This is an optimization exercise on Yosys and OpenROAD, whose aim is small area, a short achievable clock period and few clock cycles, not a production implementation.
RTL that was checked went through simulation tests only; none was proved equivalent to the original.
Some runs may be left out. An edit can pass the tests and still lose a function that they never use.
The RTL of runs 4 to 6 was laid out without a check of its function.
The flow treats the clock pin as an ideal source. Dropping or thinning the clock tree relies on that and would not hold on a real chip.
Power and IR drop assume default switching activity.

Run 1, local utilization:
18 x 18 tiles, from dark blue (low) to red (high), 0 to 100% covered.
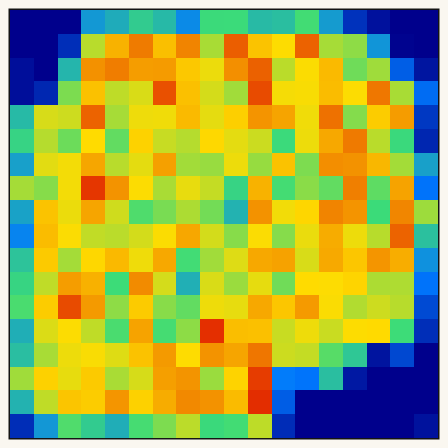
Run 1, placement by cell class:
Fill, decap, tap and diode cells in gray.
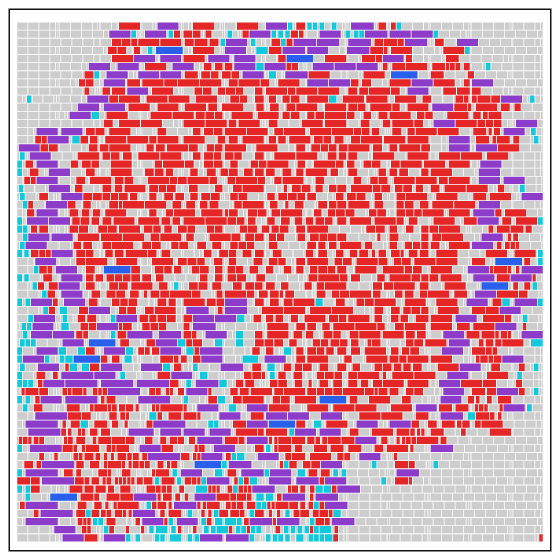
Run 1, logic cells by family:
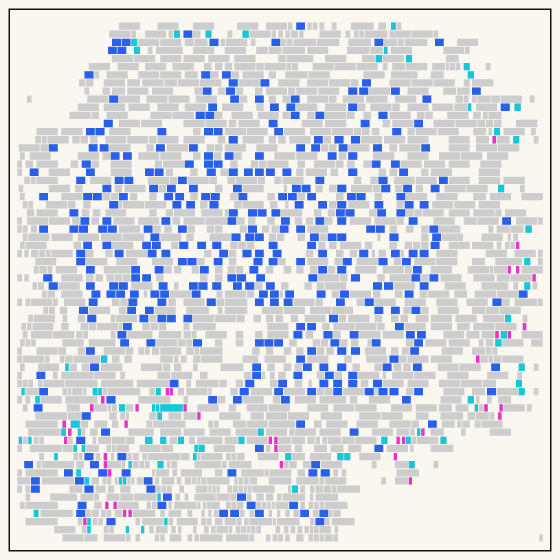
--- design/flow/constraint.sdc ---
create_clock -name core_clock -period 15.0 [get_ports {clk}]
set_input_delay 3.0000 -clock core_clock [delete_from_list [all_inputs] [get_ports {clk}]]
set_output_delay 3.0000 -clock core_clock [all_outputs]
set_load 0.01 [all_outputs]
--- design/flow/flow/run.sh ---
#!/bin/bash
# Standard ORFS layout (standard.sh, unchanged synthesis), with
#  - timing repair aimed well below the clock period (SETUP_SLACK_MARGIN),
#  - plain buffers on the ports instead of delay buffers,
#  - one tie cell for the constant outputs,
#  - a two-level clock tree (see post_cts.tcl).
# Every tool's output is in standard.log and in orfs/logs/.
set -euo pipefail
here=$(pwd)
bash standard.sh \
  SETUP_SLACK_MARGIN=11 \
  BUFFER_PORTS_ARGS="-buffer_cell sky130_fd_sc_hd__buf_2" \
  SKIP_REPAIR_TIE_FANOUT=1 \
  CTS_ARGS="-sink_clustering_enable -repair_clock_nets -sink_clustering_size 30 -sink_clustering_max_diameter 150 -dont_use_dummy_load" \
  POST_CTS_TCL="$here/flow/post_cts.tcl" \
  finish > standard.log 2>&1
--- design/flow/standard.sh ---
#!/bin/bash
# synth_recipe.tcl (not shown) runs the flow's synth.tcl, then flattens the netlist and writes it again
# the make line also repeats each setting of config.mk as NAME=value (left out here)
make -C /OpenROAD-flow-scripts/flow DESIGN_CONFIG=/design/flow/config.mk WORK_HOME=/design/flow/orfs CLKGATE_MAP_FILE= SYNTH_SCRIPT=/design/flow/synth_recipe.tcl "${@:-finish}"
--- design/flow/design.v ---
`timescale 1ns/1ps
module conv2d_3x3_lb #(
    parameter MAX_W = 16
)(
    input         clk,
    input         reset,
    input         start,
    input  [7:0]  base_a,
    input  [7:0]  base_b,
    input  [7:0]  base_c,
    input  [4:0]  tile_w,    
    input  [4:0]  tile_h,    
    output reg    busy,
    output reg    done,
    output            a_en,
    output            a_we,          
    output reg  [7:0] a_addr,
    output      [31:0] a_di,         
    input       [31:0] a_dout,
    output            b_en,
    output            b_we,          
    output reg  [7:0] b_addr,
    output      [31:0] b_di,         
    input       [31:0] b_dout,
    output            c_en,
    output            c_we,
    output reg  [7:0] c_addr,
    output reg [31:0] c_di,
    input       [31:0] c_dout        
);
    assign a_we = 1'b0;
    assign b_we = 1'b0;
    assign a_di = 32'd0;
    assign b_di = 32'd0;
    reg        rd_en;       
    reg        wr_en;       
    assign a_en = rd_en;
    assign b_en = rd_en;
    assign c_en = wr_en;
    assign c_we = wr_en;
    reg  [1:0] kj, ki;      
    reg  [4:0] ox_left;     
    reg  [4:0] oy_left;     
    reg  [4:0] wr;          
    reg        f1, f2, f3;
    reg        l1, l2, l3;
    reg [31:0] A_r;                   
    reg [15:0] bneg, bone, btwo;      
    reg [31:0] p_s, p_c, p_x;         
    wire [31:0] nxt_s, nxt_c, nxt_x;
    wire [31:0] acc_next;             
    wire [32:0] bx = {b_dout, 1'b0};
    wire [15:0] enc_neg, enc_one, enc_two;
    genvar gi;
    generate for (gi = 0; gi < 16; gi = gi + 1) begin : benc
        assign enc_neg[gi] = bx[2*gi+2];
        assign enc_one[gi] = bx[2*gi+1] ^ bx[2*gi];
        assign enc_two[gi] = (bx[2*gi+2] & ~bx[2*gi+1] & ~bx[2*gi]) |
                             (~bx[2*gi+2] & bx[2*gi+1] & bx[2*gi]);
    end endgenerate
    wire       row_end = (ox_left == 5'd0);
    wire [7:0] a_step  = (kj != 2'd2) ? 8'd1 :
                         (ki != 2'd2) ? {3'd0, wr} - 8'd2 :
                         {2'b11, ~wr, 1'b1} + {6'd0, row_end, 1'b0};
  wire pp0_0 = (bone[0] & A_r[0]) ^ bneg[0];
  wire pp0_1 = ((bone[0] & A_r[1]) | (btwo[0] & A_r[0])) ^ bneg[0];
  wire pp0_2 = ((bone[0] & A_r[2]) | (btwo[0] & A_r[1])) ^ bneg[0];
  wire pp0_3 = ((bone[0] & A_r[3]) | (btwo[0] & A_r[2])) ^ bneg[0];
  wire pp0_4 = ((bone[0] & A_r[4]) | (btwo[0] & A_r[3])) ^ bneg[0];
  wire pp0_5 = ((bone[0] & A_r[5]) | (btwo[0] & A_r[4])) ^ bneg[0];
  wire pp0_6 = ((bone[0] & A_r[6]) | (btwo[0] & A_r[5])) ^ bneg[0];
  wire pp0_7 = ((bone[0] & A_r[7]) | (btwo[0] & A_r[6])) ^ bneg[0];
  wire pp0_8 = ((bone[0] & A_r[8]) | (btwo[0] & A_r[7])) ^ bneg[0];
  wire pp0_9 = ((bone[0] & A_r[9]) | (btwo[0] & A_r[8])) ^ bneg[0];
  wire pp0_10 = ((bone[0] & A_r[10]) | (btwo[0] & A_r[9])) ^ bneg[0];
  wire pp0_11 = ((bone[0] & A_r[11]) | (btwo[0] & A_r[10])) ^ bneg[0];
  wire pp0_12 = ((bone[0] & A_r[12]) | (btwo[0] & A_r[11])) ^ bneg[0];
  wire pp0_13 = ((bone[0] & A_r[13]) | (btwo[0] & A_r[12])) ^ bneg[0];
  wire pp0_14 = ((bone[0] & A_r[14]) | (btwo[0] & A_r[13])) ^ bneg[0];
  wire pp0_15 = ((bone[0] & A_r[15]) | (btwo[0] & A_r[14])) ^ bneg[0];
  wire pp0_16 = ((bone[0] & A_r[16]) | (btwo[0] & A_r[15])) ^ bneg[0];
  wire pp0_17 = ((bone[0] & A_r[17]) | (btwo[0] & A_r[16])) ^ bneg[0];
  wire pp0_18 = ((bone[0] & A_r[18]) | (btwo[0] & A_r[17])) ^ bneg[0];
  wire pp0_19 = ((bone[0] & A_r[19]) | (btwo[0] & A_r[18])) ^ bneg[0];
  wire pp0_20 = ((bone[0] & A_r[20]) | (btwo[0] & A_r[19])) ^ bneg[0];
  wire pp0_21 = ((bone[0] & A_r[21]) | (btwo[0] & A_r[20])) ^ bneg[0];
  wire pp0_22 = ((bone[0] & A_r[22]) | (btwo[0] & A_r[21])) ^ bneg[0];
  wire pp0_23 = ((bone[0] & A_r[23]) | (btwo[0] & A_r[22])) ^ bneg[0];
  wire pp0_24 = ((bone[0] & A_r[24]) | (btwo[0] & A_r[23])) ^ bneg[0];
  wire pp0_25 = ((bone[0] & A_r[25]) | (btwo[0] & A_r[24])) ^ bneg[0];
  wire pp0_26 = ((bone[0] & A_r[26]) | (btwo[0] & A_r[25])) ^ bneg[0];
  wire pp0_27 = ((bone[0] & A_r[27]) | (btwo[0] & A_r[26])) ^ bneg[0];
  wire pp0_28 = ((bone[0] & A_r[28]) | (btwo[0] & A_r[27])) ^ bneg[0];
  wire pp0_29 = ((bone[0] & A_r[29]) | (btwo[0] & A_r[28])) ^ bneg[0];
  wire pp0_30 = ((bone[0] & A_r[30]) | (btwo[0] & A_r[29])) ^ bneg[0];
  wire pp0_31 = ((bone[0] & A_r[31]) | (btwo[0] & A_r[30])) ^ bneg[0];
  wire pp1_0 = (bone[1] & A_r[0]) ^ bneg[1];
  wire pp1_1 = ((bone[1] & A_r[1]) | (btwo[1] & A_r[0])) ^ bneg[1];
  wire pp1_2 = ((bone[1] & A_r[2]) | (btwo[1] & A_r[1])) ^ bneg[1];
  wire pp1_3 = ((bone[1] & A_r[3]) | (btwo[1] & A_r[2])) ^ bneg[1];
  wire pp1_4 = ((bone[1] & A_r[4]) | (btwo[1] & A_r[3])) ^ bneg[1];
  wire pp1_5 = ((bone[1] & A_r[5]) | (btwo[1] & A_r[4])) ^ bneg[1];
  wire pp1_6 = ((bone[1] & A_r[6]) | (btwo[1] & A_r[5])) ^ bneg[1];
  wire pp1_7 = ((bone[1] & A_r[7]) | (btwo[1] & A_r[6])) ^ bneg[1];
  wire pp1_8 = ((bone[1] & A_r[8]) | (btwo[1] & A_r[7])) ^ bneg[1];
  wire pp1_9 = ((bone[1] & A_r[9]) | (btwo[1] & A_r[8])) ^ bneg[1];
  wire pp1_10 = ((bone[1] & A_r[10]) | (btwo[1] & A_r[9])) ^ bneg[1];
  wire pp1_11 = ((bone[1] & A_r[11]) | (btwo[1] & A_r[10])) ^ bneg[1];
  wire pp1_12 = ((bone[1] & A_r[12]) | (btwo[1] & A_r[11])) ^ bneg[1];
  wire pp1_13 = ((bone[1] & A_r[13]) | (btwo[1] & A_r[12])) ^ bneg[1];
  wire pp1_14 = ((bone[1] & A_r[14]) | (btwo[1] & A_r[13])) ^ bneg[1];
  wire pp1_15 = ((bone[1] & A_r[15]) | (btwo[1] & A_r[14])) ^ bneg[1];
  wire pp1_16 = ((bone[1] & A_r[16]) | (btwo[1] & A_r[15])) ^ bneg[1];
  wire pp1_17 = ((bone[1] & A_r[17]) | (btwo[1] & A_r[16])) ^ bneg[1];
  wire pp1_18 = ((bone[1] & A_r[18]) | (btwo[1] & A_r[17])) ^ bneg[1];
  wire pp1_19 = ((bone[1] & A_r[19]) | (btwo[1] & A_r[18])) ^ bneg[1];
  wire pp1_20 = ((bone[1] & A_r[20]) | (btwo[1] & A_r[19])) ^ bneg[1];
  wire pp1_21 = ((bone[1] & A_r[21]) | (btwo[1] & A_r[20])) ^ bneg[1];
  wire pp1_22 = ((bone[1] & A_r[22]) | (btwo[1] & A_r[21])) ^ bneg[1];
  wire pp1_23 = ((bone[1] & A_r[23]) | (btwo[1] & A_r[22])) ^ bneg[1];
  wire pp1_24 = ((bone[1] & A_r[24]) | (btwo[1] & A_r[23])) ^ bneg[1];
  wire pp1_25 = ((bone[1] & A_r[25]) | (btwo[1] & A_r[24])) ^ bneg[1];
  wire pp1_26 = ((bone[1] & A_r[26]) | (btwo[1] & A_r[25])) ^ bneg[1];
  wire pp1_27 = ((bone[1] & A_r[27]) | (btwo[1] & A_r[26])) ^ bneg[1];
  wire pp1_28 = ((bone[1] & A_r[28]) | (btwo[1] & A_r[27])) ^ bneg[1];
  wire pp1_29 = ((bone[1] & A_r[29]) | (btwo[1] & A_r[28])) ^ bneg[1];
  wire pp2_0 = (bone[2] & A_r[0]) ^ bneg[2];
  wire pp2_1 = ((bone[2] & A_r[1]) | (btwo[2] & A_r[0])) ^ bneg[2];
  wire pp2_2 = ((bone[2] & A_r[2]) | (btwo[2] & A_r[1])) ^ bneg[2];
  wire pp2_3 = ((bone[2] & A_r[3]) | (btwo[2] & A_r[2])) ^ bneg[2];
  wire pp2_4 = ((bone[2] & A_r[4]) | (btwo[2] & A_r[3])) ^ bneg[2];
  wire pp2_5 = ((bone[2] & A_r[5]) | (btwo[2] & A_r[4])) ^ bneg[2];
  wire pp2_6 = ((bone[2] & A_r[6]) | (btwo[2] & A_r[5])) ^ bneg[2];
  wire pp2_7 = ((bone[2] & A_r[7]) | (btwo[2] & A_r[6])) ^ bneg[2];
  wire pp2_8 = ((bone[2] & A_r[8]) | (btwo[2] & A_r[7])) ^ bneg[2];
  wire pp2_9 = ((bone[2] & A_r[9]) | (btwo[2] & A_r[8])) ^ bneg[2];
  wire pp2_10 = ((bone[2] & A_r[10]) | (btwo[2] & A_r[9])) ^ bneg[2];
  wire pp2_11 = ((bone[2] & A_r[11]) | (btwo[2] & A_r[10])) ^ bneg[2];
  wire pp2_12 = ((bone[2] & A_r[12]) | (btwo[2] & A_r[11])) ^ bneg[2];
  wire pp2_13 = ((bone[2] & A_r[13]) | (btwo[2] & A_r[12])) ^ bneg[2];
  wire pp2_14 = ((bone[2] & A_r[14]) | (btwo[2] & A_r[13])) ^ bneg[2];
  wire pp2_15 = ((bone[2] & A_r[15]) | (btwo[2] & A_r[14])) ^ bneg[2];
  wire pp2_16 = ((bone[2] & A_r[16]) | (btwo[2] & A_r[15])) ^ bneg[2];
  wire pp2_17 = ((bone[2] & A_r[17]) | (btwo[2] & A_r[16])) ^ bneg[2];
  wire pp2_18 = ((bone[2] & A_r[18]) | (btwo[2] & A_r[17])) ^ bneg[2];
  wire pp2_19 = ((bone[2] & A_r[19]) | (btwo[2] & A_r[18])) ^ bneg[2];
  wire pp2_20 = ((bone[2] & A_r[20]) | (btwo[2] & A_r[19])) ^ bneg[2];
  wire pp2_21 = ((bone[2] & A_r[21]) | (btwo[2] & A_r[20])) ^ bneg[2];
  wire pp2_22 = ((bone[2] & A_r[22]) | (btwo[2] & A_r[21])) ^ bneg[2];
  wire pp2_23 = ((bone[2] & A_r[23]) | (btwo[2] & A_r[22])) ^ bneg[2];
  wire pp2_24 = ((bone[2] & A_r[24]) | (btwo[2] & A_r[23])) ^ bneg[2];
  wire pp2_25 = ((bone[2] & A_r[25]) | (btwo[2] & A_r[24])) ^ bneg[2];
  wire pp2_26 = ((bone[2] & A_r[26]) | (btwo[2] & A_r[25])) ^ bneg[2];
  wire pp2_27 = ((bone[2] & A_r[27]) | (btwo[2] & A_r[26])) ^ bneg[2];
  wire pp3_0 = (bone[3] & A_r[0]) ^ bneg[3];
  wire pp3_1 = ((bone[3] & A_r[1]) | (btwo[3] & A_r[0])) ^ bneg[3];
  wire pp3_2 = ((bone[3] & A_r[2]) | (btwo[3] & A_r[1])) ^ bneg[3];
  wire pp3_3 = ((bone[3] & A_r[3]) | (btwo[3] & A_r[2])) ^ bneg[3];
  wire pp3_4 = ((bone[3] & A_r[4]) | (btwo[3] & A_r[3])) ^ bneg[3];
  wire pp3_5 = ((bone[3] & A_r[5]) | (btwo[3] & A_r[4])) ^ bneg[3];
  wire pp3_6 = ((bone[3] & A_r[6]) | (btwo[3] & A_r[5])) ^ bneg[3];
  wire pp3_7 = ((bone[3] & A_r[7]) | (btwo[3] & A_r[6])) ^ bneg[3];
  wire pp3_8 = ((bone[3] & A_r[8]) | (btwo[3] & A_r[7])) ^ bneg[3];
  wire pp3_9 = ((bone[3] & A_r[9]) | (btwo[3] & A_r[8])) ^ bneg[3];
  wire pp3_10 = ((bone[3] & A_r[10]) | (btwo[3] & A_r[9])) ^ bneg[3];
  wire pp3_11 = ((bone[3] & A_r[11]) | (btwo[3] & A_r[10])) ^ bneg[3];
  wire pp3_12 = ((bone[3] & A_r[12]) | (btwo[3] & A_r[11])) ^ bneg[3];
  wire pp3_13 = ((bone[3] & A_r[13]) | (btwo[3] & A_r[12])) ^ bneg[3];
  wire pp3_14 = ((bone[3] & A_r[14]) | (btwo[3] & A_r[13])) ^ bneg[3];
  wire pp3_15 = ((bone[3] & A_r[15]) | (btwo[3] & A_r[14])) ^ bneg[3];
  wire pp3_16 = ((bone[3] & A_r[16]) | (btwo[3] & A_r[15])) ^ bneg[3];
  wire pp3_17 = ((bone[3] & A_r[17]) | (btwo[3] & A_r[16])) ^ bneg[3];
  wire pp3_18 = ((bone[3] & A_r[18]) | (btwo[3] & A_r[17])) ^ bneg[3];
  wire pp3_19 = ((bone[3] & A_r[19]) | (btwo[3] & A_r[18])) ^ bneg[3];
  wire pp3_20 = ((bone[3] & A_r[20]) | (btwo[3] & A_r[19])) ^ bneg[3];
  wire pp3_21 = ((bone[3] & A_r[21]) | (btwo[3] & A_r[20])) ^ bneg[3];
  wire pp3_22 = ((bone[3] & A_r[22]) | (btwo[3] & A_r[21])) ^ bneg[3];
  wire pp3_23 = ((bone[3] & A_r[23]) | (btwo[3] & A_r[22])) ^ bneg[3];
  wire pp3_24 = ((bone[3] & A_r[24]) | (btwo[3] & A_r[23])) ^ bneg[3];
  wire pp3_25 = ((bone[3] & A_r[25]) | (btwo[3] & A_r[24])) ^ bneg[3];
  wire pp4_0 = (bone[4] & A_r[0]) ^ bneg[4];
  wire pp4_1 = ((bone[4] & A_r[1]) | (btwo[4] & A_r[0])) ^ bneg[4];
  wire pp4_2 = ((bone[4] & A_r[2]) | (btwo[4] & A_r[1])) ^ bneg[4];
  wire pp4_3 = ((bone[4] & A_r[3]) | (btwo[4] & A_r[2])) ^ bneg[4];
  wire pp4_4 = ((bone[4] & A_r[4]) | (btwo[4] & A_r[3])) ^ bneg[4];
  wire pp4_5 = ((bone[4] & A_r[5]) | (btwo[4] & A_r[4])) ^ bneg[4];
  wire pp4_6 = ((bone[4] & A_r[6]) | (btwo[4] & A_r[5])) ^ bneg[4];
  wire pp4_7 = ((bone[4] & A_r[7]) | (btwo[4] & A_r[6])) ^ bneg[4];
  wire pp4_8 = ((bone[4] & A_r[8]) | (btwo[4] & A_r[7])) ^ bneg[4];
  wire pp4_9 = ((bone[4] & A_r[9]) | (btwo[4] & A_r[8])) ^ bneg[4];
  wire pp4_10 = ((bone[4] & A_r[10]) | (btwo[4] & A_r[9])) ^ bneg[4];
  wire pp4_11 = ((bone[4] & A_r[11]) | (btwo[4] & A_r[10])) ^ bneg[4];
  wire pp4_12 = ((bone[4] & A_r[12]) | (btwo[4] & A_r[11])) ^ bneg[4];
  wire pp4_13 = ((bone[4] & A_r[13]) | (btwo[4] & A_r[12])) ^ bneg[4];
  wire pp4_14 = ((bone[4] & A_r[14]) | (btwo[4] & A_r[13])) ^ bneg[4];
  wire pp4_15 = ((bone[4] & A_r[15]) | (btwo[4] & A_r[14])) ^ bneg[4];
  wire pp4_16 = ((bone[4] & A_r[16]) | (btwo[4] & A_r[15])) ^ bneg[4];
  wire pp4_17 = ((bone[4] & A_r[17]) | (btwo[4] & A_r[16])) ^ bneg[4];
  wire pp4_18 = ((bone[4] & A_r[18]) | (btwo[4] & A_r[17])) ^ bneg[4];
  wire pp4_19 = ((bone[4] & A_r[19]) | (btwo[4] & A_r[18])) ^ bneg[4];
  wire pp4_20 = ((bone[4] & A_r[20]) | (btwo[4] & A_r[19])) ^ bneg[4];
  wire pp4_21 = ((bone[4] & A_r[21]) | (btwo[4] & A_r[20])) ^ bneg[4];
  wire pp4_22 = ((bone[4] & A_r[22]) | (btwo[4] & A_r[21])) ^ bneg[4];
  wire pp4_23 = ((bone[4] & A_r[23]) | (btwo[4] & A_r[22])) ^ bneg[4];
  wire pp5_0 = (bone[5] & A_r[0]) ^ bneg[5];
  wire pp5_1 = ((bone[5] & A_r[1]) | (btwo[5] & A_r[0])) ^ bneg[5];
  wire pp5_2 = ((bone[5] & A_r[2]) | (btwo[5] & A_r[1])) ^ bneg[5];
  wire pp5_3 = ((bone[5] & A_r[3]) | (btwo[5] & A_r[2])) ^ bneg[5];
  wire pp5_4 = ((bone[5] & A_r[4]) | (btwo[5] & A_r[3])) ^ bneg[5];
  wire pp5_5 = ((bone[5] & A_r[5]) | (btwo[5] & A_r[4])) ^ bneg[5];
  wire pp5_6 = ((bone[5] & A_r[6]) | (btwo[5] & A_r[5])) ^ bneg[5];
  wire pp5_7 = ((bone[5] & A_r[7]) | (btwo[5] & A_r[6])) ^ bneg[5];
  wire pp5_8 = ((bone[5] & A_r[8]) | (btwo[5] & A_r[7])) ^ bneg[5];
  wire pp5_9 = ((bone[5] & A_r[9]) | (btwo[5] & A_r[8])) ^ bneg[5];
  wire pp5_10 = ((bone[5] & A_r[10]) | (btwo[5] & A_r[9])) ^ bneg[5];
  wire pp5_11 = ((bone[5] & A_r[11]) | (btwo[5] & A_r[10])) ^ bneg[5];
  wire pp5_12 = ((bone[5] & A_r[12]) | (btwo[5] & A_r[11])) ^ bneg[5];
  wire pp5_13 = ((bone[5] & A_r[13]) | (btwo[5] & A_r[12])) ^ bneg[5];
  wire pp5_14 = ((bone[5] & A_r[14]) | (btwo[5] & A_r[13])) ^ bneg[5];
  wire pp5_15 = ((bone[5] & A_r[15]) | (btwo[5] & A_r[14])) ^ bneg[5];
  wire pp5_16 = ((bone[5] & A_r[16]) | (btwo[5] & A_r[15])) ^ bneg[5];
  wire pp5_17 = ((bone[5] & A_r[17]) | (btwo[5] & A_r[16])) ^ bneg[5];
  wire pp5_18 = ((bone[5] & A_r[18]) | (btwo[5] & A_r[17])) ^ bneg[5];
  wire pp5_19 = ((bone[5] & A_r[19]) | (btwo[5] & A_r[18])) ^ bneg[5];
  wire pp5_20 = ((bone[5] & A_r[20]) | (btwo[5] & A_r[19])) ^ bneg[5];
  wire pp5_21 = ((bone[5] & A_r[21]) | (btwo[5] & A_r[20])) ^ bneg[5];
  wire pp6_0 = (bone[6] & A_r[0]) ^ bneg[6];
  wire pp6_1 = ((bone[6] & A_r[1]) | (btwo[6] & A_r[0])) ^ bneg[6];
  wire pp6_2 = ((bone[6] & A_r[2]) | (btwo[6] & A_r[1])) ^ bneg[6];
  wire pp6_3 = ((bone[6] & A_r[3]) | (btwo[6] & A_r[2])) ^ bneg[6];
  wire pp6_4 = ((bone[6] & A_r[4]) | (btwo[6] & A_r[3])) ^ bneg[6];
  wire pp6_5 = ((bone[6] & A_r[5]) | (btwo[6] & A_r[4])) ^ bneg[6];
  wire pp6_6 = ((bone[6] & A_r[6]) | (btwo[6] & A_r[5])) ^ bneg[6];
  wire pp6_7 = ((bone[6] & A_r[7]) | (btwo[6] & A_r[6])) ^ bneg[6];
  wire pp6_8 = ((bone[6] & A_r[8]) | (btwo[6] & A_r[7])) ^ bneg[6];
  wire pp6_9 = ((bone[6] & A_r[9]) | (btwo[6] & A_r[8])) ^ bneg[6];
  wire pp6_10 = ((bone[6] & A_r[10]) | (btwo[6] & A_r[9])) ^ bneg[6];
  wire pp6_11 = ((bone[6] & A_r[11]) | (btwo[6] & A_r[10])) ^ bneg[6];
  wire pp6_12 = ((bone[6] & A_r[12]) | (btwo[6] & A_r[11])) ^ bneg[6];
  wire pp6_13 = ((bone[6] & A_r[13]) | (btwo[6] & A_r[12])) ^ bneg[6];
  wire pp6_14 = ((bone[6] & A_r[14]) | (btwo[6] & A_r[13])) ^ bneg[6];
  wire pp6_15 = ((bone[6] & A_r[15]) | (btwo[6] & A_r[14])) ^ bneg[6];
  wire pp6_16 = ((bone[6] & A_r[16]) | (btwo[6] & A_r[15])) ^ bneg[6];
  wire pp6_17 = ((bone[6] & A_r[17]) | (btwo[6] & A_r[16])) ^ bneg[6];
  wire pp6_18 = ((bone[6] & A_r[18]) | (btwo[6] & A_r[17])) ^ bneg[6];
  wire pp6_19 = ((bone[6] & A_r[19]) | (btwo[6] & A_r[18])) ^ bneg[6];
  wire pp7_0 = (bone[7] & A_r[0]) ^ bneg[7];
  wire pp7_1 = ((bone[7] & A_r[1]) | (btwo[7] & A_r[0])) ^ bneg[7];
  wire pp7_2 = ((bone[7] & A_r[2]) | (btwo[7] & A_r[1])) ^ bneg[7];
  wire pp7_3 = ((bone[7] & A_r[3]) | (btwo[7] & A_r[2])) ^ bneg[7];
  wire pp7_4 = ((bone[7] & A_r[4]) | (btwo[7] & A_r[3])) ^ bneg[7];
  wire pp7_5 = ((bone[7] & A_r[5]) | (btwo[7] & A_r[4])) ^ bneg[7];
  wire pp7_6 = ((bone[7] & A_r[6]) | (btwo[7] & A_r[5])) ^ bneg[7];
  wire pp7_7 = ((bone[7] & A_r[7]) | (btwo[7] & A_r[6])) ^ bneg[7];
  wire pp7_8 = ((bone[7] & A_r[8]) | (btwo[7] & A_r[7])) ^ bneg[7];
  wire pp7_9 = ((bone[7] & A_r[9]) | (btwo[7] & A_r[8])) ^ bneg[7];
  wire pp7_10 = ((bone[7] & A_r[10]) | (btwo[7] & A_r[9])) ^ bneg[7];
  wire pp7_11 = ((bone[7] & A_r[11]) | (btwo[7] & A_r[10])) ^ bneg[7];
  wire pp7_12 = ((bone[7] & A_r[12]) | (btwo[7] & A_r[11])) ^ bneg[7];
  wire pp7_13 = ((bone[7] & A_r[13]) | (btwo[7] & A_r[12])) ^ bneg[7];
  wire pp7_14 = ((bone[7] & A_r[14]) | (btwo[7] & A_r[13])) ^ bneg[7];
  wire pp7_15 = ((bone[7] & A_r[15]) | (btwo[7] & A_r[14])) ^ bneg[7];
  wire pp7_16 = ((bone[7] & A_r[16]) | (btwo[7] & A_r[15])) ^ bneg[7];
  wire pp7_17 = ((bone[7] & A_r[17]) | (btwo[7] & A_r[16])) ^ bneg[7];
  wire pp8_0 = (bone[8] & A_r[0]) ^ bneg[8];
  wire pp8_1 = ((bone[8] & A_r[1]) | (btwo[8] & A_r[0])) ^ bneg[8];
  wire pp8_2 = ((bone[8] & A_r[2]) | (btwo[8] & A_r[1])) ^ bneg[8];
  wire pp8_3 = ((bone[8] & A_r[3]) | (btwo[8] & A_r[2])) ^ bneg[8];
  wire pp8_4 = ((bone[8] & A_r[4]) | (btwo[8] & A_r[3])) ^ bneg[8];
  wire pp8_5 = ((bone[8] & A_r[5]) | (btwo[8] & A_r[4])) ^ bneg[8];
  wire pp8_6 = ((bone[8] & A_r[6]) | (btwo[8] & A_r[5])) ^ bneg[8];
  wire pp8_7 = ((bone[8] & A_r[7]) | (btwo[8] & A_r[6])) ^ bneg[8];
  wire pp8_8 = ((bone[8] & A_r[8]) | (btwo[8] & A_r[7])) ^ bneg[8];
  wire pp8_9 = ((bone[8] & A_r[9]) | (btwo[8] & A_r[8])) ^ bneg[8];
  wire pp8_10 = ((bone[8] & A_r[10]) | (btwo[8] & A_r[9])) ^ bneg[8];
  wire pp8_11 = ((bone[8] & A_r[11]) | (btwo[8] & A_r[10])) ^ bneg[8];
  wire pp8_12 = ((bone[8] & A_r[12]) | (btwo[8] & A_r[11])) ^ bneg[8];
  wire pp8_13 = ((bone[8] & A_r[13]) | (btwo[8] & A_r[12])) ^ bneg[8];
  wire pp8_14 = ((bone[8] & A_r[14]) | (btwo[8] & A_r[13])) ^ bneg[8];
  wire pp8_15 = ((bone[8] & A_r[15]) | (btwo[8] & A_r[14])) ^ bneg[8];
  wire pp9_0 = (bone[9] & A_r[0]) ^ bneg[9];
  wire pp9_1 = ((bone[9] & A_r[1]) | (btwo[9] & A_r[0])) ^ bneg[9];
  wire pp9_2 = ((bone[9] & A_r[2]) | (btwo[9] & A_r[1])) ^ bneg[9];
  wire pp9_3 = ((bone[9] & A_r[3]) | (btwo[9] & A_r[2])) ^ bneg[9];
  wire pp9_4 = ((bone[9] & A_r[4]) | (btwo[9] & A_r[3])) ^ bneg[9];
  wire pp9_5 = ((bone[9] & A_r[5]) | (btwo[9] & A_r[4])) ^ bneg[9];
  wire pp9_6 = ((bone[9] & A_r[6]) | (btwo[9] & A_r[5])) ^ bneg[9];
  wire pp9_7 = ((bone[9] & A_r[7]) | (btwo[9] & A_r[6])) ^ bneg[9];
  wire pp9_8 = ((bone[9] & A_r[8]) | (btwo[9] & A_r[7])) ^ bneg[9];
  wire pp9_9 = ((bone[9] & A_r[9]) | (btwo[9] & A_r[8])) ^ bneg[9];
  wire pp9_10 = ((bone[9] & A_r[10]) | (btwo[9] & A_r[9])) ^ bneg[9];
  wire pp9_11 = ((bone[9] & A_r[11]) | (btwo[9] & A_r[10])) ^ bneg[9];
  wire pp9_12 = ((bone[9] & A_r[12]) | (btwo[9] & A_r[11])) ^ bneg[9];
  wire pp9_13 = ((bone[9] & A_r[13]) | (btwo[9] & A_r[12])) ^ bneg[9];
  wire pp10_0 = (bone[10] & A_r[0]) ^ bneg[10];
  wire pp10_1 = ((bone[10] & A_r[1]) | (btwo[10] & A_r[0])) ^ bneg[10];
  wire pp10_2 = ((bone[10] & A_r[2]) | (btwo[10] & A_r[1])) ^ bneg[10];
  wire pp10_3 = ((bone[10] & A_r[3]) | (btwo[10] & A_r[2])) ^ bneg[10];
  wire pp10_4 = ((bone[10] & A_r[4]) | (btwo[10] & A_r[3])) ^ bneg[10];
  wire pp10_5 = ((bone[10] & A_r[5]) | (btwo[10] & A_r[4])) ^ bneg[10];
  wire pp10_6 = ((bone[10] & A_r[6]) | (btwo[10] & A_r[5])) ^ bneg[10];
  wire pp10_7 = ((bone[10] & A_r[7]) | (btwo[10] & A_r[6])) ^ bneg[10];
  wire pp10_8 = ((bone[10] & A_r[8]) | (btwo[10] & A_r[7])) ^ bneg[10];
  wire pp10_9 = ((bone[10] & A_r[9]) | (btwo[10] & A_r[8])) ^ bneg[10];
  wire pp10_10 = ((bone[10] & A_r[10]) | (btwo[10] & A_r[9])) ^ bneg[10];
  wire pp10_11 = ((bone[10] & A_r[11]) | (btwo[10] & A_r[10])) ^ bneg[10];
  wire pp11_0 = (bone[11] & A_r[0]) ^ bneg[11];
  wire pp11_1 = ((bone[11] & A_r[1]) | (btwo[11] & A_r[0])) ^ bneg[11];
  wire pp11_2 = ((bone[11] & A_r[2]) | (btwo[11] & A_r[1])) ^ bneg[11];
  wire pp11_3 = ((bone[11] & A_r[3]) | (btwo[11] & A_r[2])) ^ bneg[11];
  wire pp11_4 = ((bone[11] & A_r[4]) | (btwo[11] & A_r[3])) ^ bneg[11];
  wire pp11_5 = ((bone[11] & A_r[5]) | (btwo[11] & A_r[4])) ^ bneg[11];
  wire pp11_6 = ((bone[11] & A_r[6]) | (btwo[11] & A_r[5])) ^ bneg[11];
  wire pp11_7 = ((bone[11] & A_r[7]) | (btwo[11] & A_r[6])) ^ bneg[11];
  wire pp11_8 = ((bone[11] & A_r[8]) | (btwo[11] & A_r[7])) ^ bneg[11];
  wire pp11_9 = ((bone[11] & A_r[9]) | (btwo[11] & A_r[8])) ^ bneg[11];
  wire pp12_0 = (bone[12] & A_r[0]) ^ bneg[12];
  wire pp12_1 = ((bone[12] & A_r[1]) | (btwo[12] & A_r[0])) ^ bneg[12];
  wire pp12_2 = ((bone[12] & A_r[2]) | (btwo[12] & A_r[1])) ^ bneg[12];
  wire pp12_3 = ((bone[12] & A_r[3]) | (btwo[12] & A_r[2])) ^ bneg[12];
  wire pp12_4 = ((bone[12] & A_r[4]) | (btwo[12] & A_r[3])) ^ bneg[12];
  wire pp12_5 = ((bone[12] & A_r[5]) | (btwo[12] & A_r[4])) ^ bneg[12];
  wire pp12_6 = ((bone[12] & A_r[6]) | (btwo[12] & A_r[5])) ^ bneg[12];
  wire pp12_7 = ((bone[12] & A_r[7]) | (btwo[12] & A_r[6])) ^ bneg[12];
  wire pp13_0 = (bone[13] & A_r[0]) ^ bneg[13];
  wire pp13_1 = ((bone[13] & A_r[1]) | (btwo[13] & A_r[0])) ^ bneg[13];
  wire pp13_2 = ((bone[13] & A_r[2]) | (btwo[13] & A_r[1])) ^ bneg[13];
  wire pp13_3 = ((bone[13] & A_r[3]) | (btwo[13] & A_r[2])) ^ bneg[13];
  wire pp13_4 = ((bone[13] & A_r[4]) | (btwo[13] & A_r[3])) ^ bneg[13];
  wire pp13_5 = ((bone[13] & A_r[5]) | (btwo[13] & A_r[4])) ^ bneg[13];
  wire pp14_0 = (bone[14] & A_r[0]) ^ bneg[14];
  wire pp14_1 = ((bone[14] & A_r[1]) | (btwo[14] & A_r[0])) ^ bneg[14];
  wire pp14_2 = ((bone[14] & A_r[2]) | (btwo[14] & A_r[1])) ^ bneg[14];
  wire pp14_3 = ((bone[14] & A_r[3]) | (btwo[14] & A_r[2])) ^ bneg[14];
  wire pp15_0 = (bone[15] & A_r[0]) ^ bneg[15];
  wire pp15_1 = ((bone[15] & A_r[1]) | (btwo[15] & A_r[0])) ^ bneg[15];
  wire s1, c2;
  fa3 u_s1 (bneg[1], pp0_2, pp1_0, s1, c2);
  wire s3, c4;
  fa3 u_s3 (pp0_3, pp1_1, c2, s3, c4);
  wire s5, c6;
  fa3 u_s5 (bneg[2], pp0_4, pp1_2, s5, c6);
  wire s7, c8;
  fa3 u_s7 (pp2_0, s5, c4, s7, c8);
  wire s9, c10;
  fa3 u_s9 (pp0_5, pp1_3, pp2_1, s9, c10);
  wire s11, c12;
  fa3 u_s11 (c6, s9, c8, s11, c12);
  wire s13, c14;
  fa3 u_s13 (bneg[3], pp0_6, pp1_4, s13, c14);
  wire s15, c16;
  fa3 u_s15 (pp2_2, pp3_0, c10, s15, c16);
  wire s17, c18;
  fa3 u_s17 (s13, s15, c12, s17, c18);
  wire s19, c20;
  fa3 u_s19 (pp0_7, pp1_5, pp2_3, s19, c20);
  wire s21, c22;
  fa3 u_s21 (pp3_1, c14, s19, s21, c22);
  wire h23, hc24;
  ha2 u_h23 (c16, s21, h23, hc24);
  wire s25, c26;
  fa3 u_s25 (bneg[4], pp0_8, pp1_6, s25, c26);
  wire s27, c28;
  fa3 u_s27 (pp2_4, pp3_2, pp4_0, s27, c28);
  wire s29, c30;
  fa3 u_s29 (c20, s25, s27, s29, c30);
  wire s31, c32;
  fa3 u_s31 (c22, s29, hc24, s31, c32);
  wire s33, c34;
  fa3 u_s33 (pp0_9, pp1_7, pp2_5, s33, c34);
  wire s35, c36;
  fa3 u_s35 (pp3_3, pp4_1, c26, s35, c36);
  wire s37, c38;
  fa3 u_s37 (c28, s33, c30, s37, c38);
  wire s39, c40;
  fa3 u_s39 (s35, s37, c32, s39, c40);
  wire s41, c42;
  fa3 u_s41 (bneg[5], pp0_10, pp1_8, s41, c42);
  wire s43, c44;
  fa3 u_s43 (pp2_6, pp3_4, pp4_2, s43, c44);
  wire s45, c46;
  fa3 u_s45 (pp5_0, c34, s41, s45, c46);
  wire s47, c48;
  fa3 u_s47 (s43, c36, s45, s47, c48);
  wire h49, hc50;
  ha2 u_h49 (c38, s47, h49, hc50);
  wire s51, c52;
  fa3 u_s51 (pp0_11, pp1_9, pp2_7, s51, c52);
  wire s53, c54;
  fa3 u_s53 (pp3_5, pp4_3, pp5_1, s53, c54);
  wire s55, c56;
  fa3 u_s55 (c42, c44, s51, s55, c56);
  wire s57, c58;
  fa3 u_s57 (s53, c46, s55, s57, c58);
  wire s59, c60;
  fa3 u_s59 (c48, s57, hc50, s59, c60);
  wire s61, c62;
  fa3 u_s61 (bneg[6], pp0_12, pp1_10, s61, c62);
  wire s63, c64;
  fa3 u_s63 (pp2_8, pp3_6, pp4_4, s63, c64);
  wire s65, c66;
  fa3 u_s65 (pp5_2, pp6_0, c52, s65, c66);
  wire s67, c68;
  fa3 u_s67 (c54, s61, s63, s67, c68);
  wire s69, c70;
  fa3 u_s69 (c56, s65, s67, s69, c70);
  wire h71, hc72;
  ha2 u_h71 (c58, s69, h71, hc72);
  wire s73, c74;
  fa3 u_s73 (pp0_13, pp1_11, pp2_9, s73, c74);
  wire s75, c76;
  fa3 u_s75 (pp3_7, pp4_5, pp5_3, s75, c76);
  wire s77, c78;
  fa3 u_s77 (pp6_1, c62, c64, s77, c78);
  wire s79, c80;
  fa3 u_s79 (s73, s75, c66, s79, c80);
  wire s81, c82;
  fa3 u_s81 (c68, s77, s79, s81, c82);
  wire s83, c84;
  fa3 u_s83 (c70, hc72, s81, s83, c84);
  wire s85, c86;
  fa3 u_s85 (bneg[7], pp0_14, pp1_12, s85, c86);
  wire s87, c88;
  fa3 u_s87 (pp2_10, pp3_8, pp4_6, s87, c88);
  wire s89, c90;
  fa3 u_s89 (pp5_4, pp6_2, pp7_0, s89, c90);
  wire s91, c92;
  fa3 u_s91 (c74, c76, s85, s91, c92);
  wire s93, c94;
  fa3 u_s93 (s87, s89, c78, s93, c94);
  wire s95, c96;
  fa3 u_s95 (s91, c80, s93, s95, c96);
  wire h97, hc98;
  ha2 u_h97 (c82, s95, h97, hc98);
  wire s99, c100;
  fa3 u_s99 (pp0_15, pp1_13, pp2_11, s99, c100);
  wire s101, c102;
  fa3 u_s101 (pp3_9, pp4_7, pp5_5, s101, c102);
  wire s103, c104;
  fa3 u_s103 (pp6_3, pp7_1, c86, s103, c104);
  wire s105, c106;
  fa3 u_s105 (c88, c90, s101, s105, c106);
  wire s107, c108;
  fa3 u_s107 (s99, c92, s103, s107, c108);
  wire s109, c110;
  fa3 u_s109 (s105, c94, s107, s109, c110);
  wire h111, hc112;
  ha2 u_h111 (c96, s109, h111, hc112);
  wire s113, c114;
  fa3 u_s113 (bneg[8], pp0_16, pp1_14, s113, c114);
  wire s115, c116;
  fa3 u_s115 (pp2_12, pp3_10, pp4_8, s115, c116);
  wire s117, c118;
  fa3 u_s117 (pp5_6, pp6_4, pp7_2, s117, c118);
  wire s119, c120;
  fa3 u_s119 (pp8_0, c100, c102, s119, c120);
  wire s121, c122;
  fa3 u_s121 (s113, s115, s117, s121, c122);
  wire s123, c124;
  fa3 u_s123 (c104, c106, s119, s123, c124);
  wire s125, c126;
  fa3 u_s125 (s121, c108, s123, s125, c126);
  wire h127, hc128;
  ha2 u_h127 (c110, s125, h127, hc128);
  wire s129, c130;
  fa3 u_s129 (pp0_17, pp1_15, pp2_13, s129, c130);
  wire s131, c132;
  fa3 u_s131 (pp3_11, pp4_9, pp5_7, s131, c132);
  wire s133, c134;
  fa3 u_s133 (pp6_5, pp7_3, pp8_1, s133, c134);
  wire s135, c136;
  fa3 u_s135 (c114, c116, c118, s135, c136);
  wire s137, c138;
  fa3 u_s137 (s129, s131, s133, s137, c138);
  wire s139, c140;
  fa3 u_s139 (c120, c122, s135, s139, c140);
  wire s141, c142;
  fa3 u_s141 (s137, c124, s139, s141, c142);
  wire h143, hc144;
  ha2 u_h143 (c126, s141, h143, hc144);
  wire s145, c146;
  fa3 u_s145 (bneg[9], pp0_18, pp1_16, s145, c146);
  wire s147, c148;
  fa3 u_s147 (pp2_14, pp3_12, pp4_10, s147, c148);
  wire s149, c150;
  fa3 u_s149 (pp5_8, pp6_6, pp7_4, s149, c150);
  wire s151, c152;
  fa3 u_s151 (pp8_2, pp9_0, c130, s151, c152);
  wire s153, c154;
  fa3 u_s153 (c132, c134, s145, s153, c154);
  wire s155, c156;
  fa3 u_s155 (s147, s149, c136, s155, c156);
  wire s157, c158;
  fa3 u_s157 (c138, s151, s153, s157, c158);
  wire s159, c160;
  fa3 u_s159 (c140, s155, s157, s159, c160);
  wire h161, hc162;
  ha2 u_h161 (c142, s159, h161, hc162);
  wire s163, c164;
  fa3 u_s163 (pp0_19, pp1_17, pp2_15, s163, c164);
  wire s165, c166;
  fa3 u_s165 (pp3_13, pp4_11, pp5_9, s165, c166);
  wire s167, c168;
  fa3 u_s167 (pp6_7, pp7_5, pp8_3, s167, c168);
  wire s169, c170;
  fa3 u_s169 (pp9_1, c146, c148, s169, c170);
  wire s171, c172;
  fa3 u_s171 (c150, s163, s165, s171, c172);
  wire s173, c174;
  fa3 u_s173 (s167, c152, c154, s173, c174);
  wire s175, c176;
  fa3 u_s175 (s169, s171, c156, s175, c176);
  wire s177, c178;
  fa3 u_s177 (c158, s173, s175, s177, c178);
  wire h179, hc180;
  ha2 u_h179 (c160, hc162, h179, hc180);
  wire s181, c182;
  fa3 u_s181 (bneg[10], pp0_20, pp10_0, s181, c182);
  wire s183, c184;
  fa3 u_s183 (pp1_18, pp2_16, pp3_14, s183, c184);
  wire s185, c186;
  fa3 u_s185 (pp4_12, pp5_10, pp6_8, s185, c186);
  wire s187, c188;
  fa3 u_s187 (pp7_6, pp8_4, pp9_2, s187, c188);
  wire s189, c190;
  fa3 u_s189 (c164, c166, c168, s189, c190);
  wire s191, c192;
  fa3 u_s191 (s181, s183, s185, s191, c192);
  wire s193, c194;
  fa3 u_s193 (s187, c170, c172, s193, c194);
  wire s195, c196;
  fa3 u_s195 (s189, s191, c174, s195, c196);
  wire s197, c198;
  fa3 u_s197 (s193, c176, s195, s197, c198);
  wire s199, c200;
  fa3 u_s199 (pp0_21, pp10_1, pp1_19, s199, c200);
  wire s201, c202;
  fa3 u_s201 (pp2_17, pp3_15, pp4_13, s201, c202);
  wire s203, c204;
  fa3 u_s203 (pp5_11, pp6_9, pp7_7, s203, c204);
  wire s205, c206;
  fa3 u_s205 (pp8_5, pp9_3, c182, s205, c206);
  wire s207, c208;
  fa3 u_s207 (c184, c186, c188, s207, c208);
  wire s209, c210;
  fa3 u_s209 (s199, s201, s203, s209, c210);
  wire s211, c212;
  fa3 u_s211 (c190, c192, s205, s211, c212);
  wire s213, c214;
  fa3 u_s213 (s207, s209, c194, s213, c214);
  wire s215, c216;
  fa3 u_s215 (s211, c196, s213, s215, c216);
  wire s217, c218;
  fa3 u_s217 (bneg[11], pp0_22, pp10_2, s217, c218);
  wire s219, c220;
  fa3 u_s219 (pp11_0, pp1_20, pp2_18, s219, c220);
  wire s221, c222;
  fa3 u_s221 (pp3_16, pp4_14, pp5_12, s221, c222);
  wire s223, c224;
  fa3 u_s223 (pp6_10, pp7_8, pp8_6, s223, c224);
  wire s225, c226;
  fa3 u_s225 (pp9_4, c200, c202, s225, c226);
  wire s227, c228;
  fa3 u_s227 (c204, s217, s219, s227, c228);
  wire s229, c230;
  fa3 u_s229 (s221, s223, c206, s229, c230);
  wire s231, c232;
  fa3 u_s231 (c208, c210, s225, s231, c232);
  wire s233, c234;
  fa3 u_s233 (s227, c212, s229, s233, c234);
  wire s235, c236;
  fa3 u_s235 (s231, c214, s233, s235, c236);
  wire s237, c238;
  fa3 u_s237 (pp0_23, pp10_3, pp11_1, s237, c238);
  wire s239, c240;
  fa3 u_s239 (pp1_21, pp2_19, pp3_17, s239, c240);
  wire s241, c242;
  fa3 u_s241 (pp4_15, pp5_13, pp6_11, s241, c242);
  wire s243, c244;
  fa3 u_s243 (pp7_9, pp8_7, pp9_5, s243, c244);
  wire s245, c246;
  fa3 u_s245 (c218, c220, c222, s245, c246);
  wire s247, c248;
  fa3 u_s247 (c224, s237, s239, s247, c248);
  wire s249, c250;
  fa3 u_s249 (s241, s243, c226, s249, c250);
  wire s251, c252;
  fa3 u_s251 (c228, s245, s247, s251, c252);
  wire s253, c254;
  fa3 u_s253 (c230, c232, s249, s253, c254);
  wire s255, c256;
  fa3 u_s255 (s251, c234, s253, s255, c256);
  wire s257, c258;
  fa3 u_s257 (bneg[12], pp0_24, pp10_4, s257, c258);
  wire s259, c260;
  fa3 u_s259 (pp11_2, pp12_0, pp1_22, s259, c260);
  wire s261, c262;
  fa3 u_s261 (pp2_20, pp3_18, pp4_16, s261, c262);
  wire s263, c264;
  fa3 u_s263 (pp5_14, pp6_12, pp7_10, s263, c264);
  wire s265, c266;
  fa3 u_s265 (pp8_8, pp9_6, c238, s265, c266);
  wire s267, c268;
  fa3 u_s267 (c240, c242, c244, s267, c268);
  wire s269, c270;
  fa3 u_s269 (s257, s259, s261, s269, c270);
  wire s271, c272;
  fa3 u_s271 (s263, c246, c248, s271, c272);
  wire s273, c274;
  fa3 u_s273 (s265, s267, s269, s273, c274);
  wire s275, c276;
  fa3 u_s275 (c250, c252, s271, s275, c276);
  wire s277, c278;
  fa3 u_s277 (s273, c254, s275, s277, c278);
  wire s279, c280;
  fa3 u_s279 (pp0_25, pp10_5, pp11_3, s279, c280);
  wire s281, c282;
  fa3 u_s281 (pp12_1, pp1_23, pp2_21, s281, c282);
  wire s283, c284;
  fa3 u_s283 (pp3_19, pp4_17, pp5_15, s283, c284);
  wire s285, c286;
  fa3 u_s285 (pp6_13, pp7_11, pp8_9, s285, c286);
  wire s287, c288;
  fa3 u_s287 (pp9_7, c258, c260, s287, c288);
  wire s289, c290;
  fa3 u_s289 (c262, c264, s279, s289, c290);
  wire s291, c292;
  fa3 u_s291 (s281, s283, s285, s291, c292);
  wire s293, c294;
  fa3 u_s293 (c266, c268, c270, s293, c294);
  wire s295, c296;
  fa3 u_s295 (s287, s289, s291, s295, c296);
  wire s297, c298;
  fa3 u_s297 (c272, c274, s293, s297, c298);
  wire s299, c300;
  fa3 u_s299 (s295, c276, s297, s299, c300);
  wire s301, c302;
  fa3 u_s301 (bneg[13], pp0_26, pp10_6, s301, c302);
  wire s303, c304;
  fa3 u_s303 (pp11_4, pp12_2, pp13_0, s303, c304);
  wire s305, c306;
  fa3 u_s305 (pp1_24, pp2_22, pp3_20, s305, c306);
  wire s307, c308;
  fa3 u_s307 (pp4_18, pp5_16, pp6_14, s307, c308);
  wire s309, c310;
  fa3 u_s309 (pp7_12, pp8_10, pp9_8, s309, c310);
  wire s311, c312;
  fa3 u_s311 (c280, c282, c284, s311, c312);
  wire s313, c314;
  fa3 u_s313 (c286, s301, s303, s313, c314);
  wire s315, c316;
  fa3 u_s315 (s305, s307, s309, s315, c316);
  wire s317, c318;
  fa3 u_s317 (c288, c290, c292, s317, c318);
  wire s319, c320;
  fa3 u_s319 (s311, s313, s315, s319, c320);
  wire s321, c322;
  fa3 u_s321 (c294, c296, s317, s321, c322);
  wire s323, c324;
  fa3 u_s323 (s319, c298, s321, s323, c324);
  wire s325, c326;
  fa3 u_s325 (pp0_27, pp10_7, pp11_5, s325, c326);
  wire s327, c328;
  fa3 u_s327 (pp12_3, pp13_1, pp1_25, s327, c328);
  wire s329, c330;
  fa3 u_s329 (pp2_23, pp3_21, pp4_19, s329, c330);
  wire s331, c332;
  fa3 u_s331 (pp5_17, pp6_15, pp7_13, s331, c332);
  wire s333, c334;
  fa3 u_s333 (pp8_11, pp9_9, c302, s333, c334);
  wire s335, c336;
  fa3 u_s335 (c304, c306, c308, s335, c336);
  wire s337, c338;
  fa3 u_s337 (c310, s325, s327, s337, c338);
  wire s339, c340;
  fa3 u_s339 (s329, s331, c312, s339, c340);
  wire s341, c342;
  fa3 u_s341 (c314, c316, s333, s341, c342);
  wire s343, c344;
  fa3 u_s343 (s335, s337, c318, s343, c344);
  wire s345, c346;
  fa3 u_s345 (s339, c320, s341, s345, c346);
  wire s347, c348;
  fa3 u_s347 (c322, s343, s345, s347, c348);
  wire s349, c350;
  fa3 u_s349 (bneg[14], pp0_28, pp10_8, s349, c350);
  wire s351, c352;
  fa3 u_s351 (pp11_6, pp12_4, pp13_2, s351, c352);
  wire s353, c354;
  fa3 u_s353 (pp14_0, pp1_26, pp2_24, s353, c354);
  wire s355, c356;
  fa3 u_s355 (pp3_22, pp4_20, pp5_18, s355, c356);
  wire s357, c358;
  fa3 u_s357 (pp6_16, pp7_14, pp8_12, s357, c358);
  wire s359, c360;
  fa3 u_s359 (pp9_10, c326, c328, s359, c360);
  wire s361, c362;
  fa3 u_s361 (c330, c332, s349, s361, c362);
  wire s363, c364;
  fa3 u_s363 (s351, s353, s355, s363, c364);
  wire s365, c366;
  fa3 u_s365 (s357, c334, c336, s365, c366);
  wire s367, c368;
  fa3 u_s367 (c338, s359, s361, s367, c368);
  wire s369, c370;
  fa3 u_s369 (s363, c340, c342, s369, c370);
  wire s371, c372;
  fa3 u_s371 (s365, s367, c344, s371, c372);
  wire h373, hc374;
  ha2 u_h373 (c346, s369, h373, hc374);
  wire s375, c376;
  fa3 u_s375 (pp0_29, pp10_9, pp11_7, s375, c376);
  wire s377, c378;
  fa3 u_s377 (pp12_5, pp13_3, pp14_1, s377, c378);
  wire s379, c380;
  fa3 u_s379 (pp1_27, pp2_25, pp3_23, s379, c380);
  wire s381, c382;
  fa3 u_s381 (pp4_21, pp5_19, pp6_17, s381, c382);
  wire s383, c384;
  fa3 u_s383 (pp7_15, pp8_13, pp9_11, s383, c384);
  wire s385, c386;
  fa3 u_s385 (c350, c352, c354, s385, c386);
  wire s387, c388;
  fa3 u_s387 (c356, c358, s375, s387, c388);
  wire s389, c390;
  fa3 u_s389 (s377, s379, s381, s389, c390);
  wire s391, c392;
  fa3 u_s391 (s383, c360, c362, s391, c392);
  wire s393, c394;
  fa3 u_s393 (c364, s385, s387, s393, c394);
  wire s395, c396;
  fa3 u_s395 (s389, c366, c368, s395, c396);
  wire s397, c398;
  fa3 u_s397 (s391, s393, c370, s397, c398);
  wire h399, hc400;
  ha2 u_h399 (s395, hc374, h399, hc400);
  wire s401, c402;
  fa3 u_s401 (bneg[15], pp0_30, pp10_10, s401, c402);
  wire s403, c404;
  fa3 u_s403 (pp11_8, pp12_6, pp13_4, s403, c404);
  wire s405, c406;
  fa3 u_s405 (pp14_2, pp15_0, pp1_28, s405, c406);
  wire s407, c408;
  fa3 u_s407 (pp2_26, pp3_24, pp4_22, s407, c408);
  wire s409, c410;
  fa3 u_s409 (pp5_20, pp6_18, pp7_16, s409, c410);
  wire s411, c412;
  fa3 u_s411 (pp8_14, pp9_12, c376, s411, c412);
  wire s413, c414;
  fa3 u_s413 (c378, c380, c382, s413, c414);
  wire s415, c416;
  fa3 u_s415 (c384, s401, s403, s415, c416);
  wire s417, c418;
  fa3 u_s417 (s405, s407, s409, s417, c418);
  wire s419, c420;
  fa3 u_s419 (c386, c388, c390, s419, c420);
  wire s421, c422;
  fa3 u_s421 (s411, s413, s415, s421, c422);
  wire s423, c424;
  fa3 u_s423 (s417, c392, c394, s423, c424);
  wire s425, c426;
  fa3 u_s425 (s419, s421, c396, s425, c426);
  wire h427, hc428;
  ha2 u_h427 (s423, c398, h427, hc428);
  wire x429;
  xo2 u_x429 (pp0_31, pp10_11, x429);
  wire x430;
  xo2 u_x430 (pp11_9, pp12_7, x430);
  wire x431;
  xo2 u_x431 (pp13_5, pp14_3, x431);
  wire x432;
  xo2 u_x432 (pp15_1, pp1_29, x432);
  wire x433;
  xo2 u_x433 (pp2_27, pp3_25, x433);
  wire x434;
  xo2 u_x434 (pp4_23, pp5_21, x434);
  wire x435;
  xo2 u_x435 (pp6_19, pp7_17, x435);
  wire x436;
  xo2 u_x436 (pp8_15, pp9_13, x436);
  wire x437;
  xo2 u_x437 (x429, x430, x437);
  wire x438;
  xo2 u_x438 (x431, x432, x438);
  wire x439;
  xo2 u_x439 (x433, x434, x439);
  wire x440;
  xo2 u_x440 (x435, x436, x440);
  wire x441;
  xo2 u_x441 (x437, x438, x441);
  wire x442;
  xo2 u_x442 (x439, x440, x442);
  wire x443;
  xo2 u_x443 (c402, c404, x443);
  wire x444;
  xo2 u_x444 (c406, c408, x444);
  wire x445;
  xo2 u_x445 (c410, x441, x445);
  wire x446;
  xo2 u_x446 (x442, x443, x446);
  wire x447;
  xo2 u_x447 (x444, x445, x447);
  wire x448;
  xo2 u_x448 (x446, c412, x448);
  wire x449;
  xo2 u_x449 (c414, c416, x449);
  wire x450;
  xo2 u_x450 (c418, x447, x450);
  wire x451;
  xo2 u_x451 (x448, x449, x451);
  wire x452;
  xo2 u_x452 (x450, x451, x452);
  wire x453;
  xo2 u_x453 (c420, c422, x453);
  wire x454;
  xo2 u_x454 (x452, x453, x454);
  wire x455;
  xo2 u_x455 (x454, c424, x455);
  wire x456;
  xo2 u_x456 (x455, c426, x456);
  assign nxt_s[0] = bneg[0];
  assign nxt_c[0] = pp0_0;
  assign nxt_x[0] = 1'b0;
  assign nxt_s[1] = pp0_1;
  assign nxt_c[1] = 1'b0;
  assign nxt_x[1] = 1'b0;
  assign nxt_s[2] = s1;
  assign nxt_c[2] = 1'b0;
  assign nxt_x[2] = 1'b0;
  assign nxt_s[3] = s3;
  assign nxt_c[3] = 1'b0;
  assign nxt_x[3] = 1'b0;
  assign nxt_s[4] = s7;
  assign nxt_c[4] = 1'b0;
  assign nxt_x[4] = 1'b0;
  assign nxt_s[5] = s11;
  assign nxt_c[5] = 1'b0;
  assign nxt_x[5] = 1'b0;
  assign nxt_s[6] = s17;
  assign nxt_c[6] = 1'b0;
  assign nxt_x[6] = 1'b0;
  assign nxt_s[7] = h23;
  assign nxt_c[7] = c18;
  assign nxt_x[7] = 1'b0;
  assign nxt_s[8] = s31;
  assign nxt_c[8] = 1'b0;
  assign nxt_x[8] = 1'b0;
  assign nxt_s[9] = s39;
  assign nxt_c[9] = 1'b0;
  assign nxt_x[9] = 1'b0;
  assign nxt_s[10] = h49;
  assign nxt_c[10] = c40;
  assign nxt_x[10] = 1'b0;
  assign nxt_s[11] = s59;
  assign nxt_c[11] = 1'b0;
  assign nxt_x[11] = 1'b0;
  assign nxt_s[12] = h71;
  assign nxt_c[12] = c60;
  assign nxt_x[12] = 1'b0;
  assign nxt_s[13] = s83;
  assign nxt_c[13] = 1'b0;
  assign nxt_x[13] = 1'b0;
  assign nxt_s[14] = h97;
  assign nxt_c[14] = c84;
  assign nxt_x[14] = 1'b0;
  assign nxt_s[15] = hc98;
  assign nxt_c[15] = h111;
  assign nxt_x[15] = 1'b0;
  assign nxt_s[16] = hc112;
  assign nxt_c[16] = h127;
  assign nxt_x[16] = 1'b0;
  assign nxt_s[17] = hc128;
  assign nxt_c[17] = h143;
  assign nxt_x[17] = 1'b0;
  assign nxt_s[18] = hc144;
  assign nxt_c[18] = h161;
  assign nxt_x[18] = 1'b0;
  assign nxt_s[19] = s177;
  assign nxt_c[19] = h179;
  assign nxt_x[19] = 1'b0;
  assign nxt_s[20] = c178;
  assign nxt_c[20] = s197;
  assign nxt_x[20] = hc180;
  assign nxt_s[21] = c198;
  assign nxt_c[21] = s215;
  assign nxt_x[21] = 1'b0;
  assign nxt_s[22] = c216;
  assign nxt_c[22] = s235;
  assign nxt_x[22] = 1'b0;
  assign nxt_s[23] = c236;
  assign nxt_c[23] = s255;
  assign nxt_x[23] = 1'b0;
  assign nxt_s[24] = c256;
  assign nxt_c[24] = s277;
  assign nxt_x[24] = 1'b0;
  assign nxt_s[25] = c278;
  assign nxt_c[25] = s299;
  assign nxt_x[25] = 1'b0;
  assign nxt_s[26] = c300;
  assign nxt_c[26] = s323;
  assign nxt_x[26] = 1'b0;
  assign nxt_s[27] = c324;
  assign nxt_c[27] = s347;
  assign nxt_x[27] = 1'b0;
  assign nxt_s[28] = h373;
  assign nxt_c[28] = s371;
  assign nxt_x[28] = c348;
  assign nxt_s[29] = c372;
  assign nxt_c[29] = s397;
  assign nxt_x[29] = h399;
  assign nxt_s[30] = hc400;
  assign nxt_c[30] = s425;
  assign nxt_x[30] = h427;
  assign nxt_s[31] = hc428;
  assign nxt_c[31] = x456;
  assign nxt_x[31] = 1'b0;
  wire [31:0] accm = c_di & {32{~f3}};
  wire h457, hc458;
  ha2 u_h457 (p_c[0], p_s[0], h457, hc458);
  wire h459, hc460;
  ha2 u_h459 (p_s[1], accm[1], h459, hc460);
  wire h461, hc462;
  ha2 u_h461 (p_s[2], accm[2], h461, hc462);
  wire h463, hc464;
  ha2 u_h463 (p_s[3], accm[3], h463, hc464);
  wire h465, hc466;
  ha2 u_h465 (p_s[4], accm[4], h465, hc466);
  wire h467, hc468;
  ha2 u_h467 (p_s[5], accm[5], h467, hc468);
  wire h469, hc470;
  ha2 u_h469 (p_s[6], accm[6], h469, hc470);
  wire s471, c472;
  fa3 u_s471 (p_c[7], p_s[7], accm[7], s471, c472);
  wire h473, hc474;
  ha2 u_h473 (p_s[8], accm[8], h473, hc474);
  wire h475, hc476;
  ha2 u_h475 (p_s[9], accm[9], h475, hc476);
  wire s477, c478;
  fa3 u_s477 (p_c[10], p_s[10], accm[10], s477, c478);
  wire h479, hc480;
  ha2 u_h479 (p_s[11], accm[11], h479, hc480);
  wire s481, c482;
  fa3 u_s481 (p_c[12], p_s[12], accm[12], s481, c482);
  wire h483, hc484;
  ha2 u_h483 (p_s[13], accm[13], h483, hc484);
  wire s485, c486;
  fa3 u_s485 (p_c[14], p_s[14], accm[14], s485, c486);
  wire s487, c488;
  fa3 u_s487 (p_c[15], p_s[15], accm[15], s487, c488);
  wire s489, c490;
  fa3 u_s489 (p_c[16], p_s[16], accm[16], s489, c490);
  wire s491, c492;
  fa3 u_s491 (p_c[17], p_s[17], accm[17], s491, c492);
  wire s493, c494;
  fa3 u_s493 (p_c[18], p_s[18], accm[18], s493, c494);
  wire s495, c496;
  fa3 u_s495 (p_c[19], p_s[19], accm[19], s495, c496);
  wire s497, c498;
  fa3 u_s497 (p_c[20], p_s[20], p_x[20], s497, c498);
  wire h499, hc500;
  ha2 u_h499 (accm[20], s497, h499, hc500);
  wire s501, c502;
  fa3 u_s501 (p_c[21], p_s[21], accm[21], s501, c502);
  wire h503, hc504;
  ha2 u_h503 (c498, s501, h503, hc504);
  wire s505, c506;
  fa3 u_s505 (p_c[22], p_s[22], accm[22], s505, c506);
  wire h507, hc508;
  ha2 u_h507 (c502, s505, h507, hc508);
  wire s509, c510;
  fa3 u_s509 (p_c[23], p_s[23], accm[23], s509, c510);
  wire h511, hc512;
  ha2 u_h511 (c506, s509, h511, hc512);
  wire s513, c514;
  fa3 u_s513 (p_c[24], p_s[24], accm[24], s513, c514);
  wire h515, hc516;
  ha2 u_h515 (c510, s513, h515, hc516);
  wire s517, c518;
  fa3 u_s517 (p_c[25], p_s[25], accm[25], s517, c518);
  wire h519, hc520;
  ha2 u_h519 (c514, s517, h519, hc520);
  wire s521, c522;
  fa3 u_s521 (p_c[26], p_s[26], accm[26], s521, c522);
  wire h523, hc524;
  ha2 u_h523 (c518, s521, h523, hc524);
  wire s525, c526;
  fa3 u_s525 (p_c[27], p_s[27], accm[27], s525, c526);
  wire h527, hc528;
  ha2 u_h527 (c522, s525, h527, hc528);
  wire s529, c530;
  fa3 u_s529 (p_c[28], p_s[28], p_x[28], s529, c530);
  wire s531, c532;
  fa3 u_s531 (accm[28], s529, c526, s531, c532);
  wire s533, c534;
  fa3 u_s533 (p_c[29], p_s[29], p_x[29], s533, c534);
  wire s535, c536;
  fa3 u_s535 (accm[29], c530, s533, s535, c536);
  wire s537, c538;
  fa3 u_s537 (p_c[30], p_s[30], p_x[30], s537, c538);
  wire s539, c540;
  fa3 u_s539 (accm[30], c534, s537, s539, c540);
  wire x541;
  xo2 u_x541 (p_c[31], p_s[31], x541);
  wire x542;
  xo2 u_x542 (accm[31], x541, x542);
  wire x543;
  xo2 u_x543 (x542, c538, x543);
  wire [31:0] st2_a, st2_b;
  assign st2_a[0] = accm[0];
  assign st2_b[0] = h457;
  assign st2_a[1] = hc458;
  assign st2_b[1] = h459;
  assign st2_a[2] = hc460;
  assign st2_b[2] = h461;
  assign st2_a[3] = hc462;
  assign st2_b[3] = h463;
  assign st2_a[4] = hc464;
  assign st2_b[4] = h465;
  assign st2_a[5] = hc466;
  assign st2_b[5] = h467;
  assign st2_a[6] = hc468;
  assign st2_b[6] = h469;
  assign st2_a[7] = hc470;
  assign st2_b[7] = s471;
  assign st2_a[8] = h473;
  assign st2_b[8] = c472;
  assign st2_a[9] = hc474;
  assign st2_b[9] = h475;
  assign st2_a[10] = hc476;
  assign st2_b[10] = s477;
  assign st2_a[11] = h479;
  assign st2_b[11] = c478;
  assign st2_a[12] = hc480;
  assign st2_b[12] = s481;
  assign st2_a[13] = h483;
  assign st2_b[13] = c482;
  assign st2_a[14] = hc484;
  assign st2_b[14] = s485;
  assign st2_a[15] = c486;
  assign st2_b[15] = s487;
  assign st2_a[16] = c488;
  assign st2_b[16] = s489;
  assign st2_a[17] = c490;
  assign st2_b[17] = s491;
  assign st2_a[18] = c492;
  assign st2_b[18] = s493;
  assign st2_a[19] = c494;
  assign st2_b[19] = s495;
  assign st2_a[20] = c496;
  assign st2_b[20] = h499;
  assign st2_a[21] = hc500;
  assign st2_b[21] = h503;
  assign st2_a[22] = hc504;
  assign st2_b[22] = h507;
  assign st2_a[23] = hc508;
  assign st2_b[23] = h511;
  assign st2_a[24] = hc512;
  assign st2_b[24] = h515;
  assign st2_a[25] = hc516;
  assign st2_b[25] = h519;
  assign st2_a[26] = hc520;
  assign st2_b[26] = h523;
  assign st2_a[27] = hc524;
  assign st2_b[27] = h527;
  assign st2_a[28] = hc528;
  assign st2_b[28] = s531;
  assign st2_a[29] = s535;
  assign st2_b[29] = c532;
  assign st2_a[30] = c536;
  assign st2_b[30] = s539;
  assign st2_a[31] = x543;
  assign st2_b[31] = c540;
  wire [31:0] ad_p = st2_a ^ st2_b;
  wire [31:0] ad_g = st2_a & st2_b;
  wire adG1 = ad_g[1] | (ad_p[1] & ad_g[0]);
  wire adG2 = ad_g[3] | (ad_p[3] & ad_g[2]);
  wire adP2 = ad_p[3] & ad_p[2];
  wire adG3 = ad_g[5] | (ad_p[5] & ad_g[4]);
  wire adP3 = ad_p[5] & ad_p[4];
  wire adG4 = ad_g[7] | (ad_p[7] & ad_g[6]);
  wire adP4 = ad_p[7] & ad_p[6];
  wire adG5 = ad_g[9] | (ad_p[9] & ad_g[8]);
  wire adP5 = ad_p[9] & ad_p[8];
  wire adG6 = ad_g[11] | (ad_p[11] & ad_g[10]);
  wire adP6 = ad_p[11] & ad_p[10];
  wire adG7 = ad_g[13] | (ad_p[13] & ad_g[12]);
  wire adP7 = ad_p[13] & ad_p[12];
  wire adG8 = ad_g[15] | (ad_p[15] & ad_g[14]);
  wire adP8 = ad_p[15] & ad_p[14];
  wire adG9 = ad_g[17] | (ad_p[17] & ad_g[16]);
  wire adP9 = ad_p[17] & ad_p[16];
  wire adG10 = ad_g[19] | (ad_p[19] & ad_g[18]);
  wire adP10 = ad_p[19] & ad_p[18];
  wire adG11 = ad_g[21] | (ad_p[21] & ad_g[20]);
  wire adP11 = ad_p[21] & ad_p[20];
  wire adG12 = ad_g[23] | (ad_p[23] & ad_g[22]);
  wire adP12 = ad_p[23] & ad_p[22];
  wire adG13 = ad_g[25] | (ad_p[25] & ad_g[24]);
  wire adP13 = ad_p[25] & ad_p[24];
  wire adG14 = ad_g[27] | (ad_p[27] & ad_g[26]);
  wire adP14 = ad_p[27] & ad_p[26];
  wire adG15 = ad_g[29] | (ad_p[29] & ad_g[28]);
  wire adP15 = ad_p[29] & ad_p[28];
  wire adG16 = ad_g[31] | (ad_p[31] & ad_g[30]);
  wire adP16 = ad_p[31] & ad_p[30];
  wire adG17 = adG2 | (adP2 & adG1);
  wire adG18 = adG4 | (adP4 & adG3);
  wire adP18 = adP4 & adP3;
  wire adG19 = adG6 | (adP6 & adG5);
  wire adP19 = adP6 & adP5;
  wire adG20 = adG8 | (adP8 & adG7);
  wire adP20 = adP8 & adP7;
  wire adG21 = adG10 | (adP10 & adG9);
  wire adP21 = adP10 & adP9;
  wire adG22 = adG12 | (adP12 & adG11);
  wire adP22 = adP12 & adP11;
  wire adG23 = adG14 | (adP14 & adG13);
  wire adP23 = adP14 & adP13;
  wire adG24 = adG16 | (adP16 & adG15);
  wire adP24 = adP16 & adP15;
  wire adG25 = adG18 | (adP18 & adG17);
  wire adG26 = adG20 | (adP20 & adG19);
  wire adP26 = adP20 & adP19;
  wire adG27 = adG22 | (adP22 & adG21);
  wire adP27 = adP22 & adP21;
  wire adG28 = adG24 | (adP24 & adG23);
  wire adP28 = adP24 & adP23;
  wire adG29 = adG26 | (adP26 & adG25);
  wire adG30 = adG28 | (adP28 & adG27);
  wire adP30 = adP28 & adP27;
  wire adG31 = adG30 | (adP30 & adG29);
  wire adG32 = adG27 | (adP27 & adG29);
  wire adG33 = adG19 | (adP19 & adG25);
  wire adG34 = adG21 | (adP21 & adG29);
  wire adG35 = adG23 | (adP23 & adG32);
  wire adG36 = adG3 | (adP3 & adG17);
  wire adG37 = adG5 | (adP5 & adG25);
  wire adG38 = adG7 | (adP7 & adG33);
  wire adG39 = adG9 | (adP9 & adG29);
  wire adG40 = adG11 | (adP11 & adG34);
  wire adG41 = adG13 | (adP13 & adG32);
  wire adG42 = adG15 | (adP15 & adG35);
  wire adG43 = ad_g[2] | (ad_p[2] & adG1);
  wire adG44 = ad_g[4] | (ad_p[4] & adG17);
  wire adG45 = ad_g[6] | (ad_p[6] & adG36);
  wire adG46 = ad_g[8] | (ad_p[8] & adG25);
  wire adG47 = ad_g[10] | (ad_p[10] & adG37);
  wire adG48 = ad_g[12] | (ad_p[12] & adG33);
  wire adG49 = ad_g[14] | (ad_p[14] & adG38);
  wire adG50 = ad_g[16] | (ad_p[16] & adG29);
  wire adG51 = ad_g[18] | (ad_p[18] & adG39);
  wire adG52 = ad_g[20] | (ad_p[20] & adG34);
  wire adG53 = ad_g[22] | (ad_p[22] & adG40);
  wire adG54 = ad_g[24] | (ad_p[24] & adG32);
  wire adG55 = ad_g[26] | (ad_p[26] & adG41);
  wire adG56 = ad_g[28] | (ad_p[28] & adG35);
  wire adG57 = ad_g[30] | (ad_p[30] & adG42);
  assign acc_next = ad_p ^ {adG57, adG42, adG56, adG35, adG55, adG41, adG54, adG32, adG53, adG40, adG52, adG34, adG51, adG39, adG50, adG29, adG49, adG38, adG48, adG33, adG47, adG37, adG46, adG25, adG45, adG36, adG44, adG17, adG43, adG1, ad_g[0], 1'b0};
    wire running = rd_en | l1 | l2 | l3 | wr_en;
    wire go      = !running && start;
    wire win_end = (kj == 2'd2) && (ki == 2'd2);
    always @(posedge clk) begin
        a_addr <= go ? base_a : a_addr + a_step;
        b_addr <= (go || win_end) ? base_b : b_addr + 8'd1;
        c_addr <= go ? base_c : c_addr + {7'd0, wr_en};
    end
    always @(posedge clk) begin
        A_r   <= a_dout;
        bneg  <= enc_neg;
        bone  <= enc_one;
        btwo  <= enc_two;
        p_s   <= nxt_s;
        p_c   <= nxt_c;
        p_x   <= nxt_x;
        c_di  <= acc_next;
        f1    <= (kj == 2'd0) && (ki == 2'd0);
        f2    <= f1;
        f3    <= f2;
    end
    always @(posedge clk) begin
        if (reset) begin
            busy  <= 1'b0;
            done  <= 1'b0;
            rd_en <= 1'b0;
            wr_en <= 1'b0;
            l1 <= 1'b0; l2 <= 1'b0; l3 <= 1'b0;
        end else begin
            done  <= 1'b0;
            l1    <= rd_en && win_end;
            l2    <= l1;
            l3    <= l2;
            wr_en <= l3;
            if (!running) begin
                if (start) begin
                    busy    <= 1'b1;
                    rd_en   <= 1'b1;
                    kj      <= 2'd0;
                    ki      <= 2'd0;
                    ox_left <= tile_w - 5'd3;
                    oy_left <= tile_h - 5'd3;
                    wr      <= tile_w;
                end
            end else begin
                if (wr_en && !rd_en && !l3) begin
                    busy <= 1'b0;
                    done <= 1'b1;
                end
                if (rd_en) begin
                    if (kj != 2'd2) begin
                        kj     <= kj + 2'd1;
                    end else if (ki != 2'd2) begin
                        kj     <= 2'd0;
                        ki     <= ki + 2'd1;
                    end else begin
                        kj     <= 2'd0;
                        ki     <= 2'd0;
                        if (!row_end) begin
                            ox_left <= ox_left - 5'd1;
                        end else begin
                            ox_left <= wr - 5'd3;
                            if (oy_left == 5'd0)
                                rd_en <= 1'b0;
                            else
                                oy_left <= oy_left - 5'd1;
                        end
                    end
                end
            end
        end
    end
endmodule
module fa3 (
    input  a,
    input  b,
    input  c,
    output s,
    output co
);
    assign s  = a ^ b ^ c;
    assign co = (a & b) | (a & c) | (b & c);
endmodule
module ha2 (
    input  a,
    input  b,
    output s,
    output co
);
    assign s  = a ^ b;
    assign co = a & b;
endmodule
module xo2 (
    input  a,
    input  b,
    output y
);
    assign y = a ^ b;
endmodule
--- design/flow/config.mk ---
export PLATFORM = sky130hd
export DESIGN_NAME = conv2d_3x3_lb
export DESIGN_NICKNAME = conv2d_3x3_lb
export VERILOG_FILES = /design/flow/design.v
export SDC_FILE = /design/flow/constraint.sdc
export NUM_CORES = 4
export LEC_CHECK = 0
export CAP_MARGIN = 20
export CORE_MARGIN = 2
export CORE_UTILIZATION = 60
export PLACE_DENSITY = 0.75
export SLEW_MARGIN = 20
export SYNTH_HIERARCHICAL = 1
export SYNTH_MINIMUM_KEEP_SIZE = 0
--- design/flow/flow/post_cts.tcl ---
set block [ord::get_db_block]
set clk_net [[$block findBTerm clk] getNet]
proc is_clkbuf {inst} {
  return [string match "sky130_fd_sc_hd__clkbuf_*" [[$inst getMaster] getName]]
}
set leaves {}
set uppers {}
foreach inst [$block getInsts] {
  if {![is_clkbuf $inst]} { continue }
  set out [[$inst findITerm X] getNet]
  set in [[$inst findITerm A] getNet]
  if {$out == "NULL" || $in == "NULL"} { continue }
  if {[$out getSigType] != "CLOCK"} { continue }
  set drives_buf 0
  foreach it [$out getITerms] {
    if {[$it isInputSignal] && [is_clkbuf [$it getInst]]} { set drives_buf 1 }
  }
  if {$drives_buf} { lappend uppers $inst } else { lappend leaves $inst }
}
set nl [llength $leaves]
puts "post_cts: [llength $uppers] upper buffers, $nl leaf buffers"
if {$nl >= 2 && [llength $uppers] >= 1 && $nl <= 16} {
  # leaf centres
  set pts {}
  foreach inst $leaves {
    set bb [$inst getBBox]
    lappend pts [list [expr {([$bb xMin] + [$bb xMax]) / 2}] [expr {([$bb yMin] + [$bb yMax]) / 2}]]
  }
  set k [expr {$nl < 4 ? $nl : 4}]
  # k-means, started from leaves spread through the list sorted by angle
  set cen {}
  set sx 0; set sy 0
  foreach p $pts { set sx [expr {$sx + [lindex $p 0]}]; set sy [expr {$sy + [lindex $p 1]}] }
  set mx [expr {$sx / $nl}]; set my [expr {$sy / $nl}]
  set order [lsort -real -indices [lmap p $pts {expr {atan2([lindex $p 1] - $my, [lindex $p 0] - $mx)}}]]
  for {set i 0} {$i < $k} {incr i} {
    lappend cen [lindex $pts [lindex $order [expr {$i * $nl / $k}]]]
  }
  for {set it 0} {$it < 50} {incr it} {
    set asg {}
    foreach p $pts {
      set best 0; set bd 1e30
      for {set i 0} {$i < $k} {incr i} {
        set c [lindex $cen $i]
        set d [expr {abs([lindex $p 0] - [lindex $c 0]) + abs([lindex $p 1] - [lindex $c 1])}]
        if {$d < $bd} { set bd $d; set best $i }
      }
      lappend asg $best
    }
    set new {}
    for {set i 0} {$i < $k} {incr i} {
      set n 0; set ax 0; set ay 0
      foreach p $pts a $asg { if {$a == $i} { incr n; set ax [expr {$ax + [lindex $p 0]}]; set ay [expr {$ay + [lindex $p 1]}] } }
      if {$n > 0} { lappend new [list [expr {$ax / $n}] [expr {$ay / $n}]] } else { lappend new [lindex $cen $i] }
    }
    set cen $new
  }
  set master [[ord::get_db] findMaster sky130_fd_sc_hd__clkbuf_16]
  foreach inst $uppers {
    set out [[$inst findITerm X] getNet]
    odb::dbInst_destroy $inst
    if {[llength [$out getITerms]] == 0} { odb::dbNet_destroy $out }
  }
  for {set i 0} {$i < $k} {incr i} {
    set members {}
    foreach inst $leaves a $asg { if {$a == $i} { lappend members $inst } }
    if {[llength $members] == 0} { continue }
    set b [odb::dbInst_create $block $master "clkbuf_grp_${i}_clk"]
    set c [lindex $cen $i]
    $b setLocation [expr {int([lindex $c 0])}] [expr {int([lindex $c 1])}]
    $b setPlacementStatus PLACED
    set n [odb::dbNet_create $block "clknet_grp_${i}_clk"]
    $n setSigType CLOCK
    [$b findITerm A] connect $clk_net
    [$b findITerm X] connect $n
    foreach inst $members {
      set a [$inst findITerm A]
      $a disconnect
      $a connect $n
    }
    puts "post_cts: group $i: [llength $members] leaf buffers"
  }
  detailed_placement
  estimate_parasitics -placement
  repair_timing_helper
  detailed_placement
  check_placement -verbose
  report_clock_latency
}
==> results by group, run 1 <==
Placement
  – Buffers on Ports: roughly 160
  – Placed Cells incl. Taps: 2133
  – Pre-CTS setup slack: 10.38 ns
  – Gp weighted congestion: ~0.9
  – Dpl cell area: around 19000 sq um
  – DP Wirelength: 32360 um

Worst hold path
  – Worst Hold End: f3$_DFF_P_
  – Min-delay worst type: reg2reg
  – Hold Path Depth: 0
  – Hold path start: f2$_DFF_P_

Floorplan
  – Tapcell Cnt: just under 400
  – Die height: 180.8 um
  – Starting Density: 0.6116
  – I/O pin total: between 200 and 300
  – Chip width: 180.8 um
  – Die ar.: between 30000 and 40000 sq um

Clocking
  – Clk slew on worst S/H paths: around 0.12 ns
  – CTS Sinks: between 200 and 250

Setup path
  – Reg2Reg Launch Point: f3$_DFF_P_
  – Startpoint Class: flop
  – Data arrival, critical path: between 4 and 5 ns
  – Reg2Reg Capture Point: c_di[31]$_DFF_P_
  – Crit path kind: reg2reg
  – Setup crit end kind: flop
  – Crit. Startpoint: f3$_DFF_P_
  – Critical path required time: approximately 15 ns
  – Reg2Reg Setup Slack: around 11 ns
  – CP Max Fanout: 27
  – R2r worst-path depth: 14
  – Crit path capture: c_di[31]$_DFF_P_

Routing
  – 1st-iter DRT viols: between 1000 and 1500
  – Vias: between 10000 and 15000
  – WL final: roughly 47000 um
  – DR vias/cell: around 6.2
  – First-pass detailed-route iteration total: 8
  – Post-DR wirelength/cell: 21.57 um
  – DR DRC count: 0
  – Final antenna-violating net count: 0

Synthesis
  – Syn Std Cell Area: 18760 sq um
  – Yosys warns: 7
  – Synth top area cells: fa_1 (26%), dfxtp_1 (22%), xnor2_1 (14%)
  – Sequential share of the synthesized area: 0.2481
  – Yosys cell types: 45
  – Post-synthesis cell count: 1758
  – Area share of the largest cell type after synthesis: 0.2583
  – Post-Synthesis Net Count: 2219
  – Flip-flop and latch count after synthesis: roughly 220
  – Syn Area/Cell: about 11 sq um
  – Yosys top cell by area: fa_1

STA
  – Slew Limit Headroom: 0.3882
  – Least-Margin Pin Slew: 0.9165 ns
  – Setup TNS: 0 ns
  – Slew Limit Fails: 0
  – Clock Skew: 0.03940 ns
  – Setup-failing EPs final: 0
  – Worst hold margin: ~0.33 ns
  – RSZ-0062 raised after global routing: true
  – Fin worst setup slack: 11.05 ns
  – Minimum clock period: slightly below 4 ns
  – Period utilisation layout: 0.2631
  – Final hold vios: 0
  – F_max: around 250 MHz

Final layout
  – Non-Filler Instances: 2161
  – #MultiIn Comb: around 1300
  – Seq. cell area: around 4700 sq um
  – Antenna diode count: 2
  – Commonest cells after routing, fill and taps aside: xnor2_1 (293), a22oi_1 (256), fa_1 (242), dfxtp_1 (162), buf_2 (154)
  – Multi-input logic portion of the cell area: 0.6515
  – Commonest non-fill, non-tap cell in the layout: xnor2_1
  – Largest class: multi-input combinational cells
  – P&R area growth vs syn: 5.236%
  – Fin nets: 2228
  – Num sequential: 223
  – Layout cells sized above 1: 0.1543
  – Multi-input gate area: 12860 sq um
  – # fillers: between 2000 and 2500
  – Inverters, non-clock: 40

Global routing
  – Vias in the first global route: 14083
  – GRT overflow: 0
  – Largest net degree at the start of global routing: 67
  – Initial antenna violation count: 3
  – First-pass GRT wire length: around 75000 um
  – Tot GR Track Use: 0.2891

Power and ir drop
  – VDD IR max: around 0.12 mV
  – Power Total: roughly 4.2 mW
  – Pwr dens: 214.5 nW/um^2
  – Leak pwr: about 8 nW

Job
  – Max cap viols: 0

Status
  – Outcome: complete, no violations
Testbench counts for the RTL of run 1, summed over its fixed seeds: cycles 205,773.
About 'local utilization':
emptiest ninth of the die: bottom right
mean over tiles: 59%
fullest tile: 95%
nearly empty tiles: 7.7%

About 'placement by cell class':
[cyan] remaining buffers and delay cells | cells: 208
[blue] clock-net drivers | cells: 12
[red] remaining logic cells | cells: 1320
[purple] registers | cells: 223
post-route cell area: 19740 sq um
Placeable Area: 30670 sq um
Cell Rows: 64
Core Util, Final: 0.6436
sequential cell area share: 0.2388

About 'logic cells by family':
[cyan] nor cells | cells: 77 | most used: nor2b_1 | where: widely spread
[blue] xor and xnor cells | cells: 372 | most used: xnor2_1
[magenta] inv cells | cells: 40 | most used: inv_1

## run 1: critical path, stage by stage (launching register included)
cell	delay [ns]
dfxtp_2	0.49
buf_8	0.25
nor2b_1	0.10
fa_1	0.44
ha_1	0.28
ha_1	0.36
a21o_1	0.21
a21o_1	0.18
a21oi_1	0.17
o21ai_0	0.15
nor3_1	0.19
a21oi_1	0.20
a31o_2	0.30
fa_1	0.37
xnor2_1	0.13
## run 1: per-layer routing
layer,wire length (um),up-vias,global-route usage
met3,4861,138,0.06773
li1,-,5857,-
met4,1566,2,0.1026
met5,13,-,0
met2,21960,775,0.4724
met1,18210,6584,0.3776
## run 1: power breakdown
group,leakage (nW),internal (mW),switching (mW)
combinational,5.81,1.37,1.57
sequential,1.90,0.856,0.123
clock,0.148,0.145,0.171
total,7.86,2.37,1.86
## run 1: Yosys cell counts (all sizes together)
master / instances
a211oi: 3
a21boi: 1
a21o: 10
a21oi: 37
a22oi: 256
a31o: 2
a31oi: 2
and2: 6
and3: 7
buf: 110
clkbuf: 105
conb: 1
dfxtp: 204
edfxtp: 19
fa: 242
ha: 86
inv: 40
mux2i: 2
nand2: 68
nand2b: 16
nand3: 14
nand3b: 16
nand4: 2
nor2: 27
nor2b: 37
nor3: 10
nor3b: 1
nor4: 1
nor4b: 1
o211a: 2
o211ai: 4
o21a: 2
o21ai: 46
o21bai: 4
or2: 1
or4: 1
xnor2: 293
xor2: 79
## run 1: Yosys stat by module (local to each module, per instance)
module / flops+latches / cells inside / area, sq um / copies in the design
conv2d_3x3_lb: 223 / 1471 / 13590 / 1
ha2: 0 / 1 / 12.51 / 31
fa3: 0 / 1 / 20.02 / 225
xo2: 0 / 1 / 8.758 / 31
## run 1: flip-flops by register name, indices dropped and copies added, names as in the netlist, 16 cells and up
signal  cells
A_r        32
bneg       16
bone       16
btwo       16
c_di       32
p_c        22
p_s        32
## run 1: cells by family (layout without fill, tap and decap cells)
family,Yosys count,count (layout),share of synthesized area
xor gates and xnor gates,372,372,0.1737
AOI/OAI and AO/OA,369,369,0.1371
adders and majority gates,328,328,0.3156
buffers and inverters,255,260,0.06670
DFF,223,223,0.2481
and+or+nand+nor,208,208,0.05750
muxes,2,2,0.001067
other,1,3,0.0001999
==> run 2: changes to the inputs <==
--- a/design/flow/flow/run.sh
+++ b/design/flow/flow/run.sh
@@ -10,5 +10,5 @@
 bash standard.sh \
   SETUP_SLACK_MARGIN=11 \
-  BUFFER_PORTS_ARGS="-buffer_cell sky130_fd_sc_hd__buf_2" \
+  BUFFER_PORTS_ARGS="-buffer_cell sky130_fd_sc_hd__buf_1" \
   SKIP_REPAIR_TIE_FANOUT=1 \
   CTS_ARGS="-sink_clustering_enable -repair_clock_nets -sink_clustering_size 30 -sink_clustering_max_diameter 150 -dont_use_dummy_load" \
Run 2, logic cells by family:
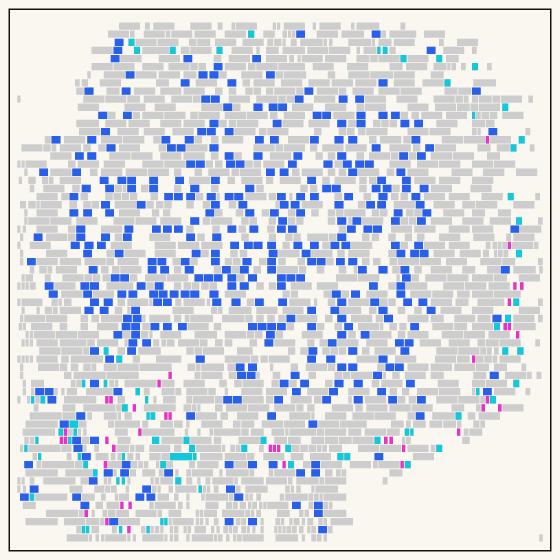
[blue] xor and xnor cells | cells: 372 | most used: xnor2_1
[magenta] inv cells | cells: 40 | most used: inv_1
[cyan] nor cells | cells: 77 | most used: nor2b_1 | where: widely spread

Run 2, congestion heat map:
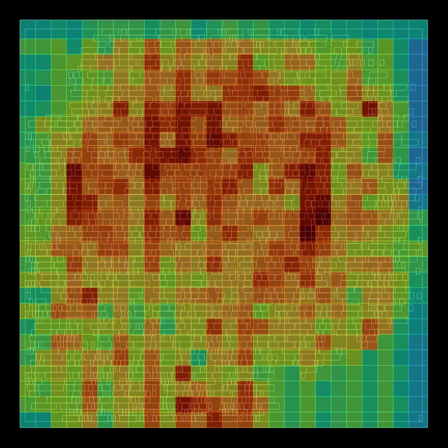
grt met3 use: 0.06551
post-DR wirelength/cell: 21.51 um
GRT met1 Usage: 0.3810

==> run 2 against run 1 <==
Compared with the run above:
- total power down 0.21%
- fmax increased by 1.4%
- register-to-register slack improved by 0.09 ns
- global-route usage fell by 0.29 points
- first-iteration DRC count down 11%
- largest cell class unchanged
- largest power group unchanged
- highest routed layer is now met4
==> results by group, run 2 <==
Status
  – Outcome: complete, no violations

Placement
  – Placed Cells incl. Taps: between 2000 and 2500
  – Pre-CTS setup slack: approximately 10 ns
  – Gp weighted congestion: between 0.9 and 1
  – DP Wirelength: ~32000 um
  – Buffers on Ports: 162

STA
  – Period utilisation layout: 0.2595
  – RSZ-0062 raised after global routing: true
  – F_max: approximately 260 MHz
  – Setup-failing EPs final: 0
  – Slew Limit Fails: 0
  – Setup TNS: 0 ns
  – Minimum clock period: just under 4 ns

Floorplan
  – Die height: around 180 um
  – Starting Density: 0.6116
  – Cell Rows: between 60 and 70
  – Placeable Area: about 31000 sq um
  – Chip width: about 180 um
  – I/O pin total: 261

Global routing
  – Largest net degree at the start of global routing: 67
  – First-pass GRT wire length: about 74000 um
  – Initial antenna violation count: 2
  – Vias in the first global route: between 10000 and 15000

Synthesis
  – Multiplexer area fraction after synthesis: 0.001067
  – Post-synthesis cell count: around 1800
  – Post-synth ARST share: 0
  – Top cells by count, synth: xnor2_1 (293), a22oi_1 (256), fa_1 (242), dfxtp_1 (204), clkbuf_1 (105)
  – Top-count cell post-synth: xnor2_1
  – Yosys cell types: 45
  – Synth Area in Adders: 0.3156
  – Syn Area/Cell: between 10 and 15 sq um
  – Largest family of logic cells by synthesized area: adder cells
  – Post-synth EDFFs: 19
  – Post-Synthesis Net Count: 2219
  – Post-synth top flop: dfxtp_1
  – Yosys warns: 7
  – Synth Area in Compound Gates: 0.1371
  – Sequential share of the synthesized area: 0.2481
  – Area share of the largest cell type after synthesis: 0.2583
  – Synth top area cells: fa_1 (26%), dfxtp_1 (22%), xnor2_1 (14%)

Setup path
  – Cells along the critical path: buf_1 -> and2_4 -> o21bai_2 -> a21oi_2
  – Crit. Startpoint: start
  – CP Max Fanout: 19
  – Critical path required time: approximately 15 ns
  – Setup crit end kind: flop
  – Startpoint Class: input pin
  – Top Family by Delay on Critical Path: compound AO/OA/AOI/OAI gates
  – Slowest stage delay, CP: ~0.30 ns
  – Reg2Reg Launch Point: btwo[7]$_DFF_P_

Power and ir drop
  – Flop pwr share: 0.232
  – Switch Pwr: about 1.9 mW

Routing
  – DR DRC count: 0
  – First-pass detailed-route iteration total: 7
  – Vias: between 10000 and 15000
  – WL final: between 40000 and 50000 um
  – Final antenna-violating net count: 0
  – 1st-iter DRT viols: 1143

Final layout
  – Core Util, Final: 0.6359
  – # fillers: roughly 2500
  – Non-Filler Instances: roughly 2200
  – P&R area growth vs syn: 3.962%
  – Largest registers: A_r x32, c_di x32, p_s x32
  – Commonest cells after routing, fill and taps aside: xnor2_1 (293), a22oi_1 (256), fa_1 (242), dfxtp_1 (169), buf_1 (107)
  – Fin nets: around 2200

Clocking
  – CTS Sinks: ~220
==> run 2: cell counts after synthesis <==
Identical to the previous run, type by type.
==> run 2: worst reg2reg max path, cell delays in order (launching register included) <==
cell	delay, ns
dfxtp_1	0.93
a22oi_1	0.18
xnor2_1	0.21
fa_1	0.58
fa_1	0.44
fa_1	0.42
fa_1	0.54
fa_1	0.44
==> run 2: cell type report, without the clock buffers <==
type / count / area, sq um / share of cell area
Sequential cell: 223 / 4708 / 0.2414
Timing Repair Buffer: 199 / 980.9 / 0.05030
Buffer: 4 / 100.1 / 0.005133
Antenna cell: 2 / 5.005 / 0.0002566
Multi-Input combinational cell: 1280 / 12860 / 0.6595
Inverter: 40 / 150.1 / 0.007699
Tap cell: 396 / 495.5 / 0.02541
==> run 2: final timing paths <==
check	cells past startpoint	to	slack [ns]
worst min register to register	0	f2$_DFF_P_	0.33
worst min-delay path	0	f2$_DFF_P_	0.33
worst max register to register	7	p_c[27]$_DFF_P_	11.14
worst max-delay path	4	ox_left[4]$_DFFE_PP_	11.11
==> run 2: metrics by stage <==
step / instance area, sq um / hold slack (ns)
after detailed placement: 18980 / 0.3136
after floorplan: 18760 / 0.3096
after global placement: 18980 / 0.3154
final: 19500 / 0.3301
after global routing: 19500 / 0.3447
==> run 2: kinds of logic after synthesis <==
| logic type | after synthesis |
|---|---|
| fa+ha+maj | 328 |
| buf+inv | 255 |
| flops | 223 |
| xor+xnor | 372 |
| simple gates | 208 |
| mux | 2 |
| other cells | 1 |
| compound gates | 369 |
==> run 2: modules after synthesis (local to each module, per instance) <==
module | times used | area, sq um | cells | flip-flops and latches
fa3 | 225 | 20.02 | 1 | 0
xo2 | 31 | 8.758 | 1 | 0
conv2d_3x3_lb | 1 | 13590 | 1471 | 223
ha2 | 31 | 12.51 | 1 | 0
==> run 2: power by group through the flow <==
stage	Combinational [mW]	Clock, mW	Sequential, mW
global route	3.39	0.345	0.999
floorplan	2.15	0	0.972
global placement	2.75	0	0.986
finish	2.93	0.315	0.980
detailed placement	2.90	0	0.993
==> run 2: metal layers <==
metal  up-vias  share of wire  wire [um]  track usage
met5         -              0          0            0
met4         0          0.035       1627       0.1061
met3       131           0.10       4700      0.06551
met2       752           0.46      21420       0.4584
met1      6536           0.40      18540       0.3810
li1       5835              -          -            -
==> run 3: changes to the inputs <==
--- a/design/flow/flow/run.sh
+++ b/design/flow/flow/run.sh
@@ -9,5 +9,5 @@
 here=$(pwd)
 bash standard.sh \
-  SETUP_SLACK_MARGIN=11 \
+  SETUP_SLACK_MARGIN=10.9 \
   BUFFER_PORTS_ARGS="-buffer_cell sky130_fd_sc_hd__buf_1" \
   SKIP_REPAIR_TIE_FANOUT=1 \
Run 3, placed standard cells:
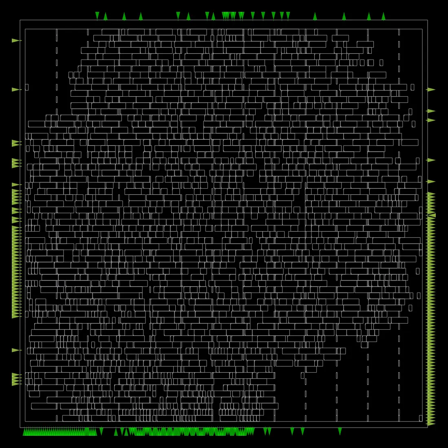
Core Util, Final: 0.6299
# fillers: 2501
sequential cell area share: 0.2418

Run 3, logic cells by family:
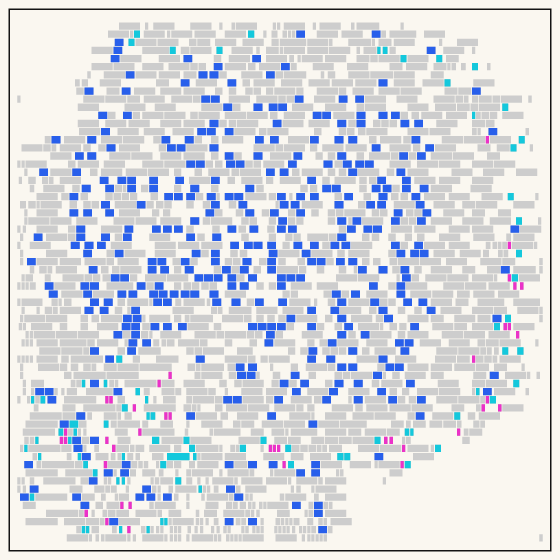
[blue] xor and xnor cells | cells: 372 | most used: xnor2_1
[magenta] inv cells | cells: 40 | most used: inv_1
[cyan] nor cells | cells: 77 | most used: nor2b_1 | where: widely spread

==> run 3 against run 2 <==
Compared with the run above:
- first-iteration DRC count grew 7.4%
- synthesized cell count is the same
- sequential share of layout area is essentially flat
- final area shrank 0.93%
- worst hold slack gained 0.0051 ns
- clock power is essentially flat
- register-to-register slack lost 0.14 ns
- still clean on timing, DRC and antenna
- sequential power is essentially flat
- wire length shrank 0.97%
- total power shrank 0.65%
- clock skew is essentially flat
==> results by group, run 3 <==
Synthesis
  – Sequential share of the synthesized area: 0.2481
  – Yosys cell types: 45
  – Area share of the largest cell type after synthesis: 0.2583
  – Post-synth top flop: dfxtp_1
  – Syn Std Cell Area: between 15000 and 20000 sq um
  – Top-count cell post-synth: xnor2_1
  – Post-synthesis cell count: approximately 1800
  – Flip-flop and latch count after synthesis: ~220
  – Post-Synthesis Net Count: 2219
  – Top cells by count, synth: xnor2_1 (293), a22oi_1 (256), fa_1 (242), dfxtp_1 (204), clkbuf_1 (105)

Clocking
  – CTS Sinks: about 220
  – Clk slew on worst S/H paths: ~0.11 ns

Floorplan
  – Placeable Area: about 31000 sq um
  – Die ar.: 32690 sq um
  – Chip width: around 180 um
  – Starting Density: 0.6116
  – I/O pin total: approximately 260
  – Cell Rows: 64

Worst hold path
  – Min-delay worst type: reg2reg

Power and ir drop
  – Pwr dens: 217.3 nW/um^2
  – VDD IR max: 0.1265 mV

Setup path
  – Critical path required time: ~15 ns
  – Stages on worst setup path: 8
  – Startpoint Class: flop
  – Cells along the critical path: a22oi_1 -> xnor2_1 -> fa_1 -> fa_1 -> fa_1 -> fa_1 -> fa_1 -> ha_1
  – Most used cell, CP: fa_1
  – CP Max Fanout: 21
  – Worst Path Buf+Inv: 0
  – Reg2Reg Capture Point: p_x[30]$_DFF_P_
  – Slowest CP cell: dfxtp_1
  – Reg2Reg Launch Point: btwo[5]$_DFF_P_
  – R2r worst-path depth: 8
  – Crit path kind: reg2reg

Status
  – Outcome: complete, no violations

Placement
  – Buffers on Ports: 162
  – DP Wirelength: 31850 um
  – Gp weighted congestion: between 0.9 and 1

STA
  – F_max: around 250 MHz
  – Period utilisation layout: 0.2664
  – Setup-failing EPs final: 0
  – RSZ-0062 raised after global routing: true

Routing
  – DR vias/cell: between 6 and 7
  – DR DRC count: 0
  – WL final: 45830 um
  – Post-DR wirelength/cell: approximately 21 um
  – 1st-iter DRT viols: between 1000 and 1500
  – Final antenna-violating net count: 0
  – Vias: approximately 13000

Final layout
  – P&R area growth vs syn: 2.995%
  – Layout cells sized above 1: 0.03721
  – Fin nets: between 2000 and 2500
  – Commonest non-fill, non-tap cell in the layout: xnor2_1

Global routing
  – Largest net degree at the start of global routing: 67
  – GRT overflow: 0
  – Initial antenna violation count: 1
  – First-pass GRT wire length: 73340 um
[run 3: cell counts after synthesis]
No cell type changed its count.
[run 3: layout make-up, without the clock buffers]
cell class	count	area, sq um
diodes	1	2.502
plain buffers	4	100.1
fillers	2501	11350
inverters	40	150.1
multi-input cells	1280	12860
flip-flops and latches	223	4671
well taps	396	495.5
repair buffers	192	840.8
[run 3: per-stage QoR]
| step | instance area, sq um | setup WS [ns] | instances | power [mW] |
|---|---|---|---|---|
| 6_report | 19320 | 11.00 | 2144 | 4.199 |
| 5_1_grt | 19320 | 10.87 | 2143 | 4.705 |
| 3_5_place_dp | 18980 | 10.31 | 2130 | 3.890 |
| 3_3_place_gp | 18980 | 10.36 | 2130 | 3.737 |
| 2_1_floorplan | 18760 | 11.00 | 1758 | 3.122 |
[run 3: cells by family (layout without fill, tap and decap cells)]
kind of cell / count (synthesis) / in the layout / synth area share
flip-flops: 223 / 223 / 0.2481
AO/OA/AOI/OAI: 369 / 369 / 0.1371
buffers and inverters: 255 / 244 / 0.06670
XOR/XNOR: 372 / 372 / 0.1737
other: 1 / 2 / 0.0001999
adder cells (fa/ha/maj): 328 / 328 / 0.3156
multiplexers: 2 / 2 / 0.001067
AND/OR/NAND/NOR: 208 / 208 / 0.05750
[run 3: per-module statistics from Yosys (local to each module, per instance)]
module	area (sq um)	times used
fa3	20.02	225
conv2d_3x3_lb	13590	1
ha2	12.51	31
xo2	8.758	31
[run 3: report_power, final]
part / leakage (nW) / switching [mW] / internal (mW)
logic: 5.26 / 1.56 / 1.34
clock network: 0.148 / 0.171 / 0.145
registers: 1.89 / 0.129 / 0.851
total: 7.30 / 1.86 / 2.34
[run 3: worst min path at each step]
stage          depth (start not counted)          to       start
2_1_floorplan                          0  f2$_DFF_P_  f1$_DFF_P_
3_3_place_gp                           0  f2$_DFF_P_  f1$_DFF_P_
3_5_place_dp                           0  f2$_DFF_P_  f1$_DFF_P_
5_1_grt                                0  f3$_DFF_P_  f2$_DFF_P_
6_report                               0  f2$_DFF_P_  f1$_DFF_P_
[run 3: metal layers]
layer  up-vias  part of all wire  global-route usage
li1       5818                 -                   -
met1      6456              0.40              0.3785
met2       727              0.46              0.4560
met3       124              0.11             0.06591
met4         0             0.032             0.09968
met5         -                 0                   0
==> run 4: changes to the inputs <==
--- a/design/flow/design.v
+++ b/design/flow/design.v
@@ -1158,10 +1158,9 @@
   assign acc_next = ad_p ^ {adG57, adG42, adG56, adG35, adG55, adG41, adG54, adG32, adG53, adG40, adG52, adG34, adG51, adG39, adG50, adG29, adG49, adG38, adG48, adG33, adG47, adG37, adG46, adG25, adG45, adG36, adG44, adG17, adG43, adG1, ad_g[0], 1'b0};
     wire running = rd_en | l1 | l2 | l3 | wr_en;
-    wire go      = !running && start;
     wire win_end = (kj == 2'd2) && (ki == 2'd2);
     always @(posedge clk) begin
-        a_addr <= go ? base_a : a_addr + a_step;
-        b_addr <= (go || win_end) ? base_b : b_addr + 8'd1;
-        c_addr <= go ? base_c : c_addr + {7'd0, wr_en};
+        a_addr <= !running ? base_a : a_addr + a_step;
+        b_addr <= (!running || win_end) ? base_b : b_addr + 8'd1;
+        c_addr <= !running ? base_c : c_addr + {7'd0, wr_en};
     end
     always @(posedge clk) begin
@@ -1192,12 +1191,12 @@
             wr_en <= l3;
             if (!running) begin
+                kj      <= 2'd0;
+                ki      <= 2'd0;
+                ox_left <= tile_w - 5'd3;
+                oy_left <= tile_h - 5'd3;
+                wr      <= tile_w;
                 if (start) begin
                     busy    <= 1'b1;
                     rd_en   <= 1'b1;
-                    kj      <= 2'd0;
-                    ki      <= 2'd0;
-                    ox_left <= tile_w - 5'd3;
-                    oy_left <= tile_h - 5'd3;
-                    wr      <= tile_w;
                 end
             end else begin
--- a/design/flow/flow/run.sh
+++ b/design/flow/flow/run.sh
@@ -9,5 +9,5 @@
 here=$(pwd)
 bash standard.sh \
-  SETUP_SLACK_MARGIN=10.9 \
+  SETUP_SLACK_MARGIN=11 \
   BUFFER_PORTS_ARGS="-buffer_cell sky130_fd_sc_hd__buf_1" \
   SKIP_REPAIR_TIE_FANOUT=1 \
Run 4, port wiring:
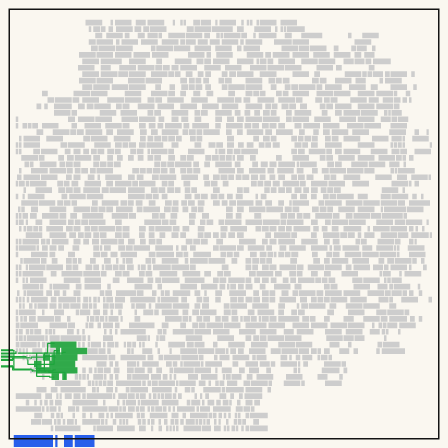
[blue] c_dout | bits: 32 | direction: input | end cells: 0 | buffers: 0
[green] tile_w | bits: 5 | direction: input | end cells: 12 | buffers: 5 | wire: 159 um
I/O pin total: 261
Buffers on Ports: 162

Run 4, placed standard cells:
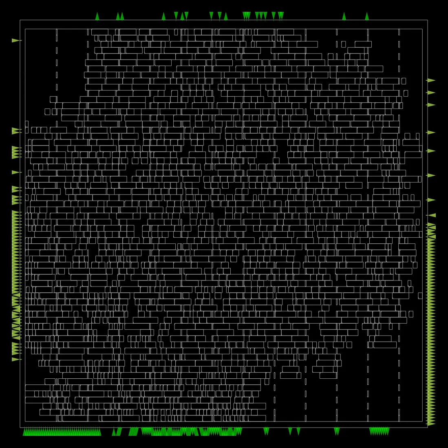
sequential cell area share: 0.2410
# fillers: 2458
Core Util, Final: 0.6384
Tapcell Cnt: 396

==> run 4 against run 3 <==
Compared with the run above:
- final cell count increased by 0.33%
- core utilization increased by 0.84 points
- synthesized cell count about the same
- largest cell class unchanged
- via count increased by 0.83%
- die area about the same
- worst setup slack improved by 0.13 ns
- wire length increased by 0.89%
- sequential share of layout area decreased by 0.077 points
==> results by group, run 4 <==
Status
  – Outcome: complete, no violations

STA
  – Worst hold margin: between 0.3 and 0.4 ns
  – Minimum clock period: between 3 and 4 ns
  – Final hold vios: 0
  – RSZ-0062 raised after global routing: true
  – Slew Limit Fails: 0
  – Period utilisation layout: 0.2580
  – Least-Margin Pin Slew: ~1.1 ns
  – Slew Limit Headroom: 0.2943
  – F_max: 258.4 MHz

Routing
  – 1st-iter DRT viols: 1225
  – DR DRC count: 0
  – First-pass detailed-route iteration total: 7
  – DR vias/cell: roughly 6
  – WL final: between 40000 and 50000 um

Job
  – Max cap viols: 0

Synthesis
  – Syn Std Cell Area: 18750 sq um
  – Post-synthesis simple-gate area fraction: 0.05704
  – Sequential share of the synthesized area: 0.2482
  – Top cells by count, synth: xnor2_1 (296), a22oi_1 (256), fa_1 (242), dfxtp_1 (204), clkbuf_1 (117)
  – Syn Area/Cell: roughly 11 sq um
  – Yosys top cell by area: fa_1
  – Post-synthesis xor/xnor area fraction: 0.1719
  – Yosys cell types: 46
  – Yosys warns: 7
  – Synth Area in Adders: 0.3157
  – Post-synth ARST share: 0
  – Top-count cell post-synth: xnor2_1
  – Synth Area in Compound Gates: 0.1418
  – Multiplexer area fraction after synthesis: 0.001134
  – Post-synth top flop: dfxtp_1
  – Flip-flop and latch count after synthesis: between 200 and 250

Setup path
  – Reg2Reg Capture Point: p_c[19]$_DFF_P_
  – Crit path kind: reg2reg
  – Most used cell, CP: fa_1
  – Reg2Reg Launch Point: bone[0]$_DFF_P_
  – Data arrival, critical path: 4.05 ns
  – Slowest stage delay, CP: 0.56 ns
  – Crit. Startpoint: bone[0]$_DFF_P_
  – Setup crit end kind: flop
  – CP Max Fanout: 24
  – Slowest CP cell: fa_1

Final layout
  – Commonest non-fill, non-tap cell in the layout: xnor2_1
  – Fin nets: 2219
  – P&R area growth vs syn: 4.397%
  – Layout cells sized above 1: 0.08837
  – Non-Filler Instances: ~2200
  – Commonest cells after routing, fill and taps aside: xnor2_1 (296), a22oi_1 (256), fa_1 (242), dfxtp_1 (161), buf_1 (112)
  – Multi-input gate area: approximately 13000 sq um
  – Post-route cell area: slightly below 20000 sq um
  – Seq. cell area: 4718 sq um

Placement
  – Pre-CTS setup slack: approximately 11 ns
  – Dpl cell area: 19020 sq um
  – DP Wirelength: between 30000 and 40000 um
  – Placed Cells incl. Taps: 2128
  – Gp weighted congestion: between 0.9 and 1

Power and ir drop
  – Power Total: between 4 and 5 mW
  – Leak pwr: 7.497 nW
  – Pwr dens: ~210 nW/um^2
  – VDD IR max: roughly 0.14 mV

Floorplan
  – Die height: between 150 and 200 um
  – Starting Density: 0.6115

Worst hold path
  – Min-delay worst type: reg2reg
  – Worst Hold End: f3$_DFF_P_
  – Hold Path Depth: 0
  – Hold path start: f2$_DFF_P_

Global routing
  – Vias in the first global route: around 14000
  – Largest net degree at the start of global routing: 67
  – GRT overflow: 0

Clocking
  – Clk slew on worst S/H paths: around 0.12 ns
run 4: cell count changes after synthesis, moves of 3 or more:
cell,delta
buf_2,-19
clkbuf_1,+12
buf_1,+11
xor2_1,-7
and3_1,-4
nor2_1,+4
inv_1,-3
nor2b_1,+3
or2_2,+3
xnor2_1,+3
run 4: where the power goes:
| part | total [mW] | switching [mW] | internal (mW) |
|---|---|---|---|
| Clock | 0.312 | 0.167 | 0.144 |
| Sequential | 0.973 | 0.127 | 0.846 |
| Combinational | 2.89 | 1.54 | 1.35 |
run 4: worst max-delay path, delay by kind of cell, from the launching register on:
kind,cells,cell delay [ns]
compound gates,1,0.16
flops,1,0.52
xor+xnor,1,0.20
fa+ha+maj,6,2.47
buf+inv,1,0.39
run 4: worst max-delay path by stage:
stage / slack [ns] / cells past startpoint / end
3_3_place_gp: 10.72 / 4 / oy_left[0]$_DFFE_PP_
5_1_grt: 10.98 / 13 / c_di[31]$_DFF_P_
6_report: 11.13 / 9 / p_c[19]$_DFF_P_
3_5_place_dp: 10.71 / 4 / oy_left[0]$_DFFE_PP_
2_1_floorplan: 11.00 / 4 / oy_left[0]$_DFFE_PP_
run 4: per-layer routing:
metal / vias to the layer above / global-route usage / part of all wire
met1: 6457 / 0.3860 / 0.39
met2: 782 / 0.4583 / 0.46
met3: 139 / 0.06853 / 0.11
met4: 2 / 0.09484 / 0.038
li1: 5854 / - / -
met5: - / 0 / 0.00028
run 4: layout make-up, without the clock buffers:
type,instances,area share
Timing Repair Buffer,199,0.05004
Inverter,36,0.006902
Buffer,4,0.005112
Antenna cell,1,0.0001278
Sequential cell,223,0.2410
Tap cell,396,0.02531
Multi-Input combinational cell,1284,0.6613
run 4: cell families (layout without fill, tap and decap cells):
kind of cell             count (synthesis)  after routing
multiplexers                             2              2
flip-flops                             223            223
other                                    1              2
AO/OA/AOI/OAI                          376            376
XOR/XNOR                               368            368
adder cells (fa/ha/maj)                328            328
AND/OR/NAND/NOR                        209            209
buffers and inverters                  252            247
run 4: per-module statistics from Yosys (local to each module, per instance):
| module | flops+latches | cells inside |
|---|---|---|
| ha2 | 0 | 1 |
| conv2d_3x3_lb | 223 | 1472 |
| xo2 | 0 | 1 |
| fa3 | 0 | 1 |
==> run 5: changes to the inputs <==
--- a/design/flow/flow/run.sh
+++ b/design/flow/flow/run.sh
@@ -9,5 +9,5 @@
 here=$(pwd)
 bash standard.sh \
-  SETUP_SLACK_MARGIN=11 \
+  SETUP_SLACK_MARGIN=11.05 \
   BUFFER_PORTS_ARGS="-buffer_cell sky130_fd_sc_hd__buf_1" \
   SKIP_REPAIR_TIE_FANOUT=1 \
Run 5, congestion heat map:
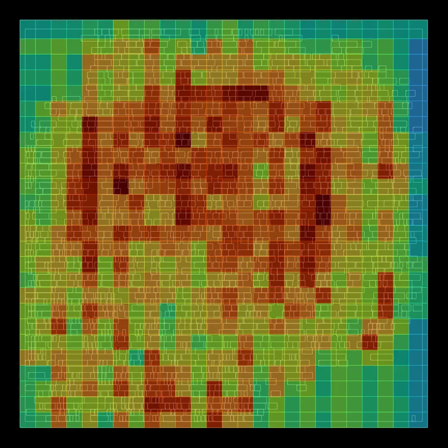
Tot GR Track Use: 0.2893
met2 usage: 0.4631
post-DR wirelength/cell: 21.68 um

Run 5, placement by cell class:
Fill, decap, tap and diode cells in gray.
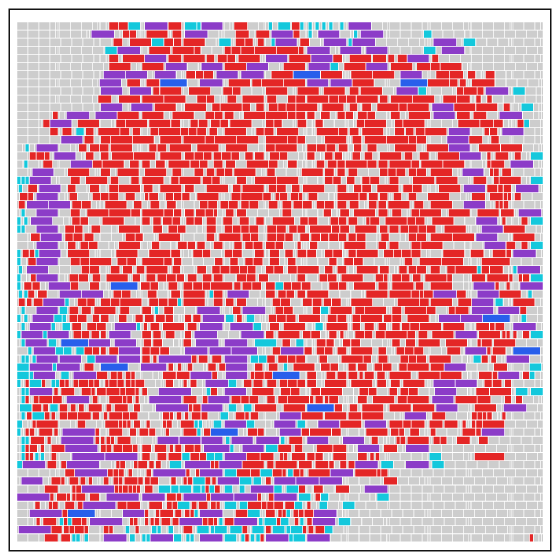
[purple] registers | cells: 223
[blue] clock-net drivers | cells: 12
[cyan] remaining buffers and delay cells | cells: 210
[red] remaining logic cells | cells: 1320
Core Util, Final: 0.6531
post-route cell area: 20030 sq um

==> run 5 against run 4 <==
Compared with the run above:
- largest power group unchanged
- wire length is 1.5% higher
- global-route usage is 0.25 points higher
- flip-flop and latch count stayed put
- worst setup slack better by 0.0037 ns
- still clean
- sequential share of layout area is 0.34 points lower
- total power is 1.7% higher
- final cell count is 0.60% higher
- register-to-register slack hardly changed
- fmax hardly changed
- combinational power is 2% higher
- via count is 1.5% higher
==> results by group, run 5 <==
Placement
  – Pre-CTS setup slack: around 11 ns
  – Placed Cells incl. Taps: roughly 2100
  – Buffers on Ports: ~160
  – Gp weighted congestion: 0.9231
  – DP Wirelength: about 33000 um

STA
  – Slew Limit Fails: 0
  – Least-Margin Pin Slew: between 1 and 1.5 ns
  – Setup-failing EPs final: 0
  – Period utilisation layout: 0.2578
  – Setup TNS: 0 ns
  – Worst hold margin: around 0.33 ns
  – Slew Limit Headroom: 0.3039
  – F_max: about 260 MHz
  – RSZ-0062 raised after global routing: true

Floorplan
  – Starting Density: 0.6115
  – Placeable Area: ~30000 sq um
  – Die height: 180.8 um
  – I/O pin total: ~260
  – Cell Rows: 64

Synthesis
  – Yosys warns: 7
  – Synth top area cells: fa_1 (26%), dfxtp_1 (22%), xnor2_1 (14%)
  – Yosys cell types: 46
  – Top-count cell post-synth: xnor2_1
  – Yosys top cell by area: fa_1
  – Area share of the largest cell type after synthesis: 0.2583
  – Sequential share of the synthesized area: 0.2482
  – Flip-flop and latch count after synthesis: 223
  – Post-synth top flop: dfxtp_1
  – Post-synth EDFFs: 19

Power and ir drop
  – Pwr dens: approximately 210 nW/um^2
  – Switch Pwr: 1.841 mW
  – Flop pwr share: 0.234
  – Int Pwr: around 2.4 mW
  – Share of power burned in the clock network: 0.075
  – Switching Fraction: 0.4335
  – Leak pwr: roughly 7.7 nW
  – Power Total: between 4 and 5 mW

Status
  – Outcome: complete, no violations

Setup path
  – Reg2Reg Setup Slack: roughly 11 ns
  – CP Max Fanout: 17
  – Crit path capture: p_c[19]$_DFF_P_
  – Setup crit end kind: flop
  – R2r worst-path depth: 8
  – Data arrival, critical path: between 4 and 5 ns
  – Startpoint Class: flop

Clocking
  – CTS Sinks: approximately 220

Routing
  – DR vias/cell: 6.208
  – Met2 wire length: approximately 22000 um
  – First-pass detailed-route iteration total: 7
  – Vias: 13434
  – DR DRC count: 0
  – 1st-iter DRT viols: 1262
  – WL met1: ~18000 um
  – WL final: 46930 um

Final layout
  – P&R area growth vs syn: 6.805%
  – Non-Filler Instances: around 2200
  – Largest registers: A_r x32, c_di x32, p_s x32
  – Commonest cells after routing, fill and taps aside: xnor2_1 (296), a22oi_1 (256), fa_1 (242), dfxtp_1 (129), buf_1 (99)
  – Layout cells sized above 1: 0.1201
  – Commonest non-fill, non-tap cell in the layout: xnor2_1
  – Fin nets: between 2000 and 2500

Global routing
  – Grt met3 use: 0.08023
  – Initial antenna violation count: 3
  – First-pass GRT wire length: roughly 75000 um
  – GRT overflow: 0
  – GRT met1 Usage: 0.3757
  – Most Crowded Layer GR: met2

Job
  – Max cap viols: 0

Worst hold path
  – Min-delay worst type: reg2reg
## run 5: cell count changes in the layout (fill, tap and decap cells not counted), moves of 11 or more
cell     previous run  this run
buf_1             112        99
buf_2              46        11
buf_4              36        47
buf_6               3        52
dfxtp_1           161       129
dfxtp_2            39        71
## run 5: layout make-up, without the clock buffers
| cell class | instances | area [sq um] |
|---|---|---|
| plain buffers | 4 | 100.1 |
| flip-flops and latches | 223 | 4758 |
| repair buffers | 210 | 1385 |
| fillers | 2419 | 10640 |
| inverters | 36 | 135.1 |
| well taps | 396 | 495.5 |
| diodes | 3 | 7.507 |
| multi-input cells | 1284 | 12950 |
## run 5: worst min path at each step
stage,from,to,slack (ns),cells after the start
detailed placement,f2$_DFF_P_,f3$_DFF_P_,0.31,0
global placement,f2$_DFF_P_,f3$_DFF_P_,0.31,0
global route,f2$_DFF_P_,f3$_DFF_P_,0.34,0
finish,f2$_DFF_P_,f3$_DFF_P_,0.33,0
floorplan,f1$_DFF_P_,f2$_DFF_P_,0.31,0
## run 5: power by group through the flow
stage | combinational [mW] | clock (mW) | sequential [mW]
detailed placement | 2.83 | 0 | 0.986
floorplan | 2.15 | 0 | 0.954
finish | 2.94 | 0.317 | 0.993
global route | 3.38 | 0.348 | 1.01
global placement | 2.71 | 0 | 0.979
## run 5: cell families (layout without fill, tap and decap cells)
logic type / count (synthesis) / after routing / share of synthesized area
AOI/OAI and AO/OA: 376 / 376 / 0.1418
xor gates and xnor gates: 368 / 368 / 0.1719
adders and majority gates: 328 / 328 / 0.3157
buffers and inverters: 252 / 258 / 0.06405
DFF: 223 / 223 / 0.2482
muxes: 2 / 2 / 0.001134
other: 1 / 4 / 0.0002000
and+or+nand+nor: 209 / 209 / 0.05704
## run 5: modules after synthesis, one instance, submodules excluded
module,cell area (sq um),cells
conv2d_3x3_lb,13590,1472
xo2,8.758,1
ha2,12.51,1
fa3,20.02,1
## run 5: per-stage QoR
| stage | util | area, sq um |
|---|---|---|
| after global routing | 0.6529 | 20020 |
| final | 0.6531 | 20030 |
| after detailed placement | 0.6202 | 19020 |
| after global placement | 0.6202 | 19020 |
| after floorplan | - | 18780 |
## run 5: critical path: stages (launching register included)
cell	delay [ns]
dfxtp_1	0.94
a22oi_1	0.18
xnor2_1	0.31
fa_1	0.49
fa_1	0.41
fa_1	0.56
fa_1	0.42
ha_1	0.20
ha_1	0.26
==> run 6: changes to the inputs <==
--- a/design/flow/flow/run.sh
+++ b/design/flow/flow/run.sh
@@ -9,5 +9,5 @@
 here=$(pwd)
 bash standard.sh \
-  SETUP_SLACK_MARGIN=11.05 \
+  SETUP_SLACK_MARGIN=11 \
   BUFFER_PORTS_ARGS="-buffer_cell sky130_fd_sc_hd__buf_1" \
   SKIP_REPAIR_TIE_FANOUT=1 \
--- a/design/flow/config.mk
+++ b/design/flow/config.mk
@@ -9,5 +9,5 @@
 export CORE_MARGIN = 2
 export CORE_UTILIZATION = 60
-export PLACE_DENSITY = 0.75
+export PLACE_DENSITY = 0.7
 export SLEW_MARGIN = 20
 export SYNTH_HIERARCHICAL = 1
Run 6, placed standard cells:
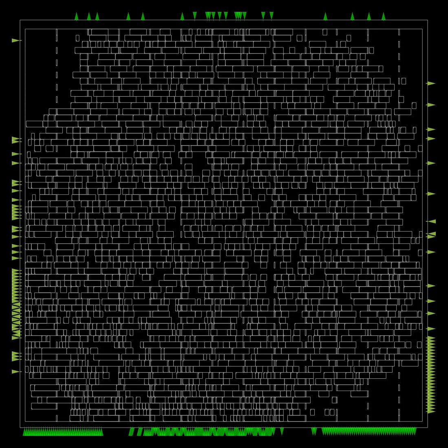
Non-Filler Instances: 2154
# fillers: 2465

Run 6, placement by cell class:
Fill, decap, tap and diode cells in gray.
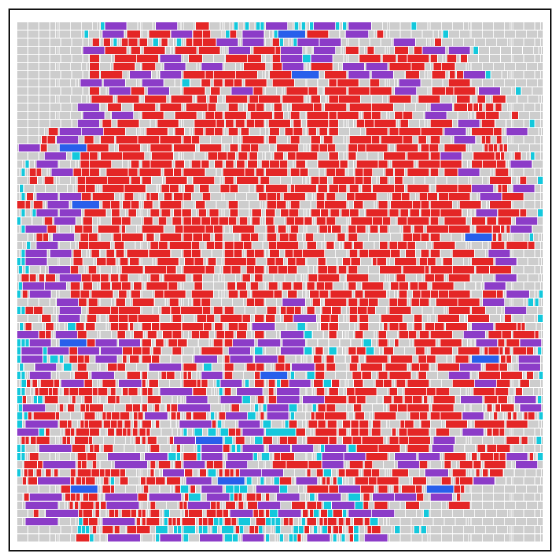
[blue] clock-net drivers | cells: 12
[red] remaining logic cells | cells: 1320
[purple] registers | cells: 223
[cyan] remaining buffers and delay cells | cells: 202

==> run 6 against run 5 <==
Compared with the run above:
- worst hold slack lost 0.0015 ns
- critical path depth is the same
- fmax shrank 0.41%
- core utilization shrank 1.4 points
- clock skew shrank 0.00076 ns
- clock power is essentially flat
- critical path type unchanged
- critical endpoint is now p_x[30]$_DFF_P_
- largest power group unchanged
- highest routed layer is now met4
==> results by group, run 6 <==
Final layout
  – Fin nets: ~2200
  – Core Util, Final: 0.6391
  – Layout cells sized above 1: 0.08936
  – Largest registers: A_r x32, c_di x32, p_s x32
  – P&R area growth vs syn: 4.510%

Setup path
  – Reg2Reg Capture Point: p_x[30]$_DFF_P_
  – Slowest stage delay, CP: between 0.9 and 1 ns
  – Reg2Reg Setup Slack: approximately 11 ns
  – Slowest CP cell: dfxtp_1
  – Crit path capture: p_x[30]$_DFF_P_
  – Stages on worst setup path: 8
  – Startpoint Class: flop
  – Most used cell, CP: fa_1
  – Cells along the critical path: a22oi_1 -> xnor2_1 -> fa_1 -> fa_1 -> fa_1 -> fa_1 -> fa_1 -> ha_1

Routing
  – Post-DR wirelength/cell: approximately 22 um
  – Final antenna-violating net count: 0
  – First-pass detailed-route iteration total: 6
  – Max layer used: met4
  – DR DRC count: 0

Synthesis
  – Flip-flop and latch count after synthesis: 223
  – Syn Area/Cell: 10.66 sq um
  – Top cells by count, synth: xnor2_1 (296), a22oi_1 (256), fa_1 (242), dfxtp_1 (204), clkbuf_1 (117)
  – Post-Synthesis Net Count: 2220
  – Yosys top cell by area: fa_1
  – Post-synthesis cell count: 1759
  – Post-synth top flop: dfxtp_1
  – Synth top area cells: fa_1 (26%), dfxtp_1 (22%), xnor2_1 (14%)
  – Area share of the largest cell type after synthesis: 0.2583
  – Post-synth EDFFs: 19

Job
  – Max cap viols: 0

Floorplan
  – Die height: about 180 um
  – Cell Rows: 64
  – Placeable Area: a little over 30000 sq um

Power and ir drop
  – Power Total: 4.134 mW
  – VDD IR max: about 0.11 mV

STA
  – RSZ-0062 raised after global routing: false
  – Minimum clock period: around 3.9 ns
  – Clock Skew: around 0.044 ns
  – Slew Limit Fails: 0
  – Period utilisation layout: 0.2588

Placement
  – Placed Cells incl. Taps: ~2100
  – Pre-CTS setup slack: 10.68 ns

Global routing
  – Vias in the first global route: between 10000 and 15000
  – Initial antenna violation count: 1

Worst hold path
  – Hold path start: f2$_DFF_P_

Clocking
  – CTS Sinks: 223
  – Clk slew on worst S/H paths: ~0.11 ns

Status
  – Outcome: complete, no violations
==> run 6: cell counts after synthesis <==
Identical to the previous run, type by type.
==> run 6: cell type report, without the clock buffers <==
type                            instances  area [sq um]
Sequential cell                       223          4713
Inverter                               36         135.1
Timing Repair Buffer                  202          1031
Buffer                                  4         100.1
Antenna cell                            1         2.502
Multi-Input combinational cell       1284         12920
Tap cell                              396         495.5
Fill cell                            2465         11070
==> run 6: how the worst min path moves through the flow <==
stage | slack, ns | depth (start not counted) | to
global placement | 0.31 | 0 | f3$_DFF_P_
finish | 0.33 | 0 | f3$_DFF_P_
floorplan | 0.31 | 0 | f2$_DFF_P_
global route | 0.34 | 0 | f3$_DFF_P_
detailed placement | 0.31 | 0 | f3$_DFF_P_
==> run 6: cells by family (layout without fill, tap and decap cells) <==
group | count (synthesis) | in the layout | share of synthesized area
AOI/OAI and AO/OA | 376 | 376 | 0.1418
xor gates and xnor gates | 368 | 368 | 0.1719
adders and majority gates | 328 | 328 | 0.3157
buffers and inverters | 252 | 250 | 0.06405
DFF | 223 | 223 | 0.2482
and+or+nand+nor | 209 | 209 | 0.05704
muxes | 2 | 2 | 0.001134
other | 1 | 2 | 0.0002000
==> run 6: metal layers <==
layer / GRT usage / vias up
met3: 0.04818 / 137
met2: 0.4762 / 698
li1: - / 5848
met1: 0.3892 / 6490
met5: 0 / -
met4: 0.1013 / 0
==> run 6: where the power goes <==
part           switching (mW)  leakage (nW)  internal (mW)
logic                    1.52          5.47           1.33
clock network           0.171         0.148          0.145
registers               0.126          1.90          0.846
total                    1.81          7.52           2.32
==> run 6: modules after synthesis (local to each module, per instance) <==
module	flip-flops and latches	cells inside	cell area (sq um)
ha2	0	1	12.51
conv2d_3x3_lb	223	1472	13590
fa3	0	1	20.02
xo2	0	1	8.758
==> run 6: through the flow <==
step / area (sq um) / hold slack, ns
2_1_floorplan: 18770 / 0.3096
3_3_place_gp: 19030 / 0.3104
3_5_place_dp: 19030 / 0.3142
5_1_grt: 19600 / 0.3434
6_report: 19600 / 0.3322

-- separate check: timing with driven ports --
In the flow no input, the clock included, has a driving cell. The finished layouts below were timed again as built, in two steps. Step 1: set_driving_cell puts a clkbuf_16 on clk and a buf_2 on each other input, an assumption about the parent block. Step 2 moves the port delays by t, midway between the first and last clock arrival at a register: inputs arrive t later, outputs are due t later. That takes back most of the time a late clock gives input paths. Slacks: no drivers / after step 1 / after step 2; pairs: no drivers / after step 1.
run | shift t [ns] | slack for setup (ns) | clock arrival spread, ns
run 1 | 0.412 | 11.054 / 11.054 / 10.806 | 0.042 / 0.042
run 2 | 0.412 | 11.107 / 11.056 / 10.764 | 0.043 / 0.042
run 3 | 0.417 | 11.004 / 10.969 / 10.675 | 0.042 / 0.041
run 4 | 0.413 | 11.130 / 11.074 / 10.865 | 0.049 / 0.048
run 5 | 0.409 | 11.134 / 11.074 / 10.909 | 0.045 / 0.045
run 6 | 0.413 | 11.117 / 11.067 / 10.823 | 0.046 / 0.045
After both steps setup and hold are still met in every run listed. For run 2, which loses most, drivers alone change the setup slack by -0.051 ns; drivers and shift together by -0.343 ns.
